Context: an optimization exercise on an open-source flow, tuned for small area, a short achievable clock period and few clock cycles. The choices shown serve that exercise and are no tape-out recipe.
Where RTL was checked, it was by simulation tests only, not by an equivalence proof against the original.
The series may have gaps, and a smaller design here may also do less where the tests do not look.
Function not checked in runs 3 to 10: the RTL went through the layout flow alone.

**Run 1: wiring by layer**

Scale: 1.5 px per um. Two of the layers only.
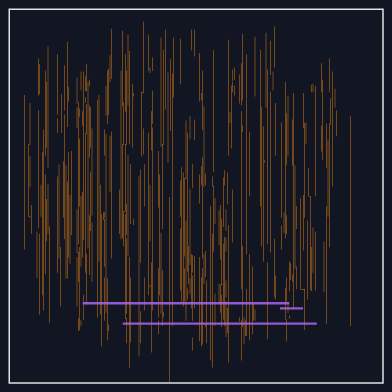
**Run 1: nets reached from selected ports**

Scale: 1.5 px per um.
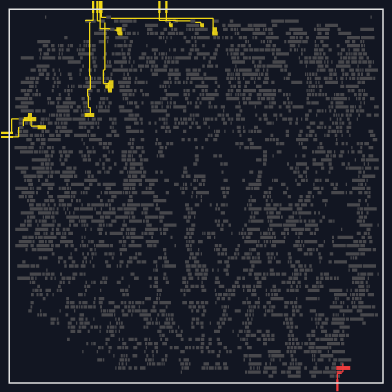
**Run 1: metal 3**

Scale: 1.5 px per um.
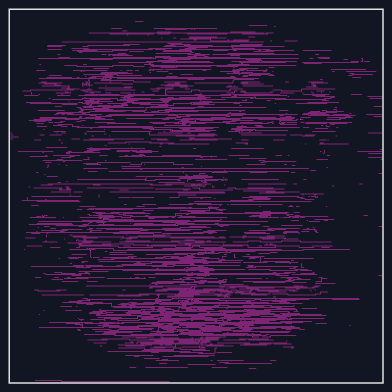
--- flow/design.v ---
module MPQ(
    input clk,
    input rst,
    input data_valid,
    input [7:0] data,
    input cmd_valid,
    input [2:0] cmd,
    input [7:0] index,
    input [7:0] value,
    output reg busy,
    output reg RAM_valid,
    output reg [7:0] RAM_A,
    output reg [7:0] RAM_D,
    output reg done
);
    reg [7:0] array [1:15];
    reg [2:0] state, next_state;
    reg [2:0] cmd_reg;
    reg [3:0] heapify_idx, build_idx;
    reg [3:0] idx_reg;
    reg [3:0] array_size;
    reg [4:0] l, r, largest;
    reg [2:0] cnt;
    reg [3:0] out_cnt;
    reg cal_done;
    reg heap;
    integer i;
    parameter 
        IDLE    = 3'd0,
        READ    = 3'd1,
        CMD     = 3'd2,
        CAL     = 3'd3,
        HEAPIFY = 3'd4,
        OUT     = 3'd5;
    always @(posedge clk or posedge rst) begin
        if (rst)
            state <= IDLE;
        else 
            state <= next_state;
    end
    always @(*) begin
        if (rst)
            next_state = IDLE;
        else begin
            case(state)
                IDLE: begin
                    if (data_valid)
                        next_state = READ;
                    else
                        next_state = IDLE;
                end
                READ: begin
                    if (!data_valid)
                        next_state = CMD;
                    else
                        next_state = READ;
                end
                CMD: begin
                    if (cmd_reg == 3'd4) 
                        next_state = OUT;
                    else if (cmd_reg < 3'd4) 
                        next_state = CAL;
                    else
                        next_state = CMD;
                end 
                CAL: begin
                    if (cal_done) 
                        next_state = CMD;
                    else if(heap)
                        next_state = HEAPIFY;
                    else
                        next_state = CAL;
                end
                HEAPIFY: begin
                    if (!heap) 
                        next_state = CAL;
                    else
                        next_state = HEAPIFY;
                end
                OUT: begin
                    if (done)
                        next_state = CMD;
                    else
                        next_state = OUT;
                end
                default:    
                    next_state = IDLE;
            endcase
        end 
    end
    always @(posedge clk or posedge rst) begin
        if (rst) begin
            busy <= 0;
            RAM_valid <= 0;
            RAM_A <= 8'd0;
            RAM_D <= 8'd0;
            cmd_reg <= 3'd5;
            done <= 0;
            array_size <= 0;
            for (i = 1; i <= 15; i = i + 1) begin
                array[i] <= 8'd0;
            end
            heapify_idx <= 0;
            build_idx <= 0;
            idx_reg <= 0;
            array_size <= 0;
            l <= 0;
            r <= 0;
            largest <= 0;
            cnt <= 0;
            cal_done <= 0;
            heap <= 0;
            out_cnt <= 0;
        end
        else begin
            case(next_state)
                IDLE: begin
                    busy <= 0;
                    done <= 0;
                end
                READ: begin
                    if (data_valid) begin
                        array[array_size+1] <= data;
                        array_size <= array_size + 1;
                    end
                end
                CMD: begin
                    cal_done <= 0;
                    done <= 0;
                    busy <= 0;
                    cmd_reg <= 3'd5;
                    if(cmd_valid && !busy)begin
                        busy <= 1;
                        cmd_reg <= cmd;
                        case(cmd)
                            3'd0: begin 
                                build_idx <= array_size>>1;
                            end
                            3'd1: begin 
                                array_size <= array_size - 1;
                                array[1] <= array[array_size];
                                array[array_size] <= 8'd0;
                                heapify_idx <= 1;
                                heap <= 1;
                            end
                            3'd2: begin 
                                array[index] <= value;
                                idx_reg <= index;
                            end
                            3'd3: begin  
                                array[array_size+1] <= value;
                                array_size <= array_size + 1;
                                idx_reg <= array_size + 1;                                
                            end
                            3'd4: begin  
                                RAM_A <= 8'd0;
                                out_cnt <= 0;
                            end
                        endcase
                    end    
                end
                CAL: begin
                    case(cmd_reg)
                        3'd0: begin  
                            if(build_idx > 0) begin
                                heap <= 1;
                                cnt <= 0;
                                build_idx <= build_idx - 1;
                                heapify_idx <= build_idx;
                            end
                            else begin
                                cal_done <= 1;
                                busy <= 0;
                            end
                        end
                        3'd1: begin  
                            if(heap==0)
                            begin
                                cal_done <= 1;
                                busy <= 0;
                            end
                        end
                        3'd2, 3'd3: begin 
                            if(idx_reg > 1 && array[(idx_reg>>1)] < array[idx_reg])begin
                                array[idx_reg] <= array[(idx_reg>>1)];
                                array[(idx_reg>>1)] <= array[idx_reg];
                                idx_reg <= idx_reg >> 1;
                            end
                            else begin
                                cal_done <= 1;
                                busy <= 0;
                            end
                        end
                    endcase
                end
                HEAPIFY: begin
                    case(cnt)
                        0: begin
                            l <= heapify_idx << 1;
                            r <= (heapify_idx << 1) + 1;
                            largest <= heapify_idx; 
                            cnt <= 1;
                        end
                        1:begin
                            if(l <= array_size && array[l] > array[heapify_idx])
                                largest <= l;
                            cnt <= 2;
                        end
                        2:begin
                            if(r <= array_size && array[r] > array[largest])
                                largest <= r;
                            cnt <= 3;
                        end
                        3: begin
                            if(largest != heapify_idx) begin
                                array[heapify_idx] <= array[largest];
                                array[largest] <= array[heapify_idx];
                                heapify_idx <= largest;
                            end
                            else begin
                                heap <= 0;
                            end
                            cnt <= 0;
                        end
                    endcase
                end
                OUT: begin
                    if(out_cnt < array_size) 
                    begin
                        RAM_valid <= 1;
                        RAM_D <= array[out_cnt+1];
                        out_cnt <= out_cnt + 1;
                        RAM_A <= out_cnt;
                    end
                    else begin
                        RAM_valid <= 0;
                        done <= 1;
                        busy <= 0;
                    end
                end
            endcase
        end
    end
endmodule
--- flow/run.sh ---
#!/bin/bash
# synth_recipe.tcl (not shown) runs the flow's synth.tcl, then flattens the netlist and writes it again
# the make line also repeats each setting of config.mk as NAME=value (left out here)
make -C /OpenROAD-flow-scripts/flow DESIGN_CONFIG=/design/flow/config.mk WORK_HOME=/design/flow/orfs CLKGATE_MAP_FILE= SYNTH_SCRIPT=/design/flow/synth_recipe.tcl finish
--- flow/config.mk ---
export PLATFORM = sky130hd
export DESIGN_NAME = MPQ
export DESIGN_NICKNAME = MPQ
export VERILOG_FILES = /design/flow/design.v
export SDC_FILE = /design/flow/constraint.sdc
export NUM_CORES = 4
export LEC_CHECK = 0
export CAP_MARGIN = 20
export CORE_MARGIN = 2
export CORE_UTILIZATION = 35
export SLEW_MARGIN = 20
--- flow/constraint.sdc ---
create_clock -name core_clock -period 10.0 [get_ports {clk}]
set_input_delay 2.0000 -clock core_clock [delete_from_list [all_inputs] [get_ports {clk}]]
set_output_delay 2.0000 -clock core_clock [all_outputs]
set_load 0.01 [all_outputs]
==> qor.txt, run 1 <==
Worst setup EP type: flip-flop
Starting density of the core: 35.36%
Post-route clock period utilization: 75.66%
Most common library cells after synthesis: 200 x nand2_1, 176 x nor2_1, 173 x dfrtp_1
Final instance area: 23,140 um^2
#FFs+latches synth: 183
Top_reg_cell synth: dfrtp_1
Largest reg by FF count: array
Layout area overhead: 10.88%
Largest net degree at the start of global routing: 73
Num CTS Buffers: 17
Final worst clock skew: 0.02018 ns
Drt first pass iters: 11
Worst setup margin: 2.434 ns
RSZ-0062 raised after global routing: false
CTS Hold Bufs: 0
DR DRC count: 0
Crit path time final: 7.566 ns
F_max: 132.2 MHz
Setup bufs post-CTS: 0
CTS Root Cell: clkbuf_16
Drt initial violations: 4,567
Clock Latency Late Sink: 0.53 ns
Die area: 61,600 um^2
Synth cell types: 102
Placed Area: 22,460 um^2
Total grt overflow: 0
Drt via density: 7.668
Slew of the pin with the lowest slew margin: 1.273 ns
Slew Limit Fails: 0
Most common cell in the synthesized netlist: nand2_1
Vias post-DR: 25,763
Worst-case clock buffer depth: 2
Slowest cell on the critical path: nor4_4
H-tree levels: 4
Synth top area cells: dfrtp_1 21%, mux2_2 7.1%, mux2i_1 6.4%
EDFF count, synth: 8
Post-detail-place hpwl: 101,800 um
Placed cells: 3,313
Die Span Y: 248.2 um
Fill cell count: 6,113
Core area: 59,020 um^2
Synth top area share: 20.74%
Syn Inst Count: 2,607
Outcome: no timing/DRC/antenna violations
First-pass GRT wire length: 193,900 um
Worst min-delay path class: flip-flop to flip-flop
Asr flop ratio synth: 95.63%
Drt wl/cell: 42.49 um
DRT antenna net count: 0
Pre-CTS setup slack: 2.927 ns
Top cell type by total area after synthesis: dfrtp_1
Post-CTS sizing: 0
Non-filler instance count after layout: 3,360
Crit-path max cell delay: 1.16 ns
Testbench counts for the RTL of run 1, summed over its fixed seeds: cycles 54,574.
Back to the opening pictures, 'wiring by layer':
colour	layer	wire length
purple	M5	278 um
orange	M4	12,200 um

Back to the opening pictures, 'nets reached from selected ports':
colour	port	direction	edge	end cells	buffers	wire
yellow	data	input	6 north, 2 west	15	8	350 um
red	RAM_valid	output	south	1	1	22.5 um
PortBufs: 41
I/O pins: 50

Back to the opening pictures, 'metal 3':
main direction	horizontal
wire length on this layer	20.0 mm
longest straight run	153 um
share of all routed wire	14%
Post-Route WL: 142,800 um
met3 usage: 17.68%

[run 1: routing by layer]
metal  part of all wire [%]  global-route usage [%]  routed length (um)
met5                   0.19                   1.669                 277
met4                    8.5                   32.39               12160
met3                     14                   17.68               20040
met2                     40                   64.35               57710
met1                     37                   56.32               52590
[run 1: final timing paths]
kind,from,endpoint,slack [ns],cells past startpoint
worst max register to register,idx_reg[2],array[10][6],2.43,13
worst min register to register,RAM_valid,RAM_valid,0.49,1
worst max-delay path,idx_reg[2],array[10][6],2.43,13
worst min-delay path,RAM_valid,RAM_valid,0.49,1
max in group asynchronous,rst,array[4][6],6.57,3
min in group asynchronous,rst,build_idx[0],2.03,2
[run 1: cell families (layout without fill, tap and decap cells)]
kind of cell,after synthesis,in the layout,share of synthesized area [%]
AO/OA/AOI/OAI,949,949,32.62
AND/OR/NAND/NOR,807,807,20.50
XOR/XNOR,15,15,0.6295
other,1,19,0.01797
multiplexers,280,280,15.01
adder cells (fa/ha/maj),49,49,2.938
buffers and inverters,323,285,6.139
flip-flops,183,183,22.15
[run 1: cell type report]
type	instances	area, um^2	share of cell area [%]
diodes	15	37.54	0.1622
clock buffers	17	425.4	1.838
clock inverters	15	215.2	0.9300
inverters	70	270.3	1.168
multi-input cells	2104	15120	65.35
flip-flops and latches	183	4632	20.02
well taps	773	967.2	4.180
repair buffers	183	1471	6.359
[run 1: layout by cell type, fill, tap and decap left out, types with 31 or more instances in the layout]
master / Yosys / layout
nand2_1: 200 / 200
nor2_1: 176 / 173
dfrtp_1: 173 / 165
o21ai_0: 157 / 157
buf_4: 6 / 140
a21oi_1: 138 / 138
mux2i_1: 134 / 134
mux2_2: 132 / 132
a22oi_1: 114 / 114
nand3_1: 89 / 89
inv_1: 66 / 65
o211ai_1: 61 / 61
a31oi_1: 49 / 49
a22o_1: 49 / 49
ha_1: 49 / 49
and3_1: 43 / 43
o22ai_1: 43 / 43
nor3_1: 45 / 41
clkdlybuf4s50_1: 0 / 41
nor2b_1: 40 / 40
nand2b_1: 37 / 37
nand3b_1: 31 / 31
[run 1: worst max-delay path, delay by kind of cell, from the launching register on]
kind	cells	cell delay (ns)
adders and majority gates	1	0.42
buffers and inverters	1	0.33
and+or+nand+nor	5	3.33
AOI/OAI and AO/OA	5	2.31
DFF	1	0.57
muxes	1	0.43
**Run 1: cell placement**

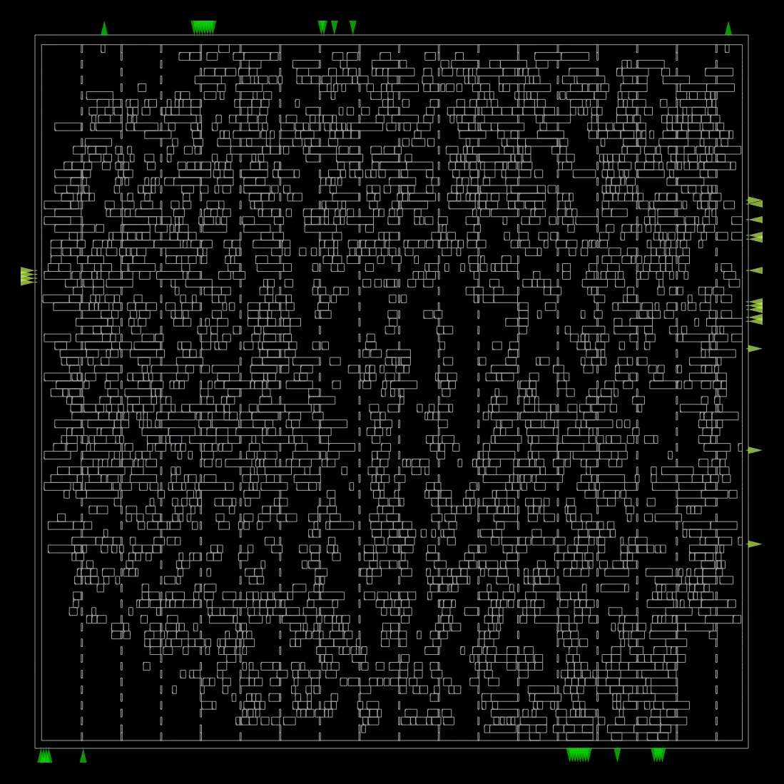

==> run 2, diff against run 1 <==
==> flow/design.v (replaced) <==
module MPQ(
    input clk,
    input rst,
    input data_valid,
    input [7:0] data,
    input cmd_valid,
    input [2:0] cmd,
    input [7:0] index,
    input [7:0] value,
    output reg busy,
    output reg RAM_valid,
    output [7:0] RAM_A,
    output [7:0] RAM_D,
    output reg done
);
    reg [7:0] A [1:15];
    reg [3:0] size;
    reg       started;
    reg       cv;
    reg [2:0] c;
    reg [3:0] pos;      
    reg [7:0] vv;
    reg [1:0] bph;      
    reg [3:0] ptr;      
    integer j;
    wire accept = cmd_valid & ~busy & started & ~data_valid;
    wire ext = cv & (c == 3'd1);
    wire stA = cv & (c == 3'd0);
    wire stB = (bph == 2'd1);
    wire stC = (bph == 2'd2);
    wire sup = cv & ((c == 3'd2) | (c == 3'd3));
    wire ins = cv & (c == 3'd3);
    wire sdn = ext | stA | stB | stC;
    reg [3:0] size_n;
    always @(*) begin
        if (data_valid)
            size_n = size + 4'd1;
        else if (ext)
            size_n = size - 4'd1;
        else if (ins)
            size_n = size + 4'd1;
        else
            size_n = size;
    end
    wire wr_acc  = accept & (cmd == 3'd4);
    wire wr_cont = RAM_valid & (ptr > 4'd1);
    always @(posedge clk or posedge rst) begin
        if (rst) begin
            size <= 4'd0;
            started <= 1'b0;
            cv <= 1'b0;
            bph <= 2'd0;
            busy <= 1'b0;
            RAM_valid <= 1'b0;
            done <= 1'b0;
        end else begin
            size <= size_n;
            if (data_valid)
                started <= 1'b1;
            cv <= accept;
            bph <= stA ? 2'd1 : (stB ? 2'd2 : 2'd0);
            busy <= (accept & (cmd == 3'd0)) | stA |
                    (wr_acc & (size_n > 4'd1)) | (RAM_valid & (ptr > 4'd2));
            RAM_valid <= (wr_acc & (size_n != 4'd0)) | wr_cont;
            done <= (wr_acc & (size_n <= 4'd1)) | (RAM_valid & (ptr == 4'd2));
        end
    end
    always @(posedge clk) begin
        c <= cmd;
        vv <= value;
        pos <= (cmd == 3'd3) ? size_n + 4'd1 : index[3:0];
        if (wr_cont)
            ptr <= ptr - 4'd1;
        else if (stB)
            ptr <= 4'd1;
        else
            ptr <= size_n;
    end
    assign RAM_A = {4'd0, ptr - 4'd1};
    assign RAM_D = A[ptr];
    wire [3:0] sz = ext ? size - 4'd1 : size;
    wire [7:0] X  = A[ptr];
    reg        rs  [1:7];    
    reg        lv  [1:7];    
    reg [7:0]  mcv [1:7];    
    reg [7:0]  xv  [1:7];    
    reg        root[1:7];
    reg        onc [1:15];   
    reg        go  [1:7];    
    reg        cmpv[1:7];
    always @(*) begin
        for (j = 1; j <= 7; j = j + 1) begin
            lv[j]  = (2*j <= sz);
            rs[j]  = (2*j+1 <= sz) && (A[2*j+1] > A[2*j]);
            mcv[j] = rs[j] ? A[2*j+1] : A[2*j];
        end
        xv[1] = X;
        xv[2] = stB ? A[2] : X;
        xv[3] = stB ? A[3] : X;
        for (j = 4; j <= 7; j = j + 1)
            xv[j] = stA ? A[j] : xv[j/2];
        root[1] = ext | stC;
        root[2] = stB;
        root[3] = stB;
        for (j = 4; j <= 7; j = j + 1)
            root[j] = stA;
        for (j = 1; j <= 7; j = j + 1)
            cmpv[j] = mcv[j] > xv[j];
        onc[1] = root[1];
        go[1]  = onc[1] & lv[1] & cmpv[1];
        for (j = 2; j <= 15; j = j + 1) begin
            if (j <= 7) begin
                onc[j] = root[j] | (go[j/2] & (rs[j/2] == j[0]));
                go[j]  = onc[j] & lv[j] & cmpv[j];
            end else begin
                onc[j] = go[j/2] & (rs[j/2] == j[0]);
            end
        end
    end
    reg        su [1:7];
    reg        m1, m2, m3;
    wire [3:0] a1 = {1'b0, pos[3:1]};
    wire [3:0] a2 = {2'b0, pos[3:2]};
    wire [3:0] a3 = {3'b0, pos[3]};
    always @(*) begin
        for (j = 1; j <= 7; j = j + 1)
            su[j] = vv > A[j];
        m1 = (a1 != 4'd0) && su[a1];
        m2 = m1 && (a2 != 4'd0) && su[a2];
        m3 = m2 && (a3 != 4'd0) && su[a3];
    end
    always @(posedge clk) begin
        for (j = 1; j <= 15; j = j + 1) begin
            if (data_valid) begin
                if (size + 4'd1 == j)
                    A[j] <= data;
            end else if (sup) begin
                if (pos == j || (m1 && a1 == j) || (m2 && a2 == j) || (m3 && a3 == j)) begin
                    if (j > 1 && ((pos == j && m1) || (a1 == j && m2) || (a2 == j && m3)))
                        A[j] <= A[j/2];
                    else
                        A[j] <= vv;
                end
            end else if (sdn) begin
                if (onc[j]) begin
                    if (j <= 7) begin
                        if (go[j])
                            A[j] <= mcv[j];
                        else
                            A[j] <= xv[j];
                    end else
                        A[j] <= xv[j/2];
                end
            end
        end
    end
endmodule
**Run 2: cell placement**

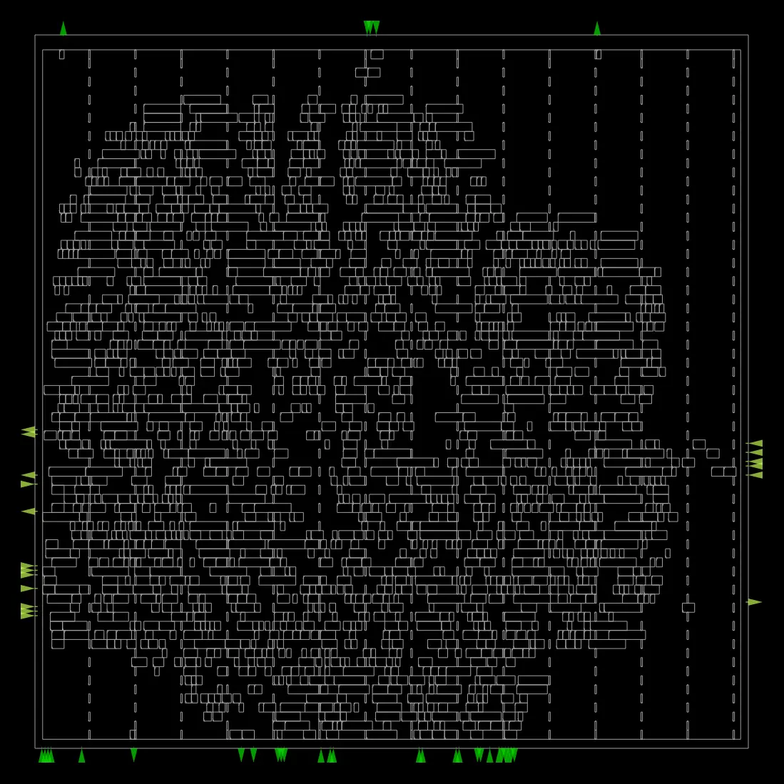
num rows: 76
seq_cells: 150
TAP cells: 585

**Run 2: metal 3**

Scale: 2 px per um.
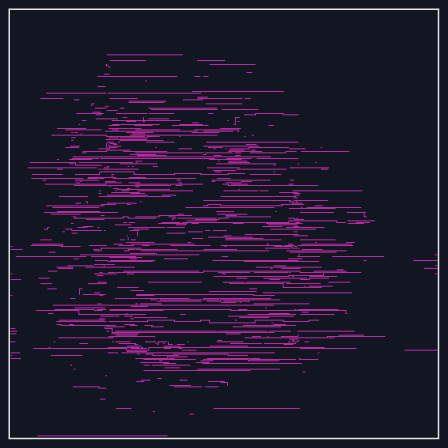
share of all routed wire	12%
main direction	horizontal
nets with wire on the layer	315
wire length on this layer	8,010 um
longest straight run	110 um
vias post-DR: 15,684
Post-Route WL: 69,650 um

==> run 2 against run 1 <==
- utilization is 0.28 points higher
- critical path type unchanged
- synthesized cell count is 28% lower
- still clean on timing, DRC and antenna
- highest routed layer unchanged
- register-to-register slack better by 0.90 ns
==> qor.txt, run 2 <==
Outcome: no timing/DRC/antenna violations
Slew Limit Fails: 0 (unchanged)
H-tree levels: 4 (unchanged)
RSZ-0062 raised after global routing: false
Core area: 43,270 um^2 (-27%)
Setup bufs post-CTS: 0 (unchanged)
Post-detail-place hpwl: 52,000 um (-49%)
Slowest cell on the critical path: o21ai_0
PortBufs: 41 (unchanged)
Asr flop ratio synth: 7.333% (-88 points)
Die Span Y: 213.9 um (-14%)
Largest reg by FF count: A
Num CTS Buffers: 17 (unchanged)
I/O pins: 50 (unchanged)
F_max: 149.9 MHz (+13%)
Drt wl/cell: 28.33 um (-33%)
Slew of the pin with the lowest slew margin: 1.174 ns (-0.09885 ns)
Worst min-delay path class: flip-flop to flip-flop
DRT antenna net count: 0 (unchanged)
Drt first pass iters: 8 (-3)
Crit-path max cell delay: 0.86 ns (-0.30 ns)
Met2 wire length: 29,500 um (-49%)
DR DRC count: 0 (unchanged)
Total grt overflow: 0 (unchanged)
EDFF count, synth: 120 (+112)
Most common cell in the synthesized netlist: nand2_1
Post-route clock period utilization: 66.69% (-9.0 points)
Final worst clock skew: 0.01783 ns (-0.002351 ns)
Largest net degree at the start of global routing: 75 (+2.7%)
Layout area overhead: 10.80% (about the same)
Drt initial violations: 2,272 (-50%)
Top cell type by total area after synthesis: edfxtp_1
Most common library cells after synthesis: 224 x nand2_1, 198 x o21ai_0, 181 x ha_1
Synth top area cells: edfxtp_1 23%, ha_1 15%, o21ai_0 6.4%
Starting density of the core: 35.64% (+0.28 points)
Worst setup EP type: flip-flop
Post-CTS sizing: 0 (unchanged)
Met3 routed WL: 8009 um (-60%)
Synth cell types: 92 (-9.8%)
#FFs+latches synth: 150 (-18%)
Syn Inst Count: 1,871 (-28%)
Most frequent cells in the layout: 222 x nand2_1, 198 x o21ai_0, 181 x ha_1
Crit path max-delay family: compound AO/OA/AOI/OAI gates
WP buf/inv: 2 (+1)
Testbench counts for the RTL of run 2, summed over its fixed seeds: cycles 12,469.
run 2: cells by family (layout without fill, tap and decap cells):
kind of cell	Yosys count	in the layout	share of synthesized area [%]
compound gates	643	643	26.77
xor+xnor	11	11	0.6247
fa+ha+maj	181	181	14.69
buf+inv	257	256	6.515
flops	150	150	27.62
mux	111	111	7.911
other cells	1	5	0.02432
simple gates	517	517	15.85
run 2: layer usage:
layer	GRT usage (%)	vias up
li1	-	6919
met1	39.90	7485
met2	44.62	1051
met3	6.291	227
met4	15.48	2
met5	0	-
run 2: worst paths after layout:
check                             start        to  slack [ns]  depth (start not counted)
worst max-delay path            size[0]  A[10][2]        3.33                         19
worst min-delay path            started   started        0.47                          1
worst max register to register  size[0]  A[10][2]        3.33                         19
worst min register to register  started   started        0.47                          1
max in group asynchronous           rst   started        7.85                          2
min in group asynchronous           rst      done        1.84                          2
run 2: cell type report:
class	instances	area, um^2
Fill cell	4409	26180
Multi-Input combinational cell	1467	10220
Sequential cell	150	4259
Timing Repair Buffer	88	758.2
Tap cell	585	732.0
Clock buffer	24	543.0
Inverter	136	510.5
Clock inverter	8	56.30
Antenna cell	1	2.502
run 2: per-stage QoR:
step / cells / util (%) / setup slack (ns) / cell area [um^2]
4_1_cts: 2458 / 39.43 / 3.088 / 17060
3_3_place_gp: 2426 / 38.04 / 3.290 / 16460
3_5_place_dp: 2426 / 38.04 / 3.108 / 16460
5_1_grt: 2458 / 39.49 / 3.075 / 17080
2_1_floorplan: 1874 / - / 4.668 / 15430
6_report: 2459 / 39.49 / 3.331 / 17090
**Run 2: wiring by layer**

Scale: 2 px per um. Two of the layers only.
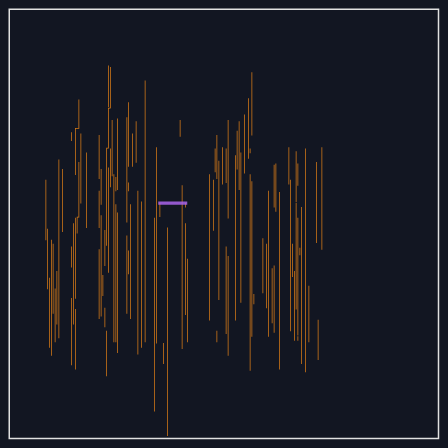

--- run 3 (changed files replaced; the others as in run 2) ---
==> flow/design.v <==
module MPQ(
    input clk,
    input rst,
    input data_valid,
    input [7:0] data,
    input cmd_valid,
    input [2:0] cmd,
    input [7:0] index,
    input [7:0] value,
    output reg busy,
    output reg RAM_valid,
    output [7:0] RAM_A,
    output [7:0] RAM_D,
    output reg done
);
    function gt8;
        input [7:0] a, b;
        reg [7:0] g, ge;
        reg [3:0] g2, ge2;
        reg [1:0] g4, ge4;
        integer k;
        begin
            g  = a & ~b;
            ge = a | ~b;
            for (k = 0; k < 4; k = k + 1) begin
                g2[k]  = g[2*k+1] | (ge[2*k+1] & g[2*k]);
                ge2[k] = g[2*k+1] | (ge[2*k+1] & ge[2*k]);
            end
            for (k = 0; k < 2; k = k + 1) begin
                g4[k]  = g2[2*k+1] | (ge2[2*k+1] & g2[2*k]);
                ge4[k] = g2[2*k+1] | (ge2[2*k+1] & ge2[2*k]);
            end
            gt8 = g4[1] | (ge4[1] & g4[0]);
        end
    endfunction
    reg [7:0] A [1:15];
    reg [3:0] size;
    reg       started;
    reg       ld;       
    reg       cv;
    reg [2:0] c;
    reg [3:0] pos;      
    reg [7:0] vv;
    reg [1:0] bph;      
    reg [3:0] ptr;      
    integer j;
    wire accept = cmd_valid & ~busy & started & ~data_valid;
    wire ext = cv & (c == 3'd1);
    wire stA = cv & (c == 3'd0);
    wire hp  = (bph != 2'd0);
    wire sup = cv & ((c == 3'd2) | (c == 3'd3));
    wire ins = cv & (c == 3'd3);
    wire sdn = ext | stA | hp;
    reg [3:0] size_n;
    always @(*) begin
        if (data_valid)
            size_n = size + 4'd1;
        else if (ext)
            size_n = size - 4'd1;
        else if (ins)
            size_n = size + 4'd1;
        else
            size_n = size;
    end
    wire wr_acc  = accept & (cmd == 3'd4);
    wire wr_cont = RAM_valid & (ptr > 4'd1);
    always @(posedge clk or posedge rst) begin
        if (rst) begin
            size <= 4'd0;
            started <= 1'b0;
            ld <= 1'b0;
            cv <= 1'b0;
            bph <= 2'd0;
            busy <= 1'b0;
            RAM_valid <= 1'b0;
            done <= 1'b0;
        end else begin
            size <= size_n;
            if (data_valid)
                started <= 1'b1;
            ld <= data_valid;
            cv <= accept;
            bph <= stA ? 2'd1 : (bph == 2'd1) ? 2'd2 : (bph == 2'd2) ? 2'd3 : 2'd0;
            busy <= (accept & (cmd == 3'd0)) | stA | (bph == 2'd1) |
                    (wr_acc & (size_n > 4'd1)) | (RAM_valid & (ptr > 4'd2));
            RAM_valid <= (wr_acc & (size_n != 4'd0)) | wr_cont;
            done <= (wr_acc & (size_n <= 4'd1)) | (RAM_valid & (ptr == 4'd2));
        end
    end
    always @(posedge clk) begin
        c <= cmd;
        vv <= data_valid ? data : value;
        pos <= data_valid ? size_n : (cmd == 3'd3) ? size_n + 4'd1 : index[3:0];
        if (wr_cont)
            ptr <= ptr - 4'd1;
        else if (data_valid | (accept & ((cmd == 3'd2) | (cmd == 3'd3))))
            ptr <= 4'd0;
        else if (stA)
            ptr <= 4'd3;
        else if (bph == 2'd1)
            ptr <= 4'd2;
        else if (bph == 2'd2)
            ptr <= 4'd1;
        else
            ptr <= size_n;
    end
    assign RAM_A = {4'd0, ptr - 4'd1};
    reg [7:0] NV;
    always @(*) begin
        NV = vv;
        for (j = 1; j <= 15; j = j + 1)
            if (ptr == j)
                NV = A[j];
    end
    assign RAM_D = NV;
    wire [3:0] sz = ext ? size - 4'd1 : size;
    wire [7:0] X  = NV;
    reg        rs  [1:7];    
    reg        lv  [1:7];    
    reg [7:0]  mcv [1:7];    
    reg        root[1:7];
    reg        onc [1:15];   
    reg        go  [1:7];    
    always @(*) begin
        for (j = 1; j <= 7; j = j + 1) begin
            lv[j]  = (2*j <= sz);
            rs[j]  = (2*j+1 <= sz) && gt8(A[2*j+1], A[2*j]);
            mcv[j] = rs[j] ? A[2*j+1] : A[2*j];
        end
        root[1] = ext | (hp & (ptr == 4'd1));
        root[2] = hp & (ptr == 4'd2);
        root[3] = hp & (ptr == 4'd3);
        onc[1]  = root[1];
        go[1]   = onc[1] & lv[1] & gt8(mcv[1], X);
        onc[2]  = root[2] | (go[1] & ~rs[1]);
        go[2]   = onc[2] & lv[2] & gt8(mcv[2], X);
        onc[3]  = root[3] | (go[1] & rs[1]);
        go[3]   = onc[3] & lv[3] & gt8(mcv[3], X);
        for (j = 4; j <= 7; j = j + 1) begin
            onc[j] = stA | (go[j/2] & (rs[j/2] == j[0]));
            go[j]  = onc[j] & lv[j] & gt8(mcv[j], stA ? A[j] : X);
        end
        for (j = 8; j <= 15; j = j + 1)
            onc[j] = go[j/2] & (rs[j/2] == j[0]);
    end
    reg        su [1:7];
    reg        m1, m2, m3;
    wire [3:0] a1 = {1'b0, pos[3:1]};
    wire [3:0] a2 = {2'b0, pos[3:2]};
    wire       a3 = pos[3];
    always @(*) begin
        for (j = 1; j <= 7; j = j + 1)
            su[j] = gt8(vv, A[j]);
        m1 = sup && (a1 != 4'd0) && su[a1];
        m2 = m1 && (a2 != 4'd0) && su[a2];
        m3 = m2 && a3 && su[1];
    end
    always @(posedge clk) begin
        for (j = 1; j <= 15; j = j + 1) begin
            if (ld | sup) begin
                if (pos == j || (m1 && a1 == j) || (m2 && a2 == j) || (m3 && j == 1)) begin
                    if (j > 1 && ((pos == j && m1) || (a1 == j && m2) || (a2 == j && m3)))
                        A[j] <= A[j/2];
                    else
                        A[j] <= NV;
                end
            end else if (sdn) begin
                if (j <= 7) begin
                    if (onc[j] && go[j])
                        A[j] <= mcv[j];
                    else if (onc[j] && !(stA && j >= 4) && !(hp && root[j]))
                        A[j] <= X;
                end else if (onc[j]) begin
                    A[j] <= stA ? A[j/2] : X;
                end
            end
        end
    end
endmodule
==> flow/config.mk <==
export PLATFORM = sky130hd
export DESIGN_NAME = MPQ
export DESIGN_NICKNAME = MPQ
export VERILOG_FILES = /design/flow/design.v
export SDC_FILE = /design/flow/constraint.sdc
export NUM_CORES = 4
export LEC_CHECK = 0
export ABC_AREA = 1
export CAP_MARGIN = 20
export CORE_MARGIN = 2
export CORE_UTILIZATION = 35
export SETUP_SLACK_MARGIN = 5
export SLEW_MARGIN = 20
**Run 3: wiring by layer**

Scale: 2 px per um. Two of the layers only.
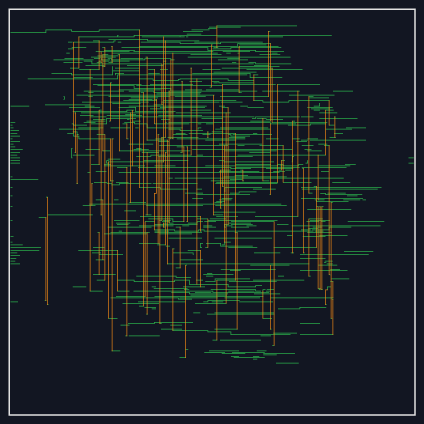
colour	layer	wire length
orange	M4	4,000 um
green	M3	7,770 um

==> run 3 against run 2 <==
- still clean on timing, DRC and antenna
- maximum frequency is 30% higher
- count of clock-buffer cells in the layout increased by 1
- flip-flop and latch count rose by 1
==> qor.txt, run 3 <==
Outcome: no timing/DRC/antenna violations
H-tree levels: 4 (unchanged)
Worst setup EP type: output pin
Num rows: 72 (-5.3%)
Layout area overhead: 19.87%
Placed Area: 14,410 um^2 (-12%)
Slew of the pin with the lowest slew margin: 0.9616 ns (-0.2122 ns)
Post-route clock period utilization: 51.30% (-15 points)
Synth top area cells: edfxtp_1 26%, nand2_1 18%, o21ai_0 13%
Final core utilization: 42.59% (+3.1 points)
Final worst clock skew: 0.01216 ns (-0.005666 ns)
EDFF count, synth: 120 (unchanged)
Register Area: 4305 um^2 (+1.1%)
Non-filler instance count after layout: 2,770 (+13%)
Post-detail-place hpwl: 44,950 um (-14%)
Final instance area: 16,460 um^2 (-3.7%)
Die Span Y: 202.1 um (-5.5%)
Slew Limit Fails: 0 (unchanged)
Post-Route WL: 63,710 um (-8.5%)
Starting density of the core: 35.53% (-0.11 points)
Most frequent cells in the layout: 612 x nand2_1, 324 x o21ai_0, 249 x inv_1
Asr flop ratio synth: 7.947% (+0.61 points)
Most common library cells after synthesis: 645 x nand2_1, 343 x o21ai_0, 261 x inv_1
Worst min-delay path class: flip-flop to flip-flop
DR DRC count: 0 (unchanged)
Drt initial violations: 2,272 (unchanged)
Drt first pass iters: 6 (-2)
Synth cell types: 50 (-46%)
Largest reg by FF count: A
Syn Inst Count: 2,186 (+17%)
Vias post-DR: 16,178 (+3.1%)
Top cell type by total area after synthesis: edfxtp_1
Num CTS Buffers: 17 (unchanged)
I/O pins: 50 (unchanged)
RSZ-0062 raised after global routing: true
Multi-input gate area: 8600 um^2 (-16%)
Most common cell in the synthesized netlist: nand2_1
Pre-CTS setup slack: 3.857 ns (+0.7484 ns)
**Run 3: cell placement**

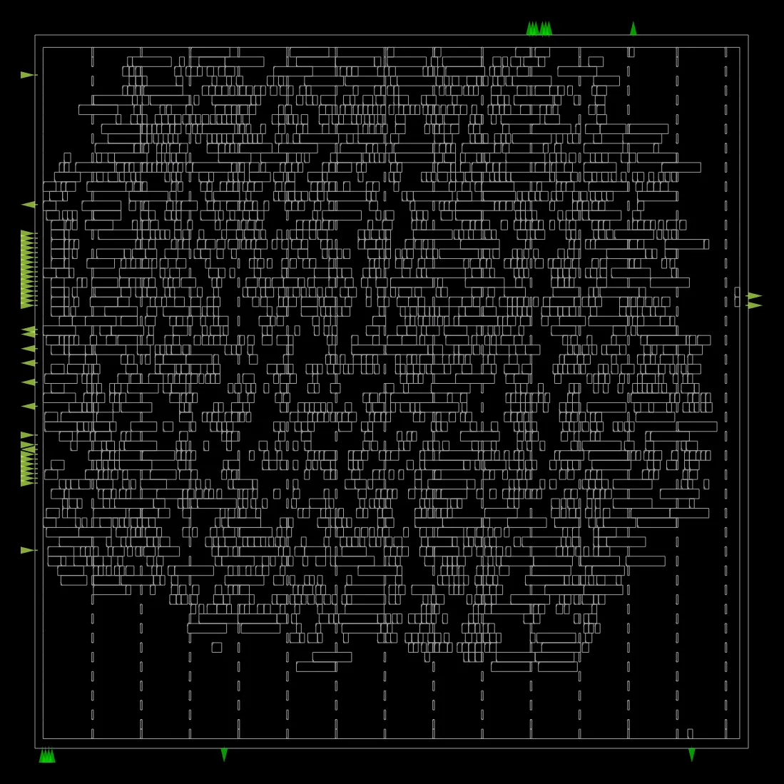
seq_cells: 151
core area: 38,650 um^2
TAP cells: 518

run 3: cell count changes in the layout (fill, tap and decap cells not counted), moves of 34 or more:
cell and change:
mux2i_1 -51, nand3_1 +122, o21ai_0 +126, nor2_1 +40, nand2_1 +390, inv_1 +116
a21oi_1 -48, mux2_2 -57, ha_1 -171, o21ai_1 +34
run 3: final timing paths:
path                               from  slack [ns]        end  depth (start not counted)
worst min-delay path            started        0.47    started                          2
worst max-delay path             ptr[0]        4.87   RAM_D[1]                         22
worst max register to register   ptr[0]        5.15    A[4][7]                         32
min in group asynchronous           rst        1.87  RAM_valid                          2
max in group asynchronous           rst        7.79    size[1]                          2
worst min register to register  started        0.47    started                          2
run 3: cell type report:
type | instances | share of cell area [%]
diodes | 1 | 0.01520
repair buffers | 122 | 7.373
repair inverters | 1 | 0.04561
clock inverters | 7 | 0.4333
well taps | 518 | 3.937
flip-flops and latches | 151 | 26.16
clock buffers | 25 | 3.344
inverters | 272 | 6.453
multi-input cells | 1673 | 52.24
run 3: critical path: stages, from the launching register on:
cell	delay, ns
dfxtp_4	0.38
inv_6	0.08
ha_4	0.15
nand2_4	0.05
nor2_4	0.18
inv_4	0.08
o21ai_0	0.14
inv_1	0.06
nand2_1	0.09
nand2_1	0.07
nand3_1	0.09
nand3_2	0.13
nand3_2	0.10
nand3_2	0.09
nand3_1	0.12
nand3_2	0.11
nand2_2	0.09
nand2_2	0.06
nand2_4	0.11
nand2_4	0.06
inv_2	0.09
buf_12	0.12
clkdlybuf4s15_2	0.22
run 3: routing by layer:
| metal | vias to the layer above | wire length (um) | GRT usage (%) |
|---|---|---|---|
| met5 | - | 0 | 0 |
| met4 | 0 | 3997 | 17.70 |
| met3 | 225 | 7772 | 8.433 |
| met2 | 1056 | 26400 | 44.94 |
| met1 | 7462 | 25540 | 40.39 |
| li1 | 7435 | - | - |
run 3: stage by stage:
step	hold slack (ns)
after global placement	0.4367
after detailed placement	0.4491
final	0.4665
after floorplan	0.4223
after CTS	0.4647
after global routing	0.5183
run 3: logic make-up (layout without fill, tap and decap cells):
| family | after synthesis | after routing | synth area share (%) |
|---|---|---|---|
| buf+inv | 367 | 427 | 11.21 |
| flops | 151 | 151 | 31.20 |
| fa+ha+maj | 16 | 16 | 1.421 |
| xor+xnor | 8 | 8 | 0.5103 |
| other cells | 1 | 5 | 0.02731 |
| compound gates | 598 | 598 | 23.89 |
| simple gates | 1045 | 1047 | 31.74 |
run 3: what timing repair did:
item                       4_1_cts  5_1_grt
gates cloned                     6        0
setup buffers                   42       20
resized for setup              132      100
setup endpoints to repair      161      161
pin swaps                       17       21
**Run 3: metal 3**

Scale: 2 px per um.
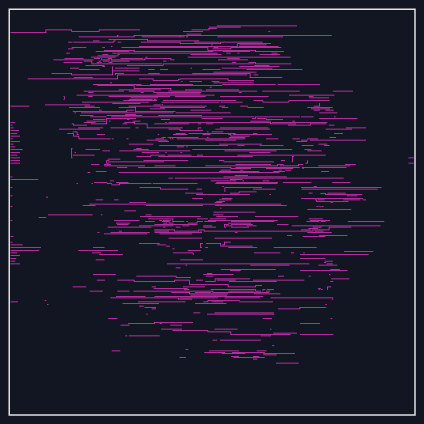

==> run 4, diff against run 3 <==
--- a/flow/config.mk
+++ b/flow/config.mk
@@ -5,7 +5,6 @@
 export SDC_FILE = /design/flow/constraint.sdc
 export NUM_CORES = 4
 export LEC_CHECK = 0
-export ABC_AREA = 1
 export CAP_MARGIN = 20
 export CORE_MARGIN = 2
 export CORE_UTILIZATION = 35
**Run 4: metal 3**

Scale: 2 px per um.
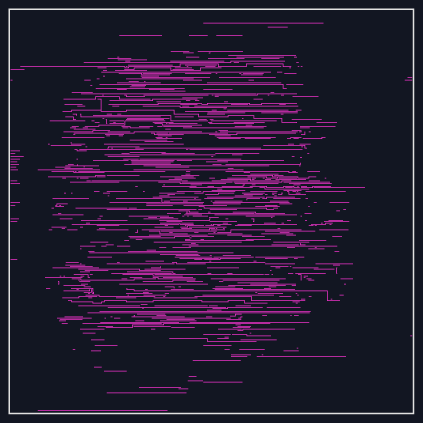
wire length on this layer	9,770 um
main direction	horizontal
Post-Route WL: 68,490 um
met3 usage: 10.69%
vias post-DR: 15,342

**Run 4: cell placement**

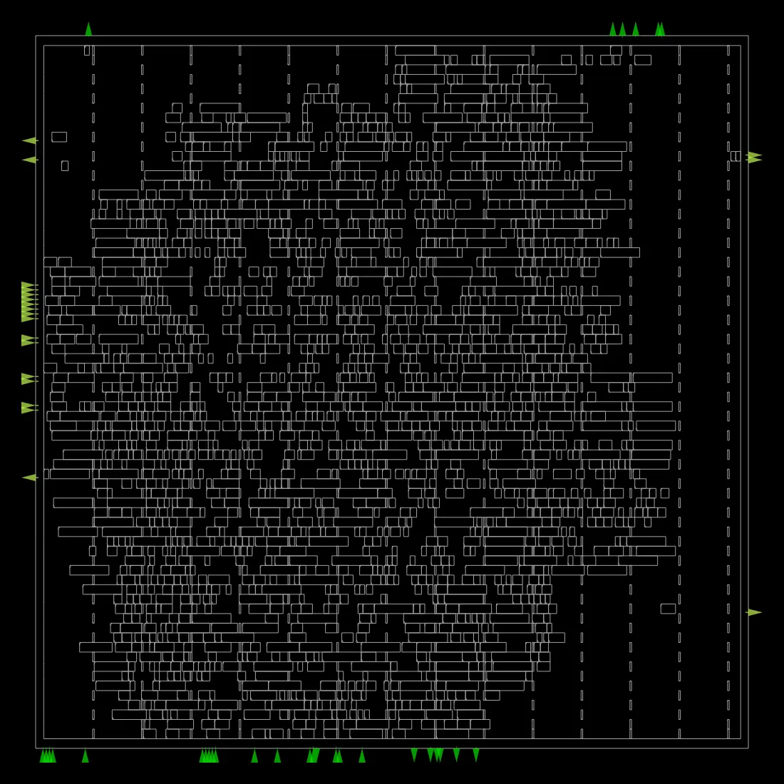
core area: 38,560 um^2
sequential share of cell area: 25.42%

==> run 4 against run 3 <==
- wire length is 7.5% higher
- first-iteration DRC count is 12% higher
- critical endpoint is now RAM_D[6]
- register-to-register slack worse by 0.13 ns
- design area is 2.6% higher
- worst hold slack better by 0.020 ns
- global-route usage is 1.9 points higher
- area after synthesis is 0.72% lower
- highest routed layer is now met5
- maximum frequency is 0.46% higher
==> qor.txt, run 4 <==
Outcome: no timing/DRC/antenna violations
Slowest cell on the critical path: or4_1
Synth top area cells: edfxtp_1 26%, o21ai_0 5.4%, a21oi_1 5.0%
Worst Path Required: 8.00 ns
Num CTS Buffers: 17 (unchanged)
Crit-path max cell delay: 0.52 ns (+0.14 ns)
Synth cell types: 103 (+110%)
Crit path arrival time: 3.11 ns
Drt initial violations: 2,555 (+12%)
NumNets Final: 1,818
WP buf/inv: 5 (-1)
Cell Area, Synth: 13,630 um^2
Clk sinks: 151
Cell chain of the critical path: buf_4 > ha_4 > clkbuf_16 > nand2b_1 > o221ai_1 > a21oi_1 > or4_1 > nand2_2 > buf_12 > clkinvlp_4 > buf_6
RSZ-0062 raised after global routing: true
I/O pins: 50 (unchanged)
Most common cell in the synthesized netlist: nand2_1
Placer congestion estimate: 1.009
Hold path depth: 1 (-1)
Post-route clock period utilization: 51.06% (-0.24 points)
Worst-case clock buffer depth: 2
Max-slew headroom: 20.65%
Worst setup EP type: output pin
Crit path time final: 5.106 ns
Asr flop ratio synth: 7.947% (unchanged)
Total grt overflow: 0
Die Span Y: 201.4 um (-0.35%)
Crit path max-delay family: simple AND/OR/NAND/NOR gates
Final worst clock skew: 0.01423 ns (+0.002067 ns)
Worst min-delay path class: flip-flop to flip-flop
Crit Reg-Reg Startpoint: ptr[0]
Gr usage total: 32.52%
R2r worst-path depth: 20 (-38%)
Post-detail-place hpwl: 45,840 um (+2.0%)
Syn Inst Count: 1,689 (-23%)
Die area: 40,550 um^2
Drt first pass iters: 8 (+2)
PortBufs: 41
Most common library cells after synthesis: 167 x nand2_1, 164 x nor2_1, 148 x o21ai_0
Worst Setup SP: ptr[0]
Starting density of the core: 35.36% (-0.17 points)
EDFF count, synth: 120 (unchanged)
Slew Limit Fails: 0 (unchanged)
Largest reg by FF count: A
Top cell type by total area after synthesis: edfxtp_1
Pre-CTS setup slack: 3.384 ns (-0.4723 ns)
Layout area overhead: 23.93%
DR DRC count: 0 (unchanged)
WP depth: 11 (-50%)
HP Start: started
F_max: 195.8 MHz
Slew of the pin with the lowest slew margin: 1.186 ns (+0.2247 ns)
Ratio of cells with drive above 1 in the final layout: 20.77%
Most frequent cells in the layout: 163 x nand2_1, 155 x nor2_1, 134 x o21ai_0
Num rows: 72 (unchanged)
H-tree levels: 4 (unchanged)
-- run 4: changes by cell type after synthesis, moves of 37 or more --
cell	previous run	this run
nor2b_1	0	39
inv_1	261	94
nand2b_1	0	42
a221oi_1	3	40
nand3_1	180	30
nand2_1	645	167
mux2i_1	0	65
o21ai_0	343	148
-- run 4: final timing paths --
check                      slack [ns]       end
max reg2reg                      5.02  A[15][2]
min in group asynchronous        1.86   size[3]
min                              0.49   started
max in group asynchronous        7.77   size[0]
max                              4.89  RAM_D[6]
min reg2reg                      0.49   started
-- run 4: repair_timing --
action                     CTS  global route
gates resized for setup    157            87
gates cloned                 4             5
setup endpoints to repair  206           160
buffers inserted            55            38
pin swaps                   17            24
-- run 4: kinds of logic after synthesis --
| group | Yosys count | share of synthesized area [%] |
|---|---|---|
| compound gates | 589 | 29.06 |
| xor+xnor | 12 | 0.7709 |
| fa+ha+maj | 56 | 4.470 |
| buf+inv | 215 | 6.599 |
| flops | 151 | 31.42 |
| mux | 93 | 7.085 |
| other cells | 1 | 0.02751 |
| simple gates | 572 | 20.57 |
-- run 4: metal layers --
metal	GRT usage, %	up-vias	wire [um]
met3	10.69	300	9771
met4	19.07	4	4695
li1	-	6487	-
met5	0	-	34
met2	47.11	1238	28300
met1	42.14	7313	25690
-- run 4: final cells by class --
cell class	count	area [um^2]
Antenna cell	2	5.005
Clock buffer	18	439.2
Clock inverter	14	136.4
Fill cell	3810	21660
Inverter	105	451.7
Multi-Input combinational cell	1327	9190
Sequential cell	151	4295
Tap cell	518	648.1
Timing Repair Buffer	170	1723
Timing Repair inverter	1	6.256
-- run 4: metrics by stage --
stage | util [%] | cell area [um^2] | hold slack, ns | instances
final | 43.82 | 16900 | 0.4861 | 2306
after detailed placement | 37.42 | 14430 | 0.4659 | 2169
after CTS | 41.80 | 16120 | 0.4862 | 2260
after floorplan | - | 13640 | 0.4367 | 1692
after global placement | 37.42 | 14430 | 0.4558 | 2169
after global routing | 43.81 | 16890 | 0.4964 | 2304
-- run 4: worst reg2reg max path, stage by stage, from the launching register on --
cell and delay (ns):
dfxtp_4 0.38, buf_4 0.13, ha_4 0.16, buf_12 0.17
nor2b_4 0.09, a221oi_1 0.57, a2111oi_2 0.11, a2111oi_2 0.37
a311o_2 0.21, buf_4 0.15, buf_4 0.18, buf_4 0.25
o21ai_0 0.20, nor3_1 0.16, o211a_1 0.22, o22a_2 0.23
nand3_4 0.15, a2111oi_4 0.43, buf_4 0.20, nand3_1 0.12
nand2_4 0.21
**Run 4: wiring by layer**

Scale: 2 px per um. Two of the layers only.
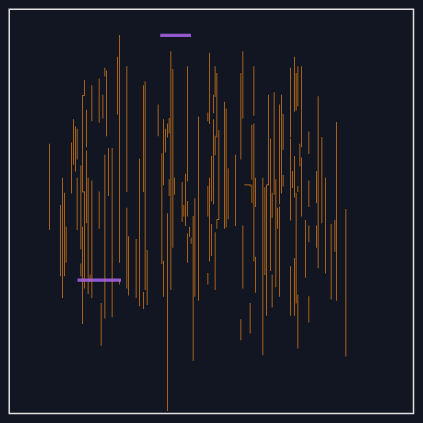

## Run 5: files that changed since run 4, shown whole
==> flow/design.v <==
module MPQ(
    input clk,
    input rst,
    input data_valid,
    input [7:0] data,
    input cmd_valid,
    input [2:0] cmd,
    input [7:0] index,
    input [7:0] value,
    output reg busy,
    output reg RAM_valid,
    output [7:0] RAM_A,
    output [7:0] RAM_D,
    output reg done
);
    function gt8;
        input [7:0] a, b;
        reg [7:0] g, ge;
        reg [3:0] g2, ge2;
        reg [1:0] g4, ge4;
        integer k;
        begin
            g  = a & ~b;
            ge = a | ~b;
            for (k = 0; k < 4; k = k + 1) begin
                g2[k]  = g[2*k+1] | (ge[2*k+1] & g[2*k]);
                ge2[k] = g[2*k+1] | (ge[2*k+1] & ge[2*k]);
            end
            for (k = 0; k < 2; k = k + 1) begin
                g4[k]  = g2[2*k+1] | (ge2[2*k+1] & g2[2*k]);
                ge4[k] = g2[2*k+1] | (ge2[2*k+1] & ge2[2*k]);
            end
            gt8 = g4[1] | (ge4[1] & g4[0]);
        end
    endfunction
    reg [7:0] A [1:15];
    reg [3:0] size;
    reg       started;
    reg       m_upd;    
    reg       m_sup;    
    reg       m_ins;    
    reg       m_ext;    
    reg       m_stA;    
    reg [1:0] bph;      
    reg       m_hp;     
    reg       m_sdn;    
    reg [3:0]  pos;     
    reg [7:0]  vv;      
    reg [3:0]  sz;      
    reg [15:0] p;       
    integer j;
    wire accept = cmd_valid & ~busy & started & ~data_valid;
    reg [3:0] size_n;
    always @(*) begin
        if (data_valid | m_ins)
            size_n = size + 4'd1;
        else if (m_ext)
            size_n = size - 4'd1;
        else
            size_n = size;
    end
    wire wr_acc  = accept & (cmd == 3'd4);
    wire p_le1   = p[0] | p[1];
    wire wr_cont = RAM_valid & ~p_le1;
    always @(posedge clk or posedge rst) begin
        if (rst) begin
            size <= 4'd0;
            started <= 1'b0;
            m_upd <= 1'b0;
            m_sup <= 1'b0;
            m_ins <= 1'b0;
            m_ext <= 1'b0;
            m_stA <= 1'b0;
            bph <= 2'd0;
            m_hp <= 1'b0;
            m_sdn <= 1'b0;
            busy <= 1'b0;
            RAM_valid <= 1'b0;
            done <= 1'b0;
        end else begin
            size <= size_n;
            if (data_valid)
                started <= 1'b1;
            m_upd <= data_valid | (accept & ((cmd == 3'd2) | (cmd == 3'd3)));
            m_sup <= accept & ((cmd == 3'd2) | (cmd == 3'd3));
            m_ins <= accept & (cmd == 3'd3);
            m_ext <= accept & (cmd == 3'd1);
            m_stA <= accept & (cmd == 3'd0);
            bph <= m_stA ? 2'd1 : (bph == 2'd1) ? 2'd2 : (bph == 2'd2) ? 2'd3 : 2'd0;
            m_hp <= m_stA | (bph == 2'd1) | (bph == 2'd2);
            m_sdn <= (accept & ((cmd == 3'd0) | (cmd == 3'd1))) | m_stA |
                     (bph == 2'd1) | (bph == 2'd2);
            busy <= (accept & (cmd == 3'd0)) | m_stA | (bph == 2'd1) |
                    (wr_acc & (size_n > 4'd1)) | (RAM_valid & ~p_le1 & ~p[2]);
            RAM_valid <= (wr_acc & (size_n != 4'd0)) | wr_cont;
            done <= (wr_acc & (size_n <= 4'd1)) | (RAM_valid & p[2]);
        end
    end
    always @(posedge clk) begin
        vv <= data_valid ? data : value;
        pos <= data_valid ? size_n : (cmd == 3'd3) ? size_n + 4'd1 : index[3:0];
        sz <= (accept & (cmd == 3'd1)) ? size_n - 4'd1 : size_n;
        if (wr_cont)
            p <= {1'b0, p[15:1]};
        else if (data_valid | (accept & ((cmd == 3'd2) | (cmd == 3'd3))))
            p <= 16'd1;
        else if (m_stA)
            p <= 16'd1 << 3;
        else if (bph == 2'd1)
            p <= 16'd1 << 2;
        else if (bph == 2'd2)
            p <= 16'd1 << 1;
        else
            p <= 16'd1 << size_n;
    end
    reg [7:0] NV;
    reg [3:0] ra;
    always @(*) begin
        NV = {8{p[0]}} & vv;
        ra = 4'd0;
        for (j = 1; j <= 15; j = j + 1) begin
            NV = NV | ({8{p[j]}} & A[j]);
            ra = ra | ({4{p[j]}} & (j - 1));
        end
    end
    assign RAM_D = NV;
    assign RAM_A = {4'd0, ra};
    reg        rs  [1:7];    
    reg        lv  [1:7];    
    reg [7:0]  mcv [1:7];    
    reg        root[1:7];
    reg        onc [1:15];   
    reg        go  [1:7];    
    always @(*) begin
        for (j = 1; j <= 7; j = j + 1) begin
            lv[j]  = (2*j <= sz);
            rs[j]  = (2*j+1 <= sz) && gt8(A[2*j+1], A[2*j]);
            mcv[j] = rs[j] ? A[2*j+1] : A[2*j];
        end
        root[1] = m_ext | (m_hp & p[1]);
        root[2] = m_hp & p[2];
        root[3] = m_hp & p[3];
        onc[1]  = root[1];
        go[1]   = onc[1] & lv[1] & gt8(mcv[1], NV);
        onc[2]  = root[2] | (go[1] & ~rs[1]);
        go[2]   = onc[2] & lv[2] & gt8(mcv[2], NV);
        onc[3]  = root[3] | (go[1] & rs[1]);
        go[3]   = onc[3] & lv[3] & gt8(mcv[3], NV);
        for (j = 4; j <= 7; j = j + 1) begin
            root[j] = m_stA;
            onc[j]  = m_stA | (go[j/2] & (rs[j/2] == j[0]));
            go[j]   = onc[j] & lv[j] & gt8(mcv[j], m_stA ? A[j] : NV);
        end
        for (j = 8; j <= 15; j = j + 1)
            onc[j] = go[j/2] & (rs[j/2] == j[0]);
    end
    reg        su [1:7];
    reg        m1, m2, m3;
    wire [3:0] a1 = {1'b0, pos[3:1]};
    wire [3:0] a2 = {2'b0, pos[3:2]};
    wire       a3 = pos[3];
    always @(*) begin
        for (j = 1; j <= 7; j = j + 1)
            su[j] = gt8(vv, A[j]);
        m1 = m_sup && (a1 != 4'd0) && su[a1];
        m2 = m1 && (a2 != 4'd0) && su[a2];
        m3 = m2 && a3 && su[1];
    end
    reg        en   [1:15];
    reg        upch [1:15];   
    reg        dnpa [1:15];   
    always @(*) begin
        for (j = 1; j <= 15; j = j + 1) begin
            upch[j] = (j <= 7) && m_sdn && onc[j] && go[j];
            dnpa[j] = (j > 1) && ((m_sup && ((pos == j && m1) || (a1 == j && m2) || (a2 == j && m3))) ||
                                  (j >= 8 && m_stA && onc[j]));
            en[j]   = (m_upd && (pos == j || (m1 && a1 == j) || (m2 && a2 == j) || (m3 && j == 1))) ||
                      (m_sdn && onc[j] && (j >= 8 || go[j] || !root[j] || (j == 1 && m_ext)));
        end
    end
    always @(posedge clk) begin
        for (j = 1; j <= 15; j = j + 1)
            if (en[j])
                A[j] <= upch[j] ? mcv[j] : dnpa[j] ? A[j/2] : NV;
    end
endmodule
==> flow/config.mk <==
export PLATFORM = sky130hd
export DESIGN_NAME = MPQ
export DESIGN_NICKNAME = MPQ
export VERILOG_FILES = /design/flow/design.v
export SDC_FILE = /design/flow/constraint.sdc
export NUM_CORES = 4
export LEC_CHECK = 0
export ABC_AREA = 1
export CAP_MARGIN = 20
export CORE_MARGIN = 2
export CORE_UTILIZATION = 35
export SETUP_SLACK_MARGIN = 5
export SLEW_MARGIN = 20
**Run 5: wiring by layer**

Scale: 2 px per um. Two of the layers only.
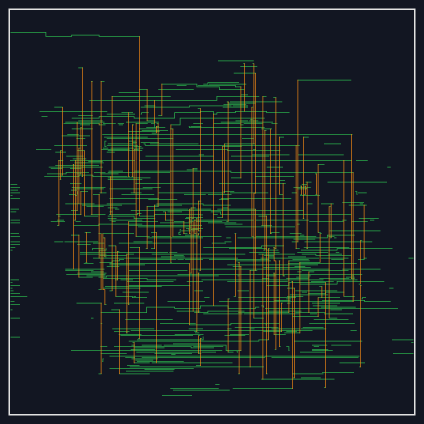
colour	layer	wire length
orange	M4	4,170 um
green	M3	7,920 um
drt wl/cell: 24.18 um
vias post-DR: 15,643

**Run 5: cell placement**

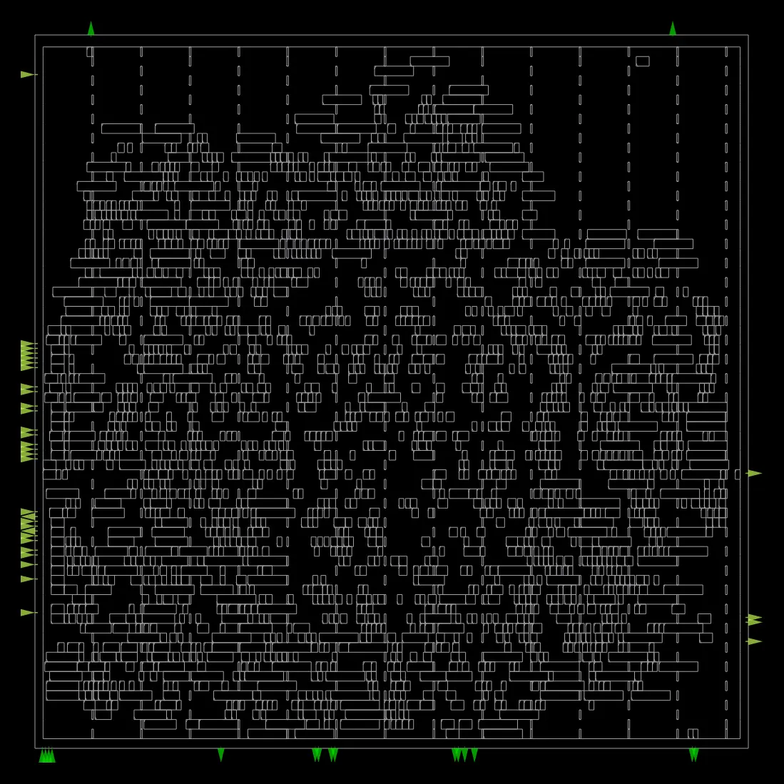
non-filler instance count after layout: 2,688
num rows: 72
fill cell count: 4,162
seq_cells: 169
sequential share of cell area: 30.70%

==> run 5 against run 4 <==
- non-clock buffer count is 106 lower
- flip-flop and latch count is 18 higher
- area after synthesis rose by 0.60%
- worst setup slack improved by 0.10 ns
- synthesized cell count rose by 27%
- critical path depth decreased by 6
- cell count rose by 17%
- maximum frequency increased by 2.0%
- register-to-register slack better by 0.11 ns
- worst hold slack worse by 0.037 ns
- critical path type unchanged
- critical endpoint is now RAM_D[0]
==> qor.txt, run 5 <==
Min Hold Slack: 0.4488 ns (-0.03731 ns)
NumNets Final: 2,199 (+21%)
Max-slew headroom: 27.54% (+6.9 points)
Post-Route WL: 64,990 um (-5.1%)
Num CTS Buffers: 17 (unchanged)
I/O pins: 50 (unchanged)
Crit path arrival time: 3.01 ns (-0.10 ns)
Worst min-delay path class: flip-flop to flip-flop
Mux contribution to synthesized area: 0.1460% (-6.9 points)
H-tree levels: 4 (unchanged)
Worst-case clock buffer depth: 2 (unchanged)
Asr flop ratio synth: 10.06% (+2.1 points)
Die Span Y: 202.0 um (+0.29%)
Syn Inst Count: 2,139 (+27%)
Largest reg by FF count: A
Starting density of the core: 35.49% (+0.13 points)
Slew Limit Fails: 0 (unchanged)
F_max: 199.8 MHz (+2.0%)
Post-synthesis xor/xnor area fraction: 0.3193% (-0.45 points)
Crit path time final: 5.006 ns (-0.1002 ns)
Outcome: no timing/DRC/antenna violations
Layout area overhead: 10.92%
Ratio of cells with drive above 1 in the final layout: 6.685% (-14 points)
Drt initial violations: 2,222 (-13%)
PortBufs: 41 (unchanged)
Die area: 40,780 um^2 (+0.59%)
Adder-cell share of the synthesized area: 1.095% (-3.4 points)
Placer congestion estimate: 1.044 (+3.5%)
Synth Area in Compound Gates: 14.96% (-14 points)
Clk sinks: 169 (+12%)
Most common library cells after synthesis: 846 x nand2_1, 217 x inv_1, 205 x nand3_1
RSZ-0062 raised after global routing: false
Most common cell in the synthesized netlist: nand2_1
Top cell type by total area after synthesis: edfxtp_1
Simple-gate share of the synthesized area: 40.10% (+20 points)
Drt first pass iters: 9 (+1)
Total grt overflow: 0 (unchanged)
Synth top area cells: edfxtp_1 26%, nand2_1 23%, nand3_1 7.5%
Largest family of logic cells by synthesized area: simple AND/OR/NAND/NOR gates
Cell Area, Synth: 13,710 um^2 (+0.60%)
Top_reg_cell synth: edfxtp_1
Most frequent cells in the layout: 846 x nand2_1, 217 x inv_1, 205 x nand3_1
DR DRC count: 0 (unchanged)
Final worst clock skew: 0.02123 ns (+0.006998 ns)
Worst Path Required: 8.00 ns (about the same)
Gr usage total: 31.51% (-1.0 points)
[run 5: cell count changes after synthesis, moves of 39 or more]
cell,before,now
inv_1,94,217
clkbuf_1,72,29
nor2b_1,39,0
nor2_1,164,112
mux2i_1,65,2
nand2_1,167,846
a21oi_1,135,38
nand3_1,30,205
nand4_1,4,45
nand2b_1,42,0
[run 5: cell families (layout without fill, tap and decap cells)]
kind of cell    after synthesis  in the layout
flops                       169            169
fa+ha+maj                    12             12
simple gates               1296           1296
other cells                   1              5
compound gates              345            345
xor+xnor                      5              5
mux                           2              2
buf+inv                     309            336
[run 5: worst paths after layout]
check / start / endpoint / slack, ns / cells after the start
worst max-delay path: p[4] / RAM_D[0] / 4.99 / 5
worst min-delay path: started / started / 0.45 / 2
worst max register to register: p[4] / A[5][3] / 5.13 / 18
worst min register to register: started / started / 0.45 / 2
max in group asynchronous: rst / m_hp / 7.65 / 2
min in group asynchronous: rst / m_upd / 1.91 / 2
[run 5: metrics by stage]
step | utilization, % | instances | instance area [um^2] | worst slack (ns)
final | 39.36 | 2688 | 15210 | 4.994
after global routing | 39.36 | 2687 | 15210 | 5.025
after CTS | 39.36 | 2687 | 15210 | 5.169
after detailed placement | 37.59 | 2647 | 14530 | 4.990
after global placement | 37.59 | 2647 | 14530 | 5.023
after floorplan | - | 2142 | 13730 | 6.387
[run 5: final cells by class]
| type | instances | area (um^2) |
|---|---|---|
| sequential | 169 | 4671 |
| fill | 4162 | 23440 |
| antenna | 1 | 2.502 |
| multi-input combinational | 1664 | 7785 |
| clock inverter | 15 | 196.4 |
| tap | 518 | 648.1 |
| timing repair buffer | 64 | 583.1 |
| inverter | 240 | 900.9 |
| clock buffer | 17 | 425.4 |
[run 5: per-layer routing]
metal / routed length (um) / share of wire, % / global-route usage, % / vias up
met5: 0 / 0 / 0 / -
met3: 7920 / 12 / 8.707 / 247
met4: 4171 / 6.4 / 18.64 / 0
met2: 27980 / 43 / 48.24 / 1052
met1: 24920 / 38 / 39.68 / 7203
li1: - / - / - / 7141
[run 5: timing repair]
action                                  in CTS  in global routing
hold buffers                                 0                  0
endpoints found under the setup margin      13                  0
setup buffers                                8                  0
gates resized for setup                      1                  0
[run 5: worst max-delay path, cell delays in order (launching register included)]
cell             delay (ns)
dfxtp_1                0.63
inv_1                  0.36
o2111ai_1              0.30
nor2_1                 0.13
nand2_1                0.46
clkdlybuf4s50_1        0.65
**Run 5: nets reached from selected ports**

Scale: 2 px per um.
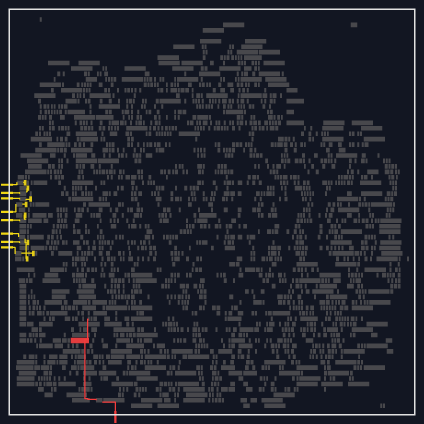

==> run 6, diff against run 5 <==
--- a/flow/config.mk
+++ b/flow/config.mk
@@ -8,6 +8,6 @@
 export ABC_AREA = 1
 export CAP_MARGIN = 20
 export CORE_MARGIN = 2
-export CORE_UTILIZATION = 35
+export CORE_UTILIZATION = 60
 export SETUP_SLACK_MARGIN = 5
 export SLEW_MARGIN = 20
**Run 6: nets reached from selected ports**

Scale: 2 px per um.
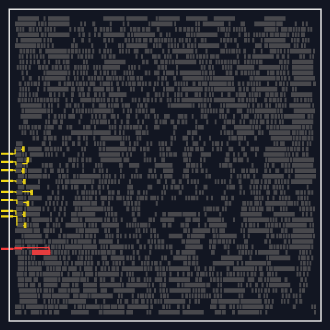
colour	port	direction	edge	end cells	buffers	wire
yellow	data	input	west	8	8	47.5 um
red	RAM_valid	output	west	1	1	26.0 um

**Run 6: M4 wires**

Scale: 4 px per um. Supply wires on this layer in grey.
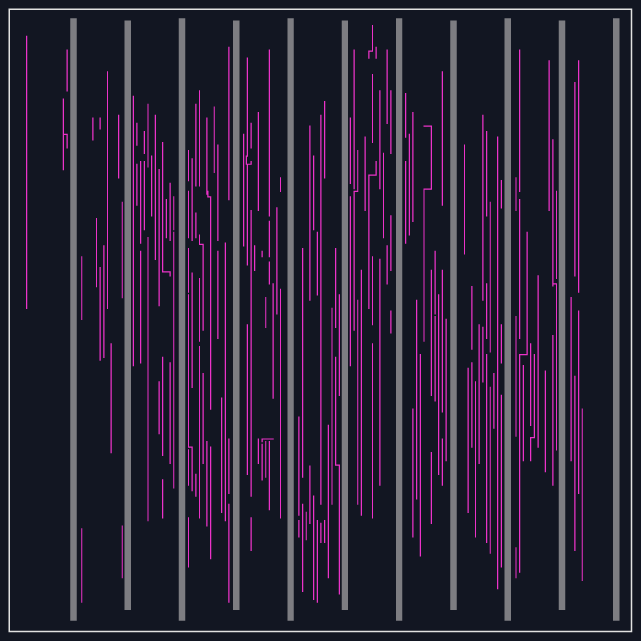
nets with wire on the layer	132
main direction	vertical
longest straight run	113 um
wire length on this layer	5,030 um
share of all routed wire	8.5%
vias post-DR: 16,251
Post-Route WL: 59,180 um

==> run 6 against run 5 <==
- critical path type unchanged
- critical endpoint is now RAM_D[1]
- worst setup slack lost 0.079 ns
- wire length shrank 8.9%
- clock skew shrank 0.0052 ns
- non-clock buffer count shrank 5
- sequential share of layout area grew 0.78 points
- worst hold slack gained 0.0050 ns
- flip-flop and latch count is the same
==> qor.txt, run 6 <==
Final core utilization: 65.71% (+26 points)
Syn Inst Count: 2,139 (unchanged)
F_max: 196.7 MHz (-1.5%)
DR DRC count: 0 (unchanged)
Crit path arrival time: 3.08 ns (+0.07 ns)
Gr usage total: 48.96% (+17 points)
Simple-gate share of the synthesized area: 40.10% (unchanged)
Crit path time final: 5.085 ns (+0.07862 ns)
Outcome: no timing/DRC/antenna violations
Largest family of logic cells by synthesized area: simple AND/OR/NAND/NOR gates
Clk sinks: 169 (unchanged)
Mux contribution to synthesized area: 0.1460% (unchanged)
Slew Limit Fails: 0 (unchanged)
Num rows: 55 (-24%)
CTS Hold Bufs: 0 (unchanged)
Post-synthesis xor/xnor area fraction: 0.3193% (unchanged)
PortBufs: 41 (unchanged)
Adder-cell share of the synthesized area: 1.095% (unchanged)
Die area: 24,080 um^2 (-41%)
Worst Path Required: 8.00 ns (about the same)
NumNets Final: 2,194 (-0.23%)
Worst setup margin: 4.915 ns (-0.07862 ns)
Worst-case clock buffer depth: 2 (unchanged)
Starting density of the core: 60.76% (+25 points)
RSZ-0062 raised after global routing: false
Worst min-delay path class: flip-flop to flip-flop
Drt wl/cell: 24.15 um (about the same)
Ratio of cells with drive above 1 in the final layout: 6.423% (-0.26 points)
Placer congestion estimate: 1.094 (+4.8%)
Pre-CTS setup slack: 4.927 ns (-0.06290 ns)
Asr flop ratio synth: 10.06% (unchanged)
Most common library cells after synthesis: 846 x nand2_1, 217 x inv_1, 205 x nand3_1
Synth top area cells: edfxtp_1 26%, nand2_1 23%, nand3_1 7.5%
Most common cell in the synthesized netlist: nand2_1
I/O pins: 50 (unchanged)
Die Span Y: 155.2 um (-23%)
H-tree levels: 4 (unchanged)
Largest reg by FF count: A
Most frequent cells in the layout: 846 x nand2_1, 217 x inv_1, 205 x nand3_1
Top cell type by total area after synthesis: edfxtp_1
-- run 6: cell families after synthesis --
group           after synthesis
fa+ha+maj                    12
mux                           2
xor+xnor                      5
compound gates              345
simple gates               1296
other cells                   1
flops                       169
buf+inv                     309
-- run 6: area by class of cell --
| class | instances | area, um^2 | area share, % |
|---|---|---|---|
| inverter | 240 | 900.9 | 6.074 |
| multi-input combinational | 1664 | 7782 | 52.47 |
| tap | 285 | 356.6 | 2.404 |
| clock inverter | 15 | 148.9 | 1.004 |
| antenna | 1 | 2.502 | 0.01687 |
| sequential | 169 | 4669 | 31.48 |
| clock buffer | 17 | 425.4 | 2.868 |
| timing repair buffer | 59 | 545.5 | 3.678 |
-- run 6: path summary, 6_finish.rpt --
check	depth (start not counted)	from	end	slack [ns]
max	5	p[2]	RAM_D[1]	4.92
min	2	started	started	0.45
max reg2reg	18	p[2]	A[5][6]	5.54
min reg2reg	2	started	started	0.45
max in group asynchronous	2	rst	started	7.63
min in group asynchronous	2	rst	size[2]	1.93
-- run 6: stage by stage --
| step | instance area (um^2) | cells | hold slack (ns) |
|---|---|---|---|
| final | 14830 | 2450 | 0.4538 |
| after global routing | 14830 | 2449 | 0.4754 |
| after CTS | 14800 | 2445 | 0.4562 |
| after detailed placement | 14210 | 2412 | 0.4395 |
| after global placement | 14210 | 2412 | 0.4301 |
| after floorplan | 13730 | 2142 | 0.4144 |
-- run 6: worst max-delay path, cell delays in order, from the launching register on --
cell and delay (ns):
dfxtp_1 0.61, inv_1 0.38, o2111ai_1 0.29, nor2_1 0.07
nand2_2 0.58, clkdlybuf4s50_1 0.69
-- run 6: repair_timing --
item	CTS	global route
resized for setup	0	1
endpoints found under the setup margin	1	9
buffers inserted	1	4
-- run 6: metal layers --
metal  part of all wire (%)  global-route usage, %  wire [um]  vias up
met5                  0.073                      0         43        -
met4                    8.5                  30.76       5034        2
met3                     17                  17.35      10280      414
met2                     40                  70.56      23400     1509
met1                     35                  62.71      20420     7211
li1                       -                      -          -     7115
**Run 6: cell placement**

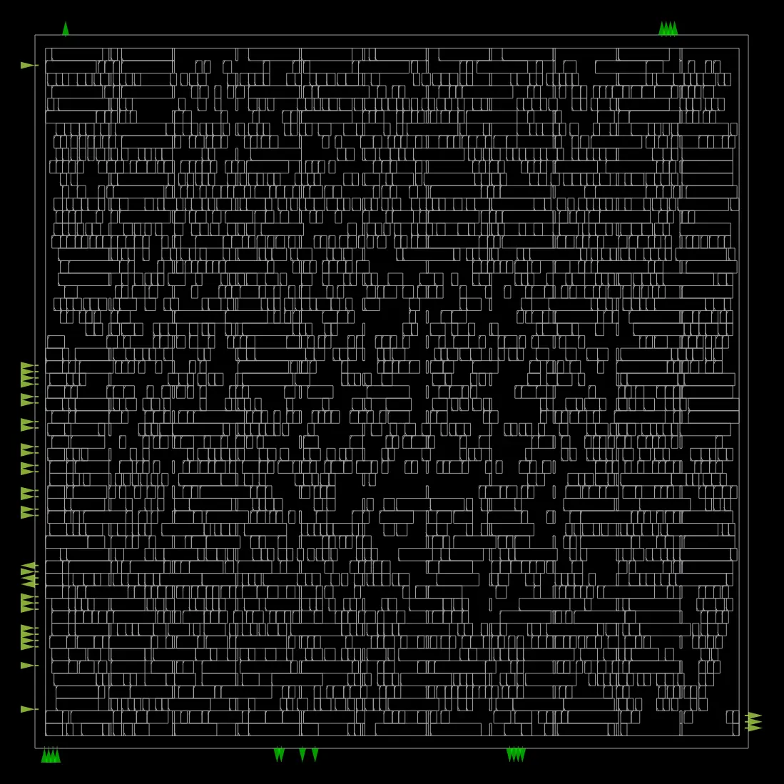

==> run 7, diff against run 6 <==
--- a/flow/design.v
+++ b/flow/design.v
@@ -31,6 +31,26 @@
                 ge4[k] = g2[2*k+1] | (ge2[2*k+1] & ge2[2*k]);
             end
             gt8 = g4[1] | (ge4[1] & g4[0]);
+        end
+    endfunction
+    function [1:0] cmp8;
+        input [7:0] a, b;
+        reg [7:0] g, ge;
+        reg [3:0] g2, ge2;
+        reg [1:0] g4, ge4;
+        integer k;
+        begin
+            g  = a & ~b;
+            ge = a | ~b;
+            for (k = 0; k < 4; k = k + 1) begin
+                g2[k]  = g[2*k+1] | (ge[2*k+1] & g[2*k]);
+                ge2[k] = g[2*k+1] | (ge[2*k+1] & ge[2*k]);
+            end
+            for (k = 0; k < 2; k = k + 1) begin
+                g4[k]  = g2[2*k+1] | (ge2[2*k+1] & g2[2*k]);
+                ge4[k] = g2[2*k+1] | (ge2[2*k+1] & ge2[2*k]);
+            end
+            cmp8 = {g4[1] | (ge4[1] & g4[0]), g4[1] | (ge4[1] & ge4[0])};
         end
     endfunction
     reg [7:0] A [1:15];
@@ -99,7 +119,10 @@
     always @(posedge clk) begin
         vv <= data_valid ? data : value;
         pos <= data_valid ? size_n : (cmd == 3'd3) ? size_n + 4'd1 : index[3:0];
-        sz <= (accept & (cmd == 3'd1)) ? size_n - 4'd1 : size_n;
+        if (accept & ((cmd == 3'd2) | (cmd == 3'd3)))
+            sz <= 4'd0;
+        else
+            sz <= (accept & (cmd == 3'd1)) ? size_n - 4'd1 : size_n;
         if (wr_cont)
             p <= {1'b0, p[15:1]};
         else if (data_valid | (accept & ((cmd == 3'd2) | (cmd == 3'd3))))
@@ -131,25 +154,34 @@
     reg        root[1:7];
     reg        onc [1:15];   
     reg        go  [1:7];    
-    always @(*) begin
+    reg [1:0]  cm  [1:7];    
+    reg        fr  [1:7];    
+    always @(*) begin
+        fr[1] = m_sup & ((pos[3] & pos[2]) | (~pos[3] & pos[2] & pos[1]) | (~pos[3] & ~pos[2] & pos[1] & pos[0]));
+        fr[2] = m_sup & ((pos[3:2] == 2'b10) & pos[1] | (pos[3:1] == 3'b010) & pos[0]);
+        fr[3] = m_sup & ((pos[3:2] == 2'b11) & pos[1] | (pos[3:1] == 3'b011) & pos[0]);
+        for (j = 4; j <= 7; j = j + 1)
+            fr[j] = m_sup & (pos[3:1] == j) & pos[0];
         for (j = 1; j <= 7; j = j + 1) begin
             lv[j]  = (2*j <= sz);
-            rs[j]  = (2*j+1 <= sz) && gt8(A[2*j+1], A[2*j]);
+            rs[j]  = ((2*j+1 <= sz) && gt8(A[2*j+1], A[2*j])) || fr[j];
             mcv[j] = rs[j] ? A[2*j+1] : A[2*j];
         end
         root[1] = m_ext | (m_hp & p[1]);
         root[2] = m_hp & p[2];
         root[3] = m_hp & p[3];
+        for (j = 1; j <= 7; j = j + 1)
+            cm[j] = cmp8(mcv[j], (j >= 4 && m_stA) ? A[j] : NV);
         onc[1]  = root[1];
-        go[1]   = onc[1] & lv[1] & gt8(mcv[1], NV);
+        go[1]   = onc[1] & lv[1] & cm[1][1];
         onc[2]  = root[2] | (go[1] & ~rs[1]);
-        go[2]   = onc[2] & lv[2] & gt8(mcv[2], NV);
+        go[2]   = onc[2] & lv[2] & cm[2][1];
         onc[3]  = root[3] | (go[1] & rs[1]);
-        go[3]   = onc[3] & lv[3] & gt8(mcv[3], NV);
+        go[3]   = onc[3] & lv[3] & cm[3][1];
         for (j = 4; j <= 7; j = j + 1) begin
             root[j] = m_stA;
             onc[j]  = m_stA | (go[j/2] & (rs[j/2] == j[0]));
-            go[j]   = onc[j] & lv[j] & gt8(mcv[j], m_stA ? A[j] : NV);
+            go[j]   = onc[j] & lv[j] & cm[j][1];
         end
         for (j = 8; j <= 15; j = j + 1)
             onc[j] = go[j/2] & (rs[j/2] == j[0]);
@@ -160,8 +192,9 @@
     wire [3:0] a2 = {2'b0, pos[3:2]};
     wire       a3 = pos[3];
     always @(*) begin
-        for (j = 1; j <= 7; j = j + 1)
-            su[j] = gt8(vv, A[j]);
+        su[1] = gt8(vv, A[1]);
+        for (j = 2; j <= 7; j = j + 1)
+            su[j] = ~cm[j/2][0];
         m1 = m_sup && (a1 != 4'd0) && su[a1];
         m2 = m1 && (a2 != 4'd0) && su[a2];
         m3 = m2 && a3 && su[1];
--- a/flow/config.mk
+++ b/flow/config.mk
@@ -8,6 +8,6 @@
 export ABC_AREA = 1
 export CAP_MARGIN = 20
 export CORE_MARGIN = 2
-export CORE_UTILIZATION = 60
+export CORE_UTILIZATION = 35
 export SETUP_SLACK_MARGIN = 5
 export SLEW_MARGIN = 20
**Run 7: cell placement**

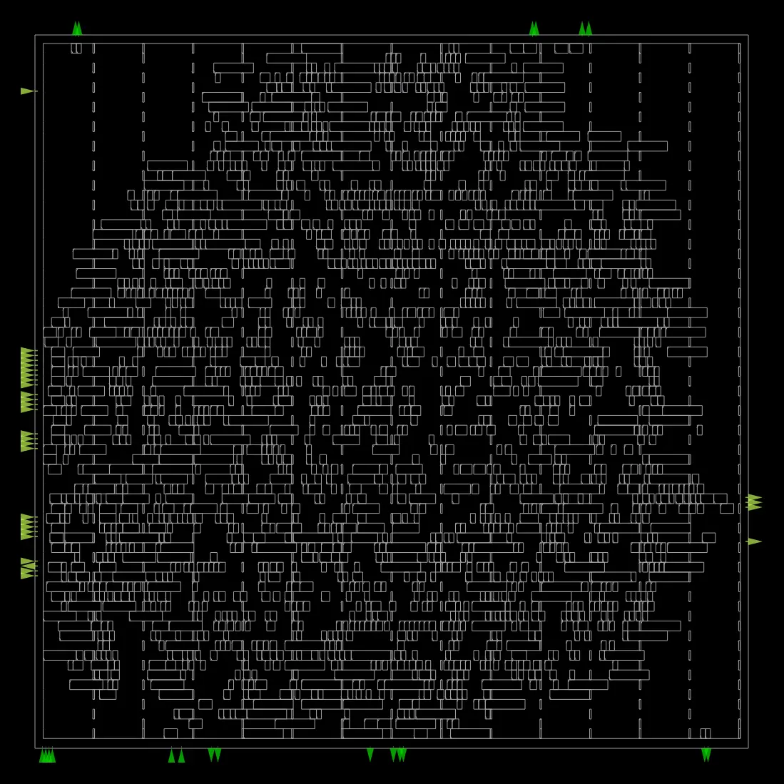
num rows: 71
non-filler instance count after layout: 2,579
TAP cells: 511
sequential share of cell area: 31.67%

==> run 7 against run 6 <==
- still clean on timing, DRC and antenna
- synthesized cell count shrank 5.2%
- clock skew rose by 0.0045 ns
- sequential share of layout area is 0.19 points higher
- count of clock-buffer cells in the layout grew 4
- critical path depth increased by 15
- non-clock buffer count up 3
- design area fell by 0.57%
- global-route usage shrank 17 points
- via count fell by 9.0%
- largest cell class unchanged
- highest routed layer is now met4
==> qor.txt, run 7 <==
Outcome: no timing/DRC/antenna violations
Die area: 39,280 um^2 (+63%)
Vias post-DR: 14,790 (-9.0%)
Placer congestion estimate: 1.099 (+0.44%)
Clk sinks: 169 (unchanged)
Starting density of the core: 35.29% (-25 points)
Slew Limit Fails: 0 (unchanged)
Placed Area: 14,110 um^2 (-0.76%)
Crit path time final: 4.939 ns (-0.1459 ns)
Met3 usage: 5.962% (-11 points)
Top cell type by total area after synthesis: edfxtp_1
Worst min-delay path class: flip-flop to flip-flop
Final core utilization: 39.43% (-26 points)
PortBufs: 41 (unchanged)
I/O pins: 50 (unchanged)
Most common cell in the synthesized netlist: nand2_1
Gr usage total: 32.21% (-17 points)
Most common library cells after synthesis: 822 x nand2_1, 239 x nand3_1, 219 x inv_1
Worst Path Required: 10.12 ns (+2.12 ns)
Multi-input gate area: 7432 um^2 (-4.5%)
M2 GR Usage: 47.42% (-23 points)
Crit path arrival time: 5.06 ns (+1.98 ns)
Post-Route WL: 62,330 um (+5.3%)
Asr flop ratio synth: 10.06% (unchanged)
Most frequent cells in the layout: 821 x nand2_1, 237 x nand3_1, 219 x inv_1
Die Span Y: 198.2 um (+28%)
Ratio of cells with drive above 1 in the final layout: 6.867% (+0.44 points)
Drt wl/cell: 24.17 um (about the same)
H-tree levels: 4 (unchanged)
Diodes inserted: 0 (-1)
Largest reg by FF count: A
**Run 7: metal 3**

Scale: 2 px per um.
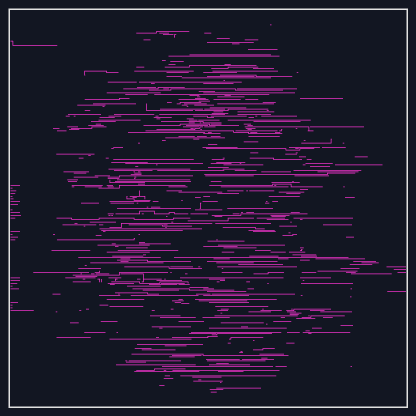
longest straight run	86.9 um
nets with wire on the layer	325
main direction	horizontal
share of all routed wire	11%
wire length on this layer	7,040 um

[run 7: cell type report]
class	instances	share of cell area [%]
clock buffer	21	3.198
sequential	169	31.67
tap	511	4.335
multi-input combinational	1577	50.39
clock inverter	11	0.7296
timing repair buffer	62	3.852
inverter	228	5.820
[run 7: cell families (layout without fill, tap and decap cells)]
family | count (synthesis) | count (layout) | synth area share [%]
fa+ha+maj | 12 | 12 | 1.138
compound gates | 287 | 287 | 13.04
simple gates | 1273 | 1273 | 41.62
flops | 169 | 169 | 35.38
buf+inv | 285 | 322 | 8.721
other cells | 1 | 4 | 0.02841
xor+xnor | 1 | 1 | 0.06637
[run 7: worst paths after layout]
check	start	to	slack, ns	cells after the start
max	pos[0]	A[2][1]	5.06	20
min in group asynchronous	rst	done	1.91	2
min reg2reg	started	started	0.46	2
min	started	started	0.46	2
max in group asynchronous	rst	m_sup	7.67	2
max reg2reg	pos[0]	A[2][1]	5.06	20
[run 7: critical path, cell delays in order (launching register included)]
cell and delay [ns]:
dfxtp_2 0.57, inv_2 0.26, nor2_1 0.44, nand2_1 0.25, nand2_1 0.19, nand2_1 0.30, nand2_2 0.33, nand2_1 0.08
nand2_1 0.13, nand2_1 0.11, nand2_1 0.09, nand2_1 0.07, a21oi_1 0.20, nand3_1 0.18, nand3_1 0.12, nand3_1 0.11
nor2_4 0.42, inv_1 0.18, nor2_1 0.11, o21ai_0 0.08, nand3_1 0.32
[run 7: layer usage]
| metal | vias to the layer above | wire [um] |
|---|---|---|
| li1 | 6744 | - |
| met1 | 6869 | 25170 |
| met2 | 961 | 25770 |
| met3 | 216 | 7040 |
| met4 | 0 | 4344 |
| met5 | - | 0 |
[run 7: metrics by stage]
stage               hold slack [ns]  setup WS (ns)  instances
finish                       0.4623          5.061       2579
floorplan                    0.4223          6.394       2031
detailed placement           0.4535          4.464       2545
global route                 0.4854          5.017       2579
global placement             0.4418          4.501       2545
CTS                          0.4711          5.136       2579
[run 7: what timing repair did]
action	CTS	global route
hold buffers	0	0
setup endpoints to repair	50	96
gates resized for setup	6	8
setup buffers	2	0
pin swaps	1	0
**Run 7: nets reached from selected ports**

Scale: 2 px per um.
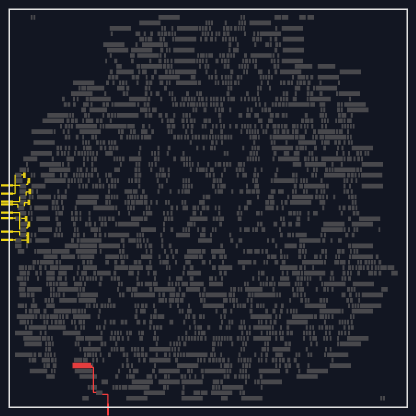

==> run 8, diff against run 7 <==
==> flow/flow/run.sh (new file) <==
#!/bin/bash
set -euo pipefail
bash standard.sh SETUP_SLACK_MARGIN=6 finish > make_finish.log 2>&1
==> flow/standard.sh (new file) <==
#!/bin/bash
# synth_recipe.tcl (not shown) runs the flow's synth.tcl, then flattens the netlist and writes it again
# the make line also repeats each setting of config.mk as NAME=value (left out here)
make -C /OpenROAD-flow-scripts/flow DESIGN_CONFIG=/design/flow/config.mk WORK_HOME=/design/flow/orfs CLKGATE_MAP_FILE= SYNTH_SCRIPT=/design/flow/synth_recipe.tcl "${@:-finish}"
--- a/flow/config.mk
+++ b/flow/config.mk
@@ -9,5 +9,4 @@
 export CAP_MARGIN = 20
 export CORE_MARGIN = 2
 export CORE_UTILIZATION = 35
-export SETUP_SLACK_MARGIN = 5
 export SLEW_MARGIN = 20
removed: flow/run.sh
**Run 8: nets reached from selected ports**

Scale: 2 px per um.
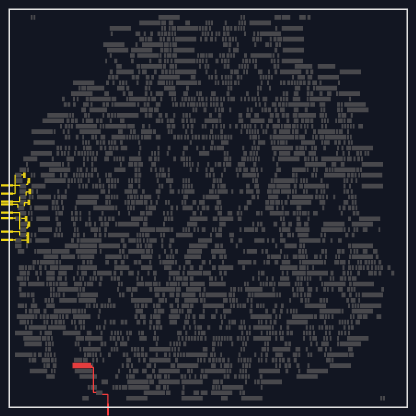
colour	port	direction	edge	end cells	buffers	wire
yellow	data	input	west	8	8	69.1 um
red	RAM_valid	output	south	1	1	24.6 um

==> run 8 against run 7 <==
- flip-flop and latch count is the same
- still clean
- utilization grew 4.1 points
- first-iteration DRC count shrank 7.7%
==> qor.txt, run 8 <==
Outcome: no timing/DRC/antenna violations
M2 GR Usage: 48.89% (+1.5 points)
Die area: 39,280 um^2 (unchanged)
CTS Root Cell: clkbuf_16
Asr flop ratio synth: 10.06% (unchanged)
Non-filler instance count after layout: 2,696 (+4.5%)
Ratio of cells with drive above 1 in the final layout: 16.63% (+9.8 points)
Slew Limit Fails: 0 (unchanged)
Worst Path Required: 8.00 ns (-2.12 ns)
Starting density of the core: 35.29% (unchanged)
Crit path arrival time: 1.98 ns (-3.08 ns)
Placed cells: 2,545 (unchanged)
Drt wl/cell: 24.58 um (+1.7%)
Most common cell in the synthesized netlist: nand2_1
PortBufs: 41 (unchanged)
Most common library cell in the layout ignoring fill and taps: nand2_1
Num rows: 71 (unchanged)
Critical path startpoint category: flip-flop
Drt initial violations: 2,178
Clk sinks: 169 (unchanged)
Worst min-delay path class: flip-flop to flip-flop
Placer congestion estimate: 1.099 (unchanged)
H-tree levels: 4 (unchanged)
Gr usage total: 34.00% (+1.8 points)
CTS Hold Bufs: 0 (unchanged)
Most common library cells after synthesis: 822 x nand2_1, 239 x nand3_1, 219 x inv_1
Crit path time final: 3.982 ns (-0.9567 ns)
I/O pins: 50 (unchanged)
Largest reg by FF count: A
DRT antenna net count: 0
Die Span Y: 198.2 um (unchanged)
Top cell type by total area after synthesis: edfxtp_1
Most frequent cells in the layout: 804 x nand2_1, 233 x nand3_1, 186 x inv_1
**Run 8: metal 3**

Scale: 2 px per um.
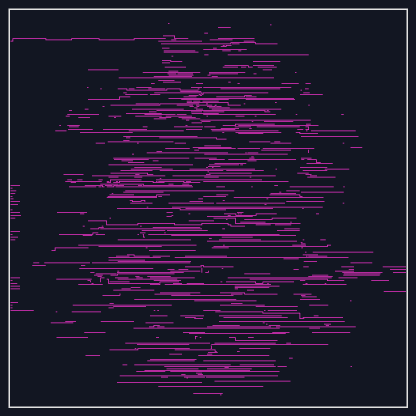
main direction	horizontal
share of all routed wire	12%
longest straight run	86.5 um
wire length on this layer	7,890 um
nets with wire on the layer	352
vias post-DR: 15,441
Post-Route WL: 66,260 um
met3 usage: 7.392%

[run 8: timing repair]
item / CTS / global route
pin swaps: 27 / 18
endpoints found under the setup margin: 269 / 249
resized for setup: 144 / 77
endpoints found under the hold margin: 0 / 0
setup buffers: 72 / 45
[run 8: final timing paths]
path,cells after the start,slack [ns],to,from
max in group asynchronous,2,7.66,m_sup,rst
worst min register to register,2,0.46,started,started
worst max-delay path,5,6.02,RAM_A[2],p[8]
worst max register to register,17,6.05,A[14][4],A[1][2]
min in group asynchronous,2,1.91,done,rst
worst min-delay path,2,0.46,started,started
[run 8: cell families (layout without fill, tap and decap cells)]
kind of cell,Yosys count,count (layout),share of synthesized area [%]
DFF,169,169,35.38
adders and majority gates,12,12,1.138
and+or+nand+nor,1273,1273,41.62
buffers and inverters,285,437,8.721
other,1,6,0.02841
AOI/OAI and AO/OA,287,287,13.04
xor gates and xnor gates,1,1,0.06637
[run 8: final cells by class]
cell class	count	area [um^2]	share of cell area, %
clock inverter	11	107.6	0.6603
antenna	2	5.005	0.03071
tap	511	639.4	3.924
sequential	169	4708	28.89
timing repair buffer	177	1575	9.667
clock buffer	21	471.7	2.895
inverter	228	929.6	5.705
multi-input combinational	1577	7859	48.23
[run 8: stage by stage]
| stage | hold WS, ns | cell area, um^2 | utilization, % | setup slack (ns) |
|---|---|---|---|---|
| after floorplan | 0.4223 | 13210 | - | 6.394 |
| after global placement | 0.4418 | 14110 | 37.72 | 4.501 |
| after detailed placement | 0.4535 | 14110 | 37.72 | 4.464 |
| after CTS | 0.4711 | 15690 | 41.95 | 5.742 |
| after global routing | 0.4854 | 16290 | 43.56 | 5.976 |
| final | 0.4625 | 16300 | 43.57 | 6.018 |
[run 8: critical path, stage by stage (launching register included)]
cell and delay [ns]:
dfxtp_4 0.45, clkinvlp_4 0.19, nand2_1 0.13, nor3_1 0.05, nand2_1 0.13, clkdlybuf4s50_1 0.56
[run 8: layer usage]
metal | vias up | wire [um]
met3 | 254 | 7891
met4 | 4 | 5245
met2 | 1018 | 26950
li1 | 6980 | -
met1 | 7185 | 26140
met5 | - | 27
**Run 8: cell placement**

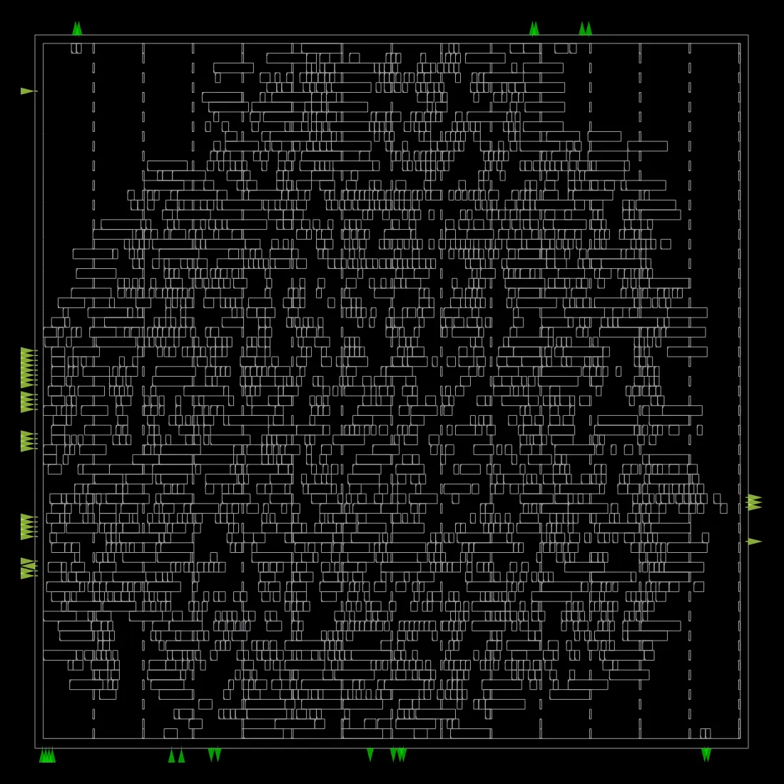

==> run 9, diff against run 8 <==
==> flow/flow/run.sh (replaced) <==
#!/bin/bash
set -euo pipefail
bash standard.sh SETUP_SLACK_MARGIN=6.5 finish > make_finish.log 2>&1
**Run 9: cell placement**

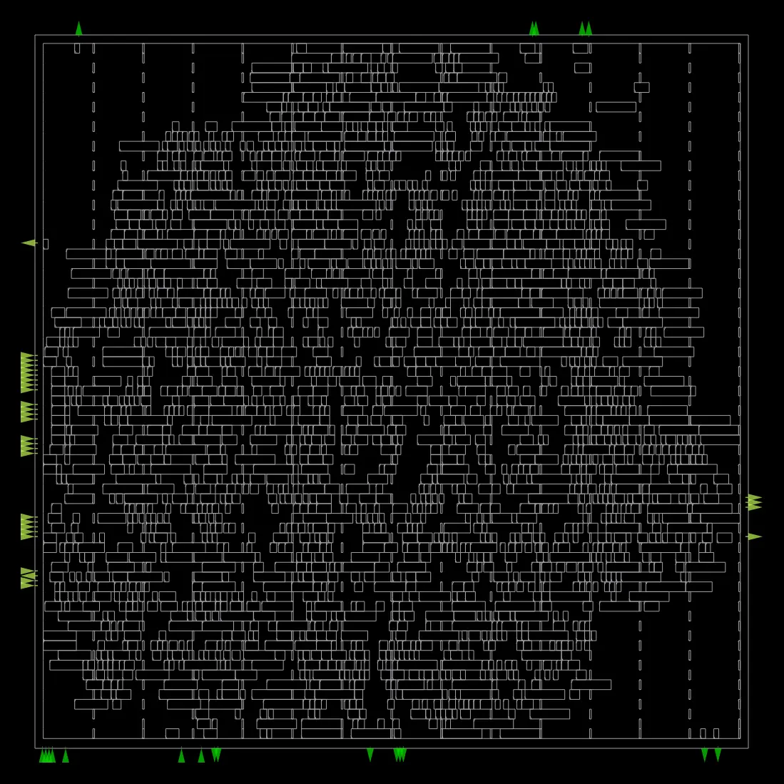
fill cell count: 3,576
core area: 37,400 um^2

==> run 9 against run 8 <==
- count of clock-buffer cells in the layout is 4 lower
- flip-flop and latch count stayed put
- non-clock buffer count is 146 higher
- die area stayed put
- maximum frequency is 2.2% lower
- largest cell class unchanged
- highest routed layer unchanged
==> qor.txt, run 9 <==
Most common library cell in the layout ignoring fill and taps: nand2_1
Placer congestion estimate: 1.051 (-4.4%)
NumNets Final: 2,377
Number of flip-flops in the largest register: 120
Most frequent cells in the layout: 681 x nand2_1, 196 x buf_4, 173 x inv_1
Largest reg by FF count: A
Drt wl/cell: 24.81 um (+0.94%)
DR DRC count: 0
Clk sinks: 169 (unchanged)
Ratio of cells with drive above 1 in the final layout: 33.19% (+17 points)
H-tree levels: 4 (unchanged)
Crit-path max cell delay: 0.54 ns (-0.02 ns)
Worst min-delay path class: flip-flop to flip-flop
Asr flop ratio synth: 10.06% (unchanged)
Critical path startpoint category: flip-flop
Die Span Y: 198.2 um (unchanged)
Most common cell in the synthesized netlist: nand2_1
Crit path time final: 4.072 ns (+0.09026 ns)
Vias post-DR: 16,574 (+7.3%)
Crit path arrival time: 2.07 ns (+0.09 ns)
Slew Limit Fails: 0 (unchanged)
Pre-CTS setup slack: 4.411 ns (-0.05328 ns)
Gr usage total: 35.74% (+1.7 points)
CTS Root Cell: clkbuf_16
Top cell by count, worst path: buf_6
WP buf/inv: 2 (unchanged)
I/O pins: 50 (unchanged)
Final worst clock skew: 0.02487 ns
Worst Path Required: 8.00 ns (about the same)
Top cell type by total area after synthesis: edfxtp_1
Slowest cell on the critical path: edfxtp_1
Flop-to-flop setup slack: 6.04 ns (about the same)
Crit path max-delay family: flip-flops
PortBufs: 41 (unchanged)
CTS Hold Bufs: 0 (unchanged)
DRT antenna net count: 0 (unchanged)
Worst setup margin: 5.928 ns (-0.09026 ns)
Num rows: 71 (unchanged)
Most common library cells after synthesis: 822 x nand2_1, 239 x nand3_1, 219 x inv_1
Post-Route WL: 70,900 um (+7.0%)
Die area: 39,280 um^2 (unchanged)
Diodes inserted: 0 (-2)
Drt initial violations: 2,297 (+5.5%)
Outcome: no timing/DRC/antenna violations
**Run 9: metal 3**

Scale: 2 px per um.
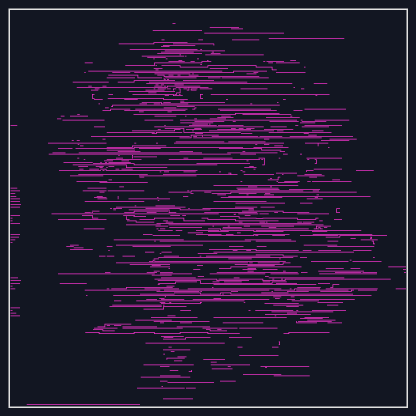
longest straight run	129 um
wire length on this layer	9,250 um
main direction	horizontal
nets with wire on the layer	389
share of all routed wire	13%

## run 9: repair_timing
item	in CTS	in global routing
pin swaps	105	116
resized for setup	437	260
setup buffers	206	61
gates cloned	13	5
setup endpoints to repair	277	261
## run 9: path summary, 6_finish.rpt
check	from	endpoint	cells past startpoint
min in group asynchronous	rst	bph[1]	2
worst max-delay path	A[2][3]	RAM_D[3]	4
worst max register to register	A[5][0]	A[5][3]	26
worst min-delay path	started	started	2
worst min register to register	started	started	2
max in group asynchronous	rst	m_sup	2
## run 9: logic make-up (layout without fill, tap and decap cells)
| group | count (synthesis) | count (layout) | synth area share, % |
|---|---|---|---|
| adder cells (fa/ha/maj) | 12 | 12 | 1.138 |
| XOR/XNOR | 1 | 1 | 0.06637 |
| AO/OA/AOI/OAI | 287 | 288 | 13.04 |
| other | 1 | 4 | 0.02841 |
| flip-flops | 169 | 169 | 35.38 |
| AND/OR/NAND/NOR | 1273 | 1289 | 41.62 |
| buffers and inverters | 285 | 584 | 8.721 |
## run 9: cell type report
cell class	count	area, um^2	area share (%)
clock buffers	17	425.4	2.192
multi-input cells	1594	9430	48.58
repair buffers	323	3064	15.79
inverters	228	957.2	4.931
flip-flops and latches	169	4726	24.35
well taps	511	639.4	3.294
repair inverters	1	16.27	0.08380
clock inverters	15	151.4	0.7800
## run 9: through the flow
stage	utilization, %	cells	hold slack (ns)	instance area (um^2)
after floorplan	-	2031	0.4223	13220
after global placement	37.63	2540	0.4364	14070
after detailed placement	37.65	2541	0.4749	14080
after CTS	47.67	2792	0.4939	17830
after global routing	51.90	2858	0.5296	19410
final	51.90	2858	0.4771	19410
## run 9: tightest hold or removal path, stage by stage (launching register included)
cell and delay (ns):
dfrtp_1 0.34, inv_1 0.05, nand2_1 0.06
## run 9: per-layer routing
metal	global-route usage, %	up-vias	share of wire [%]
met5	0	-	0.079
met4	23.06	2	8.1
met3	11.33	333	13
met2	51.80	1136	41
met1	45.67	7747	38
li1	-	7356	-
**Run 9: wiring by layer**

Scale: 2 px per um. Two of the layers only.
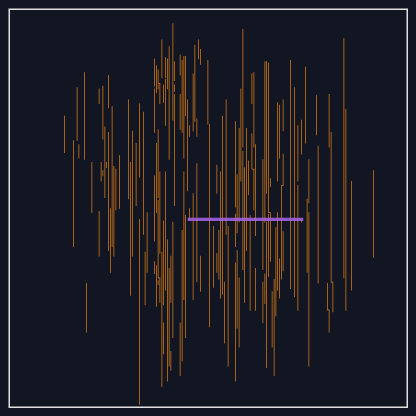

==> run 10, diff against run 9 <==
==> flow/flow/run.sh (replaced) <==
#!/bin/bash
set -euo pipefail
bash standard.sh SETUP_SLACK_MARGIN=7 finish > make_finish.log 2>&1
**Run 10: wiring by layer**

Scale: 2 px per um. Two of the layers only.
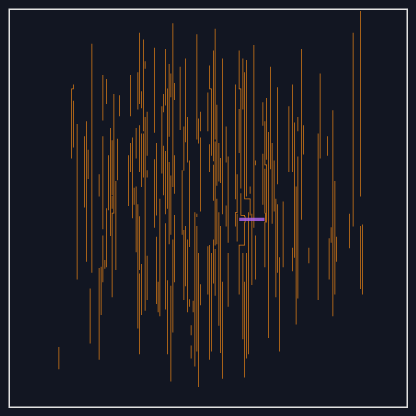
colour	layer	wire length
orange	M4	6,290 um
purple	M5	11.0 um
gr usage total: 35.14%
Post-Route WL: 71,990 um
drt wl/cell: 25.09 um
vias post-DR: 16,862

**Run 10: metal 3**

Scale: 2 px per um.
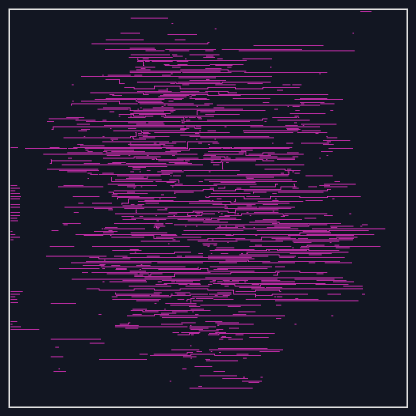
longest straight run	103 um
share of all routed wire	14%
main direction	horizontal
wire length on this layer	10,200 um
met3 usage: 10.88%

==> run 10 against run 9 <==
- still clean on timing, DRC and antenna
- first-iteration DRC count grew 9.1%
- clock skew fell by 0.0083 ns
- via count is 1.7% higher
- flip-flop and latch count did not move
- worst hold slack improved by 0.016 ns
- design area up 4.2%
- sequential share of layout area decreased by 0.96 points
- synthesized cell count did not move
- wire length rose by 1.5%
- maximum frequency is 1.6% higher
- critical endpoint is now RAM_D[7]
==> qor.txt, run 10 <==
Crit path time final: 4.008 ns (-0.06496 ns)
DR DRC count: 0 (unchanged)
CTS Hold Bufs: 0 (unchanged)
Crit path max-delay family: flip-flops
Hold path depth: 2 (unchanged)
Critical path startpoint category: flip-flop
Slowest cell on the critical path: dfxtp_2
Die Span Y: 198.2 um (unchanged)
Num rows: 71 (unchanged)
Crit path arrival time: 2.01 ns (-0.06 ns)
Flop-to-flop setup slack: 6.13 ns (+0.09 ns)
Crit Reg-Reg Startpoint: A[6][2]
Final instance area: 20,230 um^2 (+4.2%)
Number of flip-flops in the largest register: 120 (unchanged)
Die area: 39,280 um^2 (unchanged)
Hold EP: started
Top cell type by total area after synthesis: edfxtp_1
Placer congestion estimate: 1.083 (+3.1%)
Core area: 37,400 um^2 (unchanged)
Crit-path max cell delay: 0.45 ns (-0.09 ns)
Placed cells: 2,539 (-0.079%)
Largest reg by FF count: A
Min Hold Slack: 0.4935 ns (+0.01635 ns)
FF-to-FF End: A[15][7]
Asr flop ratio synth: 10.06% (unchanged)
NumNets Final: 2,388 (+0.46%)
Outcome: no timing/DRC/antenna violations
HP Start: started
Non-filler instance count after layout: 2,869 (+0.38%)
Diodes inserted: 0 (unchanged)
DRT antenna net count: 0 (unchanged)
CTS Root Cell: clkbuf_16
RSZ-0062 raised after global routing: true
Slew Limit Fails: 0 (unchanged)
PortBufs: 41 (unchanged)
WP buf/inv: 3 (+1)
Most frequent cells in the layout: 664 x nand2_1, 214 x buf_4, 160 x inv_1
Most common library cells after synthesis: 822 x nand2_1, 239 x nand3_1, 219 x inv_1
Worst Path Required: 8.00 ns (about the same)
H-tree levels: 4 (unchanged)
I/O pins: 50 (unchanged)
#FFs+latches synth: 169
Most common library cell in the layout ignoring fill and taps: nand2_1
Ratio of cells with drive above 1 in the final layout: 38.00% (+4.8 points)
Final worst clock skew: 0.01653 ns (-0.008343 ns)
Worst min-delay path class: flip-flop to flip-flop
==> run 10: logic make-up after synthesis <==
| group | after synthesis | share of synthesized area [%] |
|---|---|---|
| DFF | 169 | 35.38 |
| adders and majority gates | 12 | 1.138 |
| other | 1 | 0.02841 |
| AOI/OAI and AO/OA | 287 | 13.04 |
| buffers and inverters | 285 | 8.721 |
| xor gates and xnor gates | 1 | 0.06637 |
| and+or+nand+nor | 1273 | 41.62 |
==> run 10: worst min-delay path, delay by kind of cell (launching register included) <==
family        cells  cell delay, ns
flops             1            0.33
buf+inv           1            0.07
simple gates      1            0.07
==> run 10: layout make-up <==
cell class / count / area, um^2
clock buffer: 19 / 475.5
clock inverter: 13 / 135.1
fill: 3476 / 17170
inverter: 228 / 994.7
multi-input combinational: 1595 / 10110
sequential: 169 / 4731
tap: 511 / 639.4
timing repair buffer: 332 / 3093
timing repair inverter: 2 / 46.29
==> run 10: worst max-delay path by stage <==
| stage | cells past startpoint | to | slack (ns) | startpoint |
|---|---|---|---|---|
| after detailed placement | 20 | A[6][3] | 5.00 | pos[0] |
| after CTS | 6 | RAM_D[1] | 6.07 | A[3][1] |
| final | 6 | RAM_D[7] | 5.99 | p[15] |
| after global placement | 18 | A[14][3] | 5.03 | A[7][7] |
| after global routing | 26 | A[15][6] | 5.97 | A[6][2] |
| after floorplan | 10 | p[3] | 6.75 | data_valid |
==> run 10: timing repair <==
action / in CTS / in global routing
pin swaps: 117 / 128
endpoints found under the setup margin: 301 / 276
hold endpoints to repair: 0 / 0
cloned: 11 / 10
resized for setup: 488 / 326
buffers inserted: 166 / 111
==> run 10: metrics by stage <==
stage / setup WS (ns) / util (%)
floorplan: 6.747 / -
global placement: 5.034 / 38.39
detailed placement: 5.002 / 38.39
CTS: 6.068 / 47.90
global route: 5.965 / 54.08
finish: 5.992 / 54.08
==> run 10: layer usage <==
layer | wire (um) | global-route usage (%)
met1 | 25960 | 44.56
met2 | 29480 | 51.37
met3 | 10240 | 10.88
met4 | 6292 | 23.06
met5 | 11 | 0
**Run 10: M4 wires**

Scale: 3 px per um. Supply wires on this layer in grey.
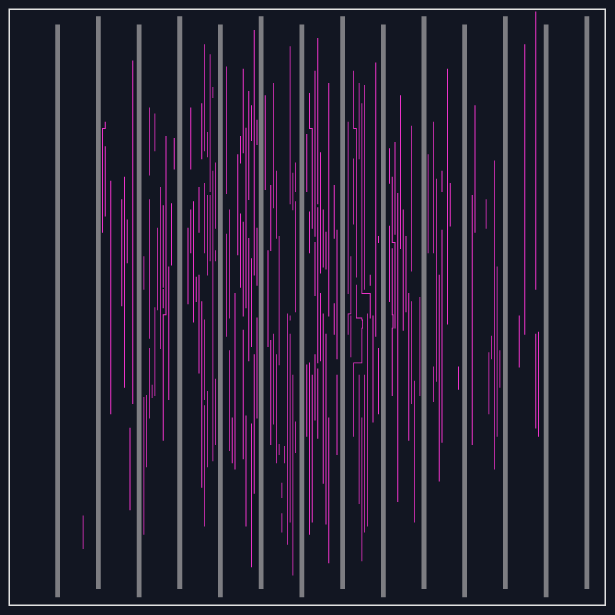

==> run 11, diff against run 10 <==
--- a/flow/design.v
+++ b/flow/design.v
@@ -10,7 +10,7 @@
     output reg busy,
     output reg RAM_valid,
     output [7:0] RAM_A,
-    output [7:0] RAM_D,
+    output reg [7:0] RAM_D,
     output reg done
 );
     function gt8;
@@ -66,7 +66,8 @@
     reg       m_sdn;    
     reg [3:0]  pos;     
     reg [7:0]  vv;      
-    reg [3:0]  sz;      
+    reg [3:0]  sz;
+    wire [7:0] a1n;      
     reg [15:0] p;       
     integer j;
     wire accept = cmd_valid & ~busy & started & ~data_valid;
@@ -79,9 +80,10 @@
         else
             size_n = size;
     end
+    reg  [3:0] wa;
+    wire [4:0] wa2 = {1'b0, wa} + 5'd2;
     wire wr_acc  = accept & (cmd == 3'd4);
-    wire p_le1   = p[0] | p[1];
-    wire wr_cont = RAM_valid & ~p_le1;
+    wire wr_cont = RAM_valid & (wa2 <= {1'b0, size});
     always @(posedge clk or posedge rst) begin
         if (rst) begin
             size <= 4'd0;
@@ -111,9 +113,9 @@
             m_sdn <= (accept & ((cmd == 3'd0) | (cmd == 3'd1))) | m_stA |
                      (bph == 2'd1) | (bph == 2'd2);
             busy <= (accept & (cmd == 3'd0)) | m_stA | (bph == 2'd1) |
-                    (wr_acc & (size_n > 4'd1)) | (RAM_valid & ~p_le1 & ~p[2]);
+                    (wr_acc & (size_n > 4'd1)) | (wr_cont & (wa2 != {1'b0, size}));
             RAM_valid <= (wr_acc & (size_n != 4'd0)) | wr_cont;
-            done <= (wr_acc & (size_n <= 4'd1)) | (RAM_valid & p[2]);
+            done <= (wr_acc & (size_n <= 4'd1)) | (wr_cont & (wa2 == {1'b0, size}));
         end
     end
     always @(posedge clk) begin
@@ -123,8 +125,12 @@
             sz <= 4'd0;
         else
             sz <= (accept & (cmd == 3'd1)) ? size_n - 4'd1 : size_n;
+        wa <= wr_cont ? wa + 4'd1 : 4'd0;
+        RAM_D <= wr_cont ? NV : a1n;
         if (wr_cont)
-            p <= {1'b0, p[15:1]};
+            p <= {p[14:0], 1'b0};
+        else if (wr_acc)
+            p <= 16'd1 << 2;
         else if (data_valid | (accept & ((cmd == 3'd2) | (cmd == 3'd3))))
             p <= 16'd1;
         else if (m_stA)
@@ -137,17 +143,12 @@
             p <= 16'd1 << size_n;
     end
     reg [7:0] NV;
-    reg [3:0] ra;
     always @(*) begin
         NV = {8{p[0]}} & vv;
-        ra = 4'd0;
-        for (j = 1; j <= 15; j = j + 1) begin
+        for (j = 1; j <= 15; j = j + 1)
             NV = NV | ({8{p[j]}} & A[j]);
-            ra = ra | ({4{p[j]}} & (j - 1));
-        end
-    end
-    assign RAM_D = NV;
-    assign RAM_A = {4'd0, ra};
+    end
+    assign RAM_A = {4'd0, wa};
     reg        rs  [1:7];    
     reg        lv  [1:7];    
     reg [7:0]  mcv [1:7];    
@@ -211,9 +212,14 @@
                       (m_sdn && onc[j] && (j >= 8 || go[j] || !root[j] || (j == 1 && m_ext)));
         end
     end
+    reg [7:0] an [1:15];      
+    always @(*) begin
+        for (j = 1; j <= 15; j = j + 1)
+            an[j] = !en[j] ? A[j] : upch[j] ? mcv[j] : dnpa[j] ? A[j/2] : NV;
+    end
+    assign a1n = an[1];
     always @(posedge clk) begin
         for (j = 1; j <= 15; j = j + 1)
-            if (en[j])
-                A[j] <= upch[j] ? mcv[j] : dnpa[j] ? A[j/2] : NV;
+            A[j] <= an[j];
     end
 endmodule
==> flow/flow/run.sh (replaced) <==
#!/bin/bash
set -euo pipefail
bash standard.sh SETUP_SLACK_MARGIN=6.5 finish > make_finish.log 2>&1
**Run 11: M4 wires**

Scale: 3 px per um. Supply wires on this layer in grey.
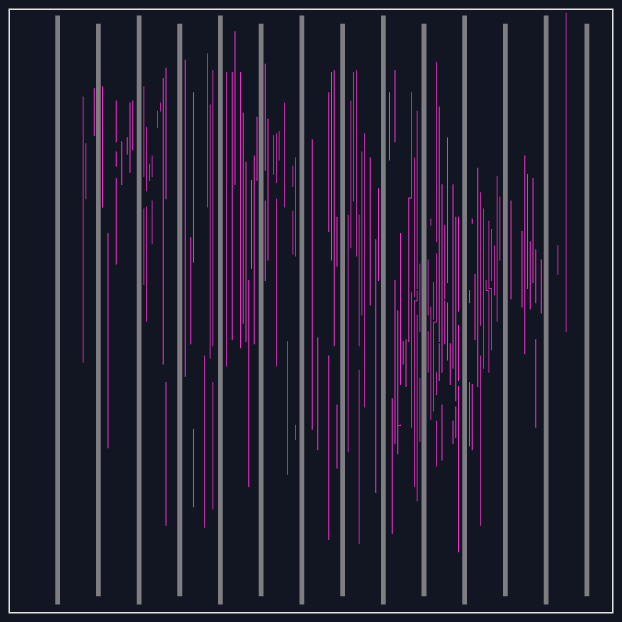
main direction	vertical
share of all routed wire	8.1%
wire length on this layer	5,590 um
vias post-DR: 16,434
Post-Route WL: 68,630 um

==> run 11 against run 10 <==
- highest routed layer unchanged
- register-to-register slack improved by 0.34 ns
- maximum frequency rose by 14%
- critical path type is now flip-flop to flip-flop
- synthesized cell count up 2.3%
- first-iteration DRC count fell by 16%
==> qor.txt, run 11 <==
PortBufs: 41 (unchanged)
Final worst clock skew: 0.01513 ns (-0.001402 ns)
Crit path arrival time: 3.72 ns (+1.71 ns)
Core area: 38,380 um^2 (+2.6%)
Die Span Y: 200.7 um (+1.2%)
Crit path time final: 3.526 ns (-0.4811 ns)
Outcome: no timing/DRC/antenna violations
Top cell type by total area after synthesis: edfxtp_1
Worst Path Required: 10.19 ns (+2.19 ns)
Worst min-delay path class: flip-flop to flip-flop
Most frequent cells in the layout: 780 x nand2_1, 192 x nand3_1, 188 x buf_4
Critical path startpoint category: flip-flop
Die area: 40,260 um^2 (+2.5%)
Largest reg by FF count: A
Asr flop ratio synth: 9.392% (-0.67 points)
Drt wl/cell: 23.96 um (-4.5%)
Most common library cells after synthesis: 872 x nand2_1, 215 x nand3_1, 184 x inv_1
H-tree levels: 4 (unchanged)
Slew Limit Fails: 0 (unchanged)
I/O pins: 50 (unchanged)
Number of flip-flops in the largest register: 120 (unchanged)
NumNets Final: 2,380 (-0.34%)
Min Hold Slack: 0.4503 ns (-0.04318 ns)
DR DRC count: 0 (unchanged)
RSZ-0062 raised after global routing: true
Gr usage total: 32.35% (-2.8 points)
Crit-path max cell delay: 0.54 ns (+0.09 ns)
Crit path max-delay family: compound AO/OA/AOI/OAI gates
Ratio of cells with drive above 1 in the final layout: 25.98% (-12 points)
#FFs+latches synth: 181 (+7.1%)
Most common library cell in the layout ignoring fill and taps: nand2_1
Testbench counts for the RTL of run 11, summed over its fixed seeds: cycles 12,800.
**Run 11: cell placement**

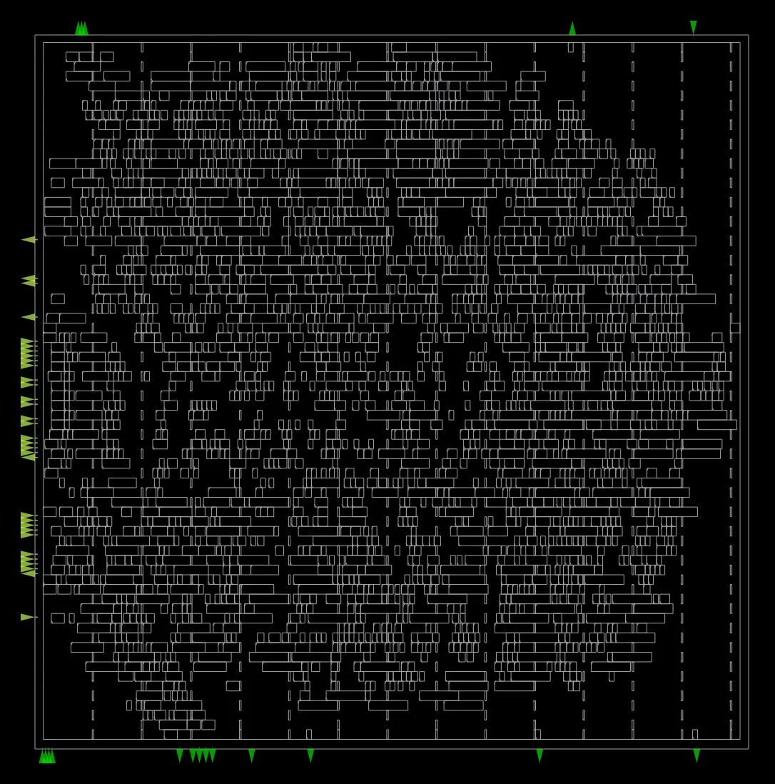
non-filler instance count after layout: 2,864
num rows: 72
sequential share of cell area: 26.28%

[run 11: cell types whose count changed after synthesis, moves of 7 or more]
| cell | delta |
|---|---|
| buf_2 | +7 |
| inv_1 | -35 |
| and2_1 | +7 |
| o21ai_0 | +7 |
| dfxtp_1 | +20 |
| nand3_1 | -24 |
| o21ai_1 | +12 |
| nor2_1 | +8 |
| edfxtp_1 | -8 |
| nand2_1 | +50 |
[run 11: cell type report]
class / count / area, um^2
antenna: 2 / 5.005
clock buffer: 18 / 429.2
clock inverter: 14 / 148.9
fill: 3868 / 19880
inverter: 201 / 838.3
multi-input combinational: 1647 / 8986
sequential: 181 / 4862
tap: 518 / 648.1
timing repair buffer: 281 / 2567
timing repair inverter: 2 / 16.27
[run 11: worst paths after layout]
| kind | from | to | slack (ns) | depth (start not counted) |
|---|---|---|---|---|
| worst max-delay path | A[6][4] | A[9][0] | 6.47 | 17 |
| worst min-delay path | wa[0] | wa[0] | 0.45 | 1 |
| worst max register to register | A[6][4] | A[9][0] | 6.47 | 17 |
| worst min register to register | wa[0] | wa[0] | 0.45 | 1 |
| max in group asynchronous | rst | m_sup | 7.61 | 2 |
| min in group asynchronous | rst | size[3] | 1.92 | 2 |
[run 11: metrics by stage]
step | cells | instance area [um^2] | utilization [%] | setup slack [ns]
after floorplan | 2077 | 13560 | - | 6.500
after global placement | 2593 | 14410 | 37.55 | 4.469
after detailed placement | 2594 | 14410 | 37.56 | 4.424
after CTS | 2746 | 16610 | 43.27 | 6.470
after global routing | 2862 | 18500 | 48.20 | 6.322
final | 2864 | 18500 | 48.21 | 6.474
[run 11: metal layers]
layer,wire [um],track usage (%)
met1,26160,41.55
met2,28950,49.48
met3,7919,7.127
met4,5585,20.21
met5,13,0
[run 11: repair_timing]
item                                    CTS  global route
hold endpoints to repair                  0             0
resized for setup                       170           273
hold buffers                              0             0
cloned                                    3            11
endpoints found under the setup margin  268           261
setup buffers                           117           105
pin swaps                                37            95
[run 11: logic make-up (layout without fill, tap and decap cells)]
family                   after synthesis  after routing  share of synthesized area [%]
other                                  1              6                        0.02770
AND/OR/NAND/NOR                     1301           1310                          40.72
buffers and inverters                259            516                          7.977
XOR/XNOR                               3              3                         0.1942
flip-flops                           181            181                          35.68
AO/OA/AOI/OAI                        311            312                          13.74
adder cells (fa/ha/maj)               18             18                          1.664

==> screenshots <==
M4 wires.
Scale: 3 px per um. Supply wires on this layer in grey.
shot_01.png
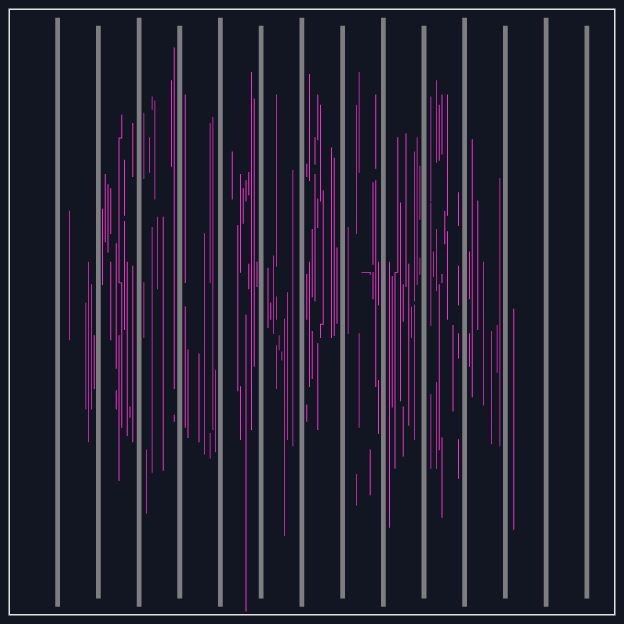
shot_02.png
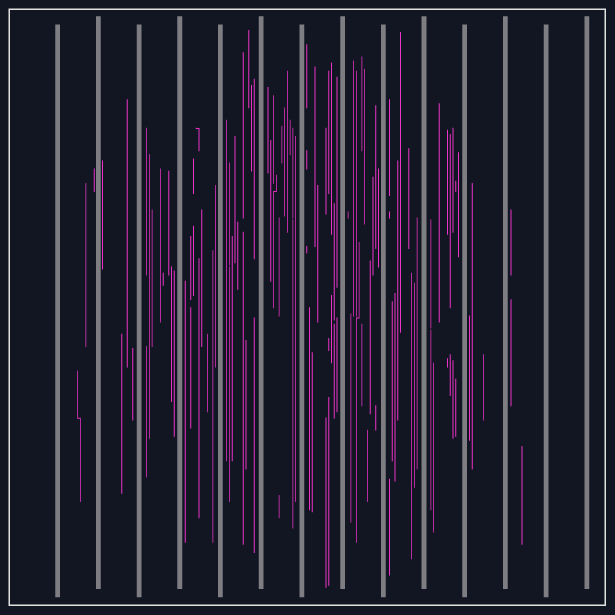
shot_03.png
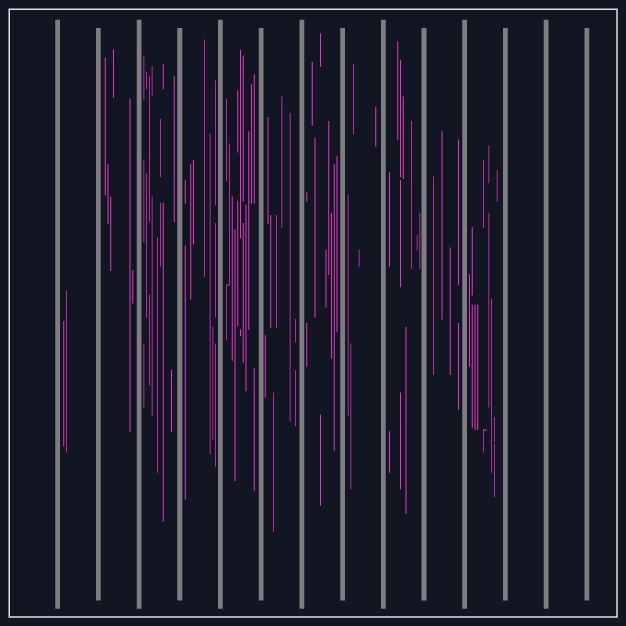
shot_04.png
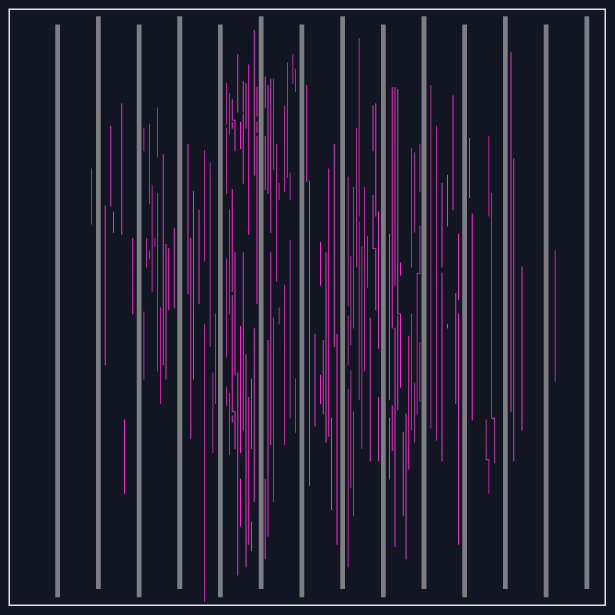
shot_05.png
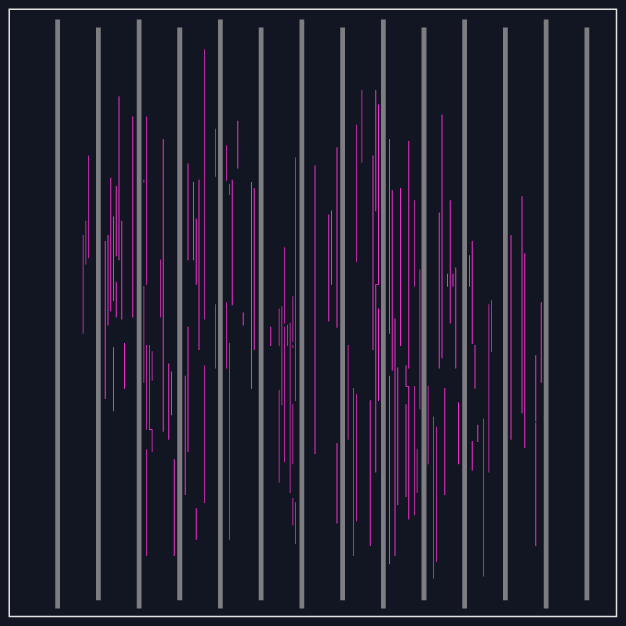
shot_06.png
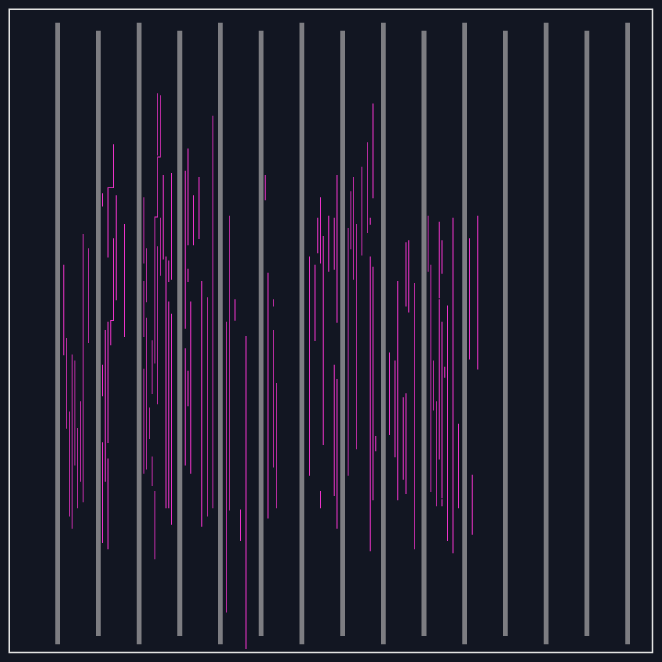
Run 9 is shot_04.png.
Run 5 is shot_05.png.
Run 2 is shot_06.png.
Run 3 is shot_03.png.
Run 4 is shot_01.png.
Run 8 is shot_02.png.

Key to shot_05.png:
main direction	vertical
share of all routed wire	6.4%
longest straight run	97.2 um
wire length on this layer	4,170 um


==> gallery <==
Wiring by layer.
Scale: 2 px per um. Two of the layers only.
Plate I
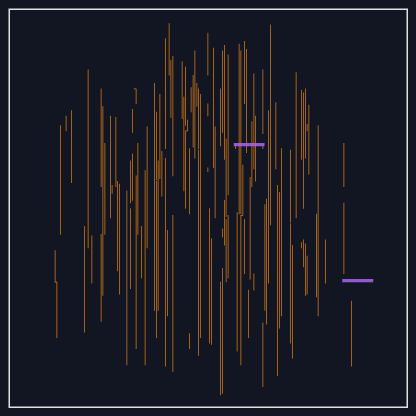
Plate II
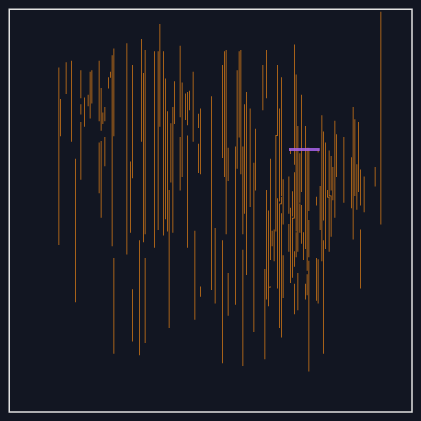
Plate III
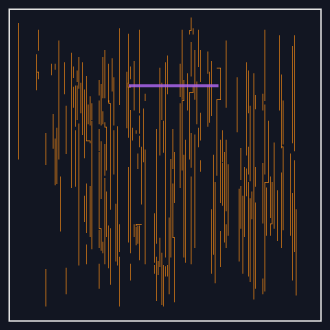
- run 8 = Plate I
- run 11 = Plate II
- run 6 = Plate III
The one with the smallest die is Plate III.

Key to Plate I:
colour	layer	wire length
orange	M4	5,250 um
purple	M5	27.6 um

## separate check: timing with driven ports
In the flow no input, the clock included, has a driving cell. The finished layouts below were timed again as built, in two steps.
Step 1, drivers: a clkbuf_16 drives clk and a buf_2 each remaining input, both assumed.
Step 2 adds t to the input delays and takes it off the output delays; t is the mean of the earliest and latest rising clock arrival at the registers after step 1. Input paths then give back, and output paths get back, about the clock's delay inside the block.
a / b / c = ideal ports / drivers / drivers and shift; a / b = the first two.
| run | shift t [ns] | slack for setup (ns) | worst setup path after step 2 | worst data-port slew with drivers (ns) | cell pins on the clock port's net |
|---|---|---|---|---|---|
| run 1 | 0.574 | 2.434 / 2.434 / 2.434 | register to register | 0.05 | 1 |
| run 2 | 0.510 | 3.331 / 3.331 / 3.331 | register to register | 0.04 | 1 |
| run 3 | 0.514 | 4.870 / 4.815 / 5.155 | register to register | 0.04 | 1 |
| run 4 | 0.516 | 4.894 / 4.844 / 5.023 | register to register | 0.04 | 1 |
| run 5 | 0.526 | 4.994 / 4.939 / 4.967 | input to register | 0.04 | 1 |
| run 6 | 0.496 | 4.915 / 4.864 / 4.784 | input to register | 0.03 | 1 |
| run 7 | 0.518 | 5.061 / 5.021 / 5.061 | register to register | 0.03 | 1 |
| run 8 | 0.516 | 6.018 / 5.964 / 5.695 | input to register | 0.03 | 1 |
| run 9 | 0.534 | 5.928 / 5.875 / 6.036 | register to register | 0.03 | 1 |
| run 10 | 0.520 | 5.992 / 5.939 / 6.128 | register to register | 0.06 | 1 |
| run 11 | 0.528 | 6.474 / 6.474 / 6.103 | input to register | 0.03 | 1 |
After both steps every run listed still meets setup and hold. The setup slack of run 11, which loses most, moves by 0.000 ns with the drivers and by -0.371 ns with both steps.
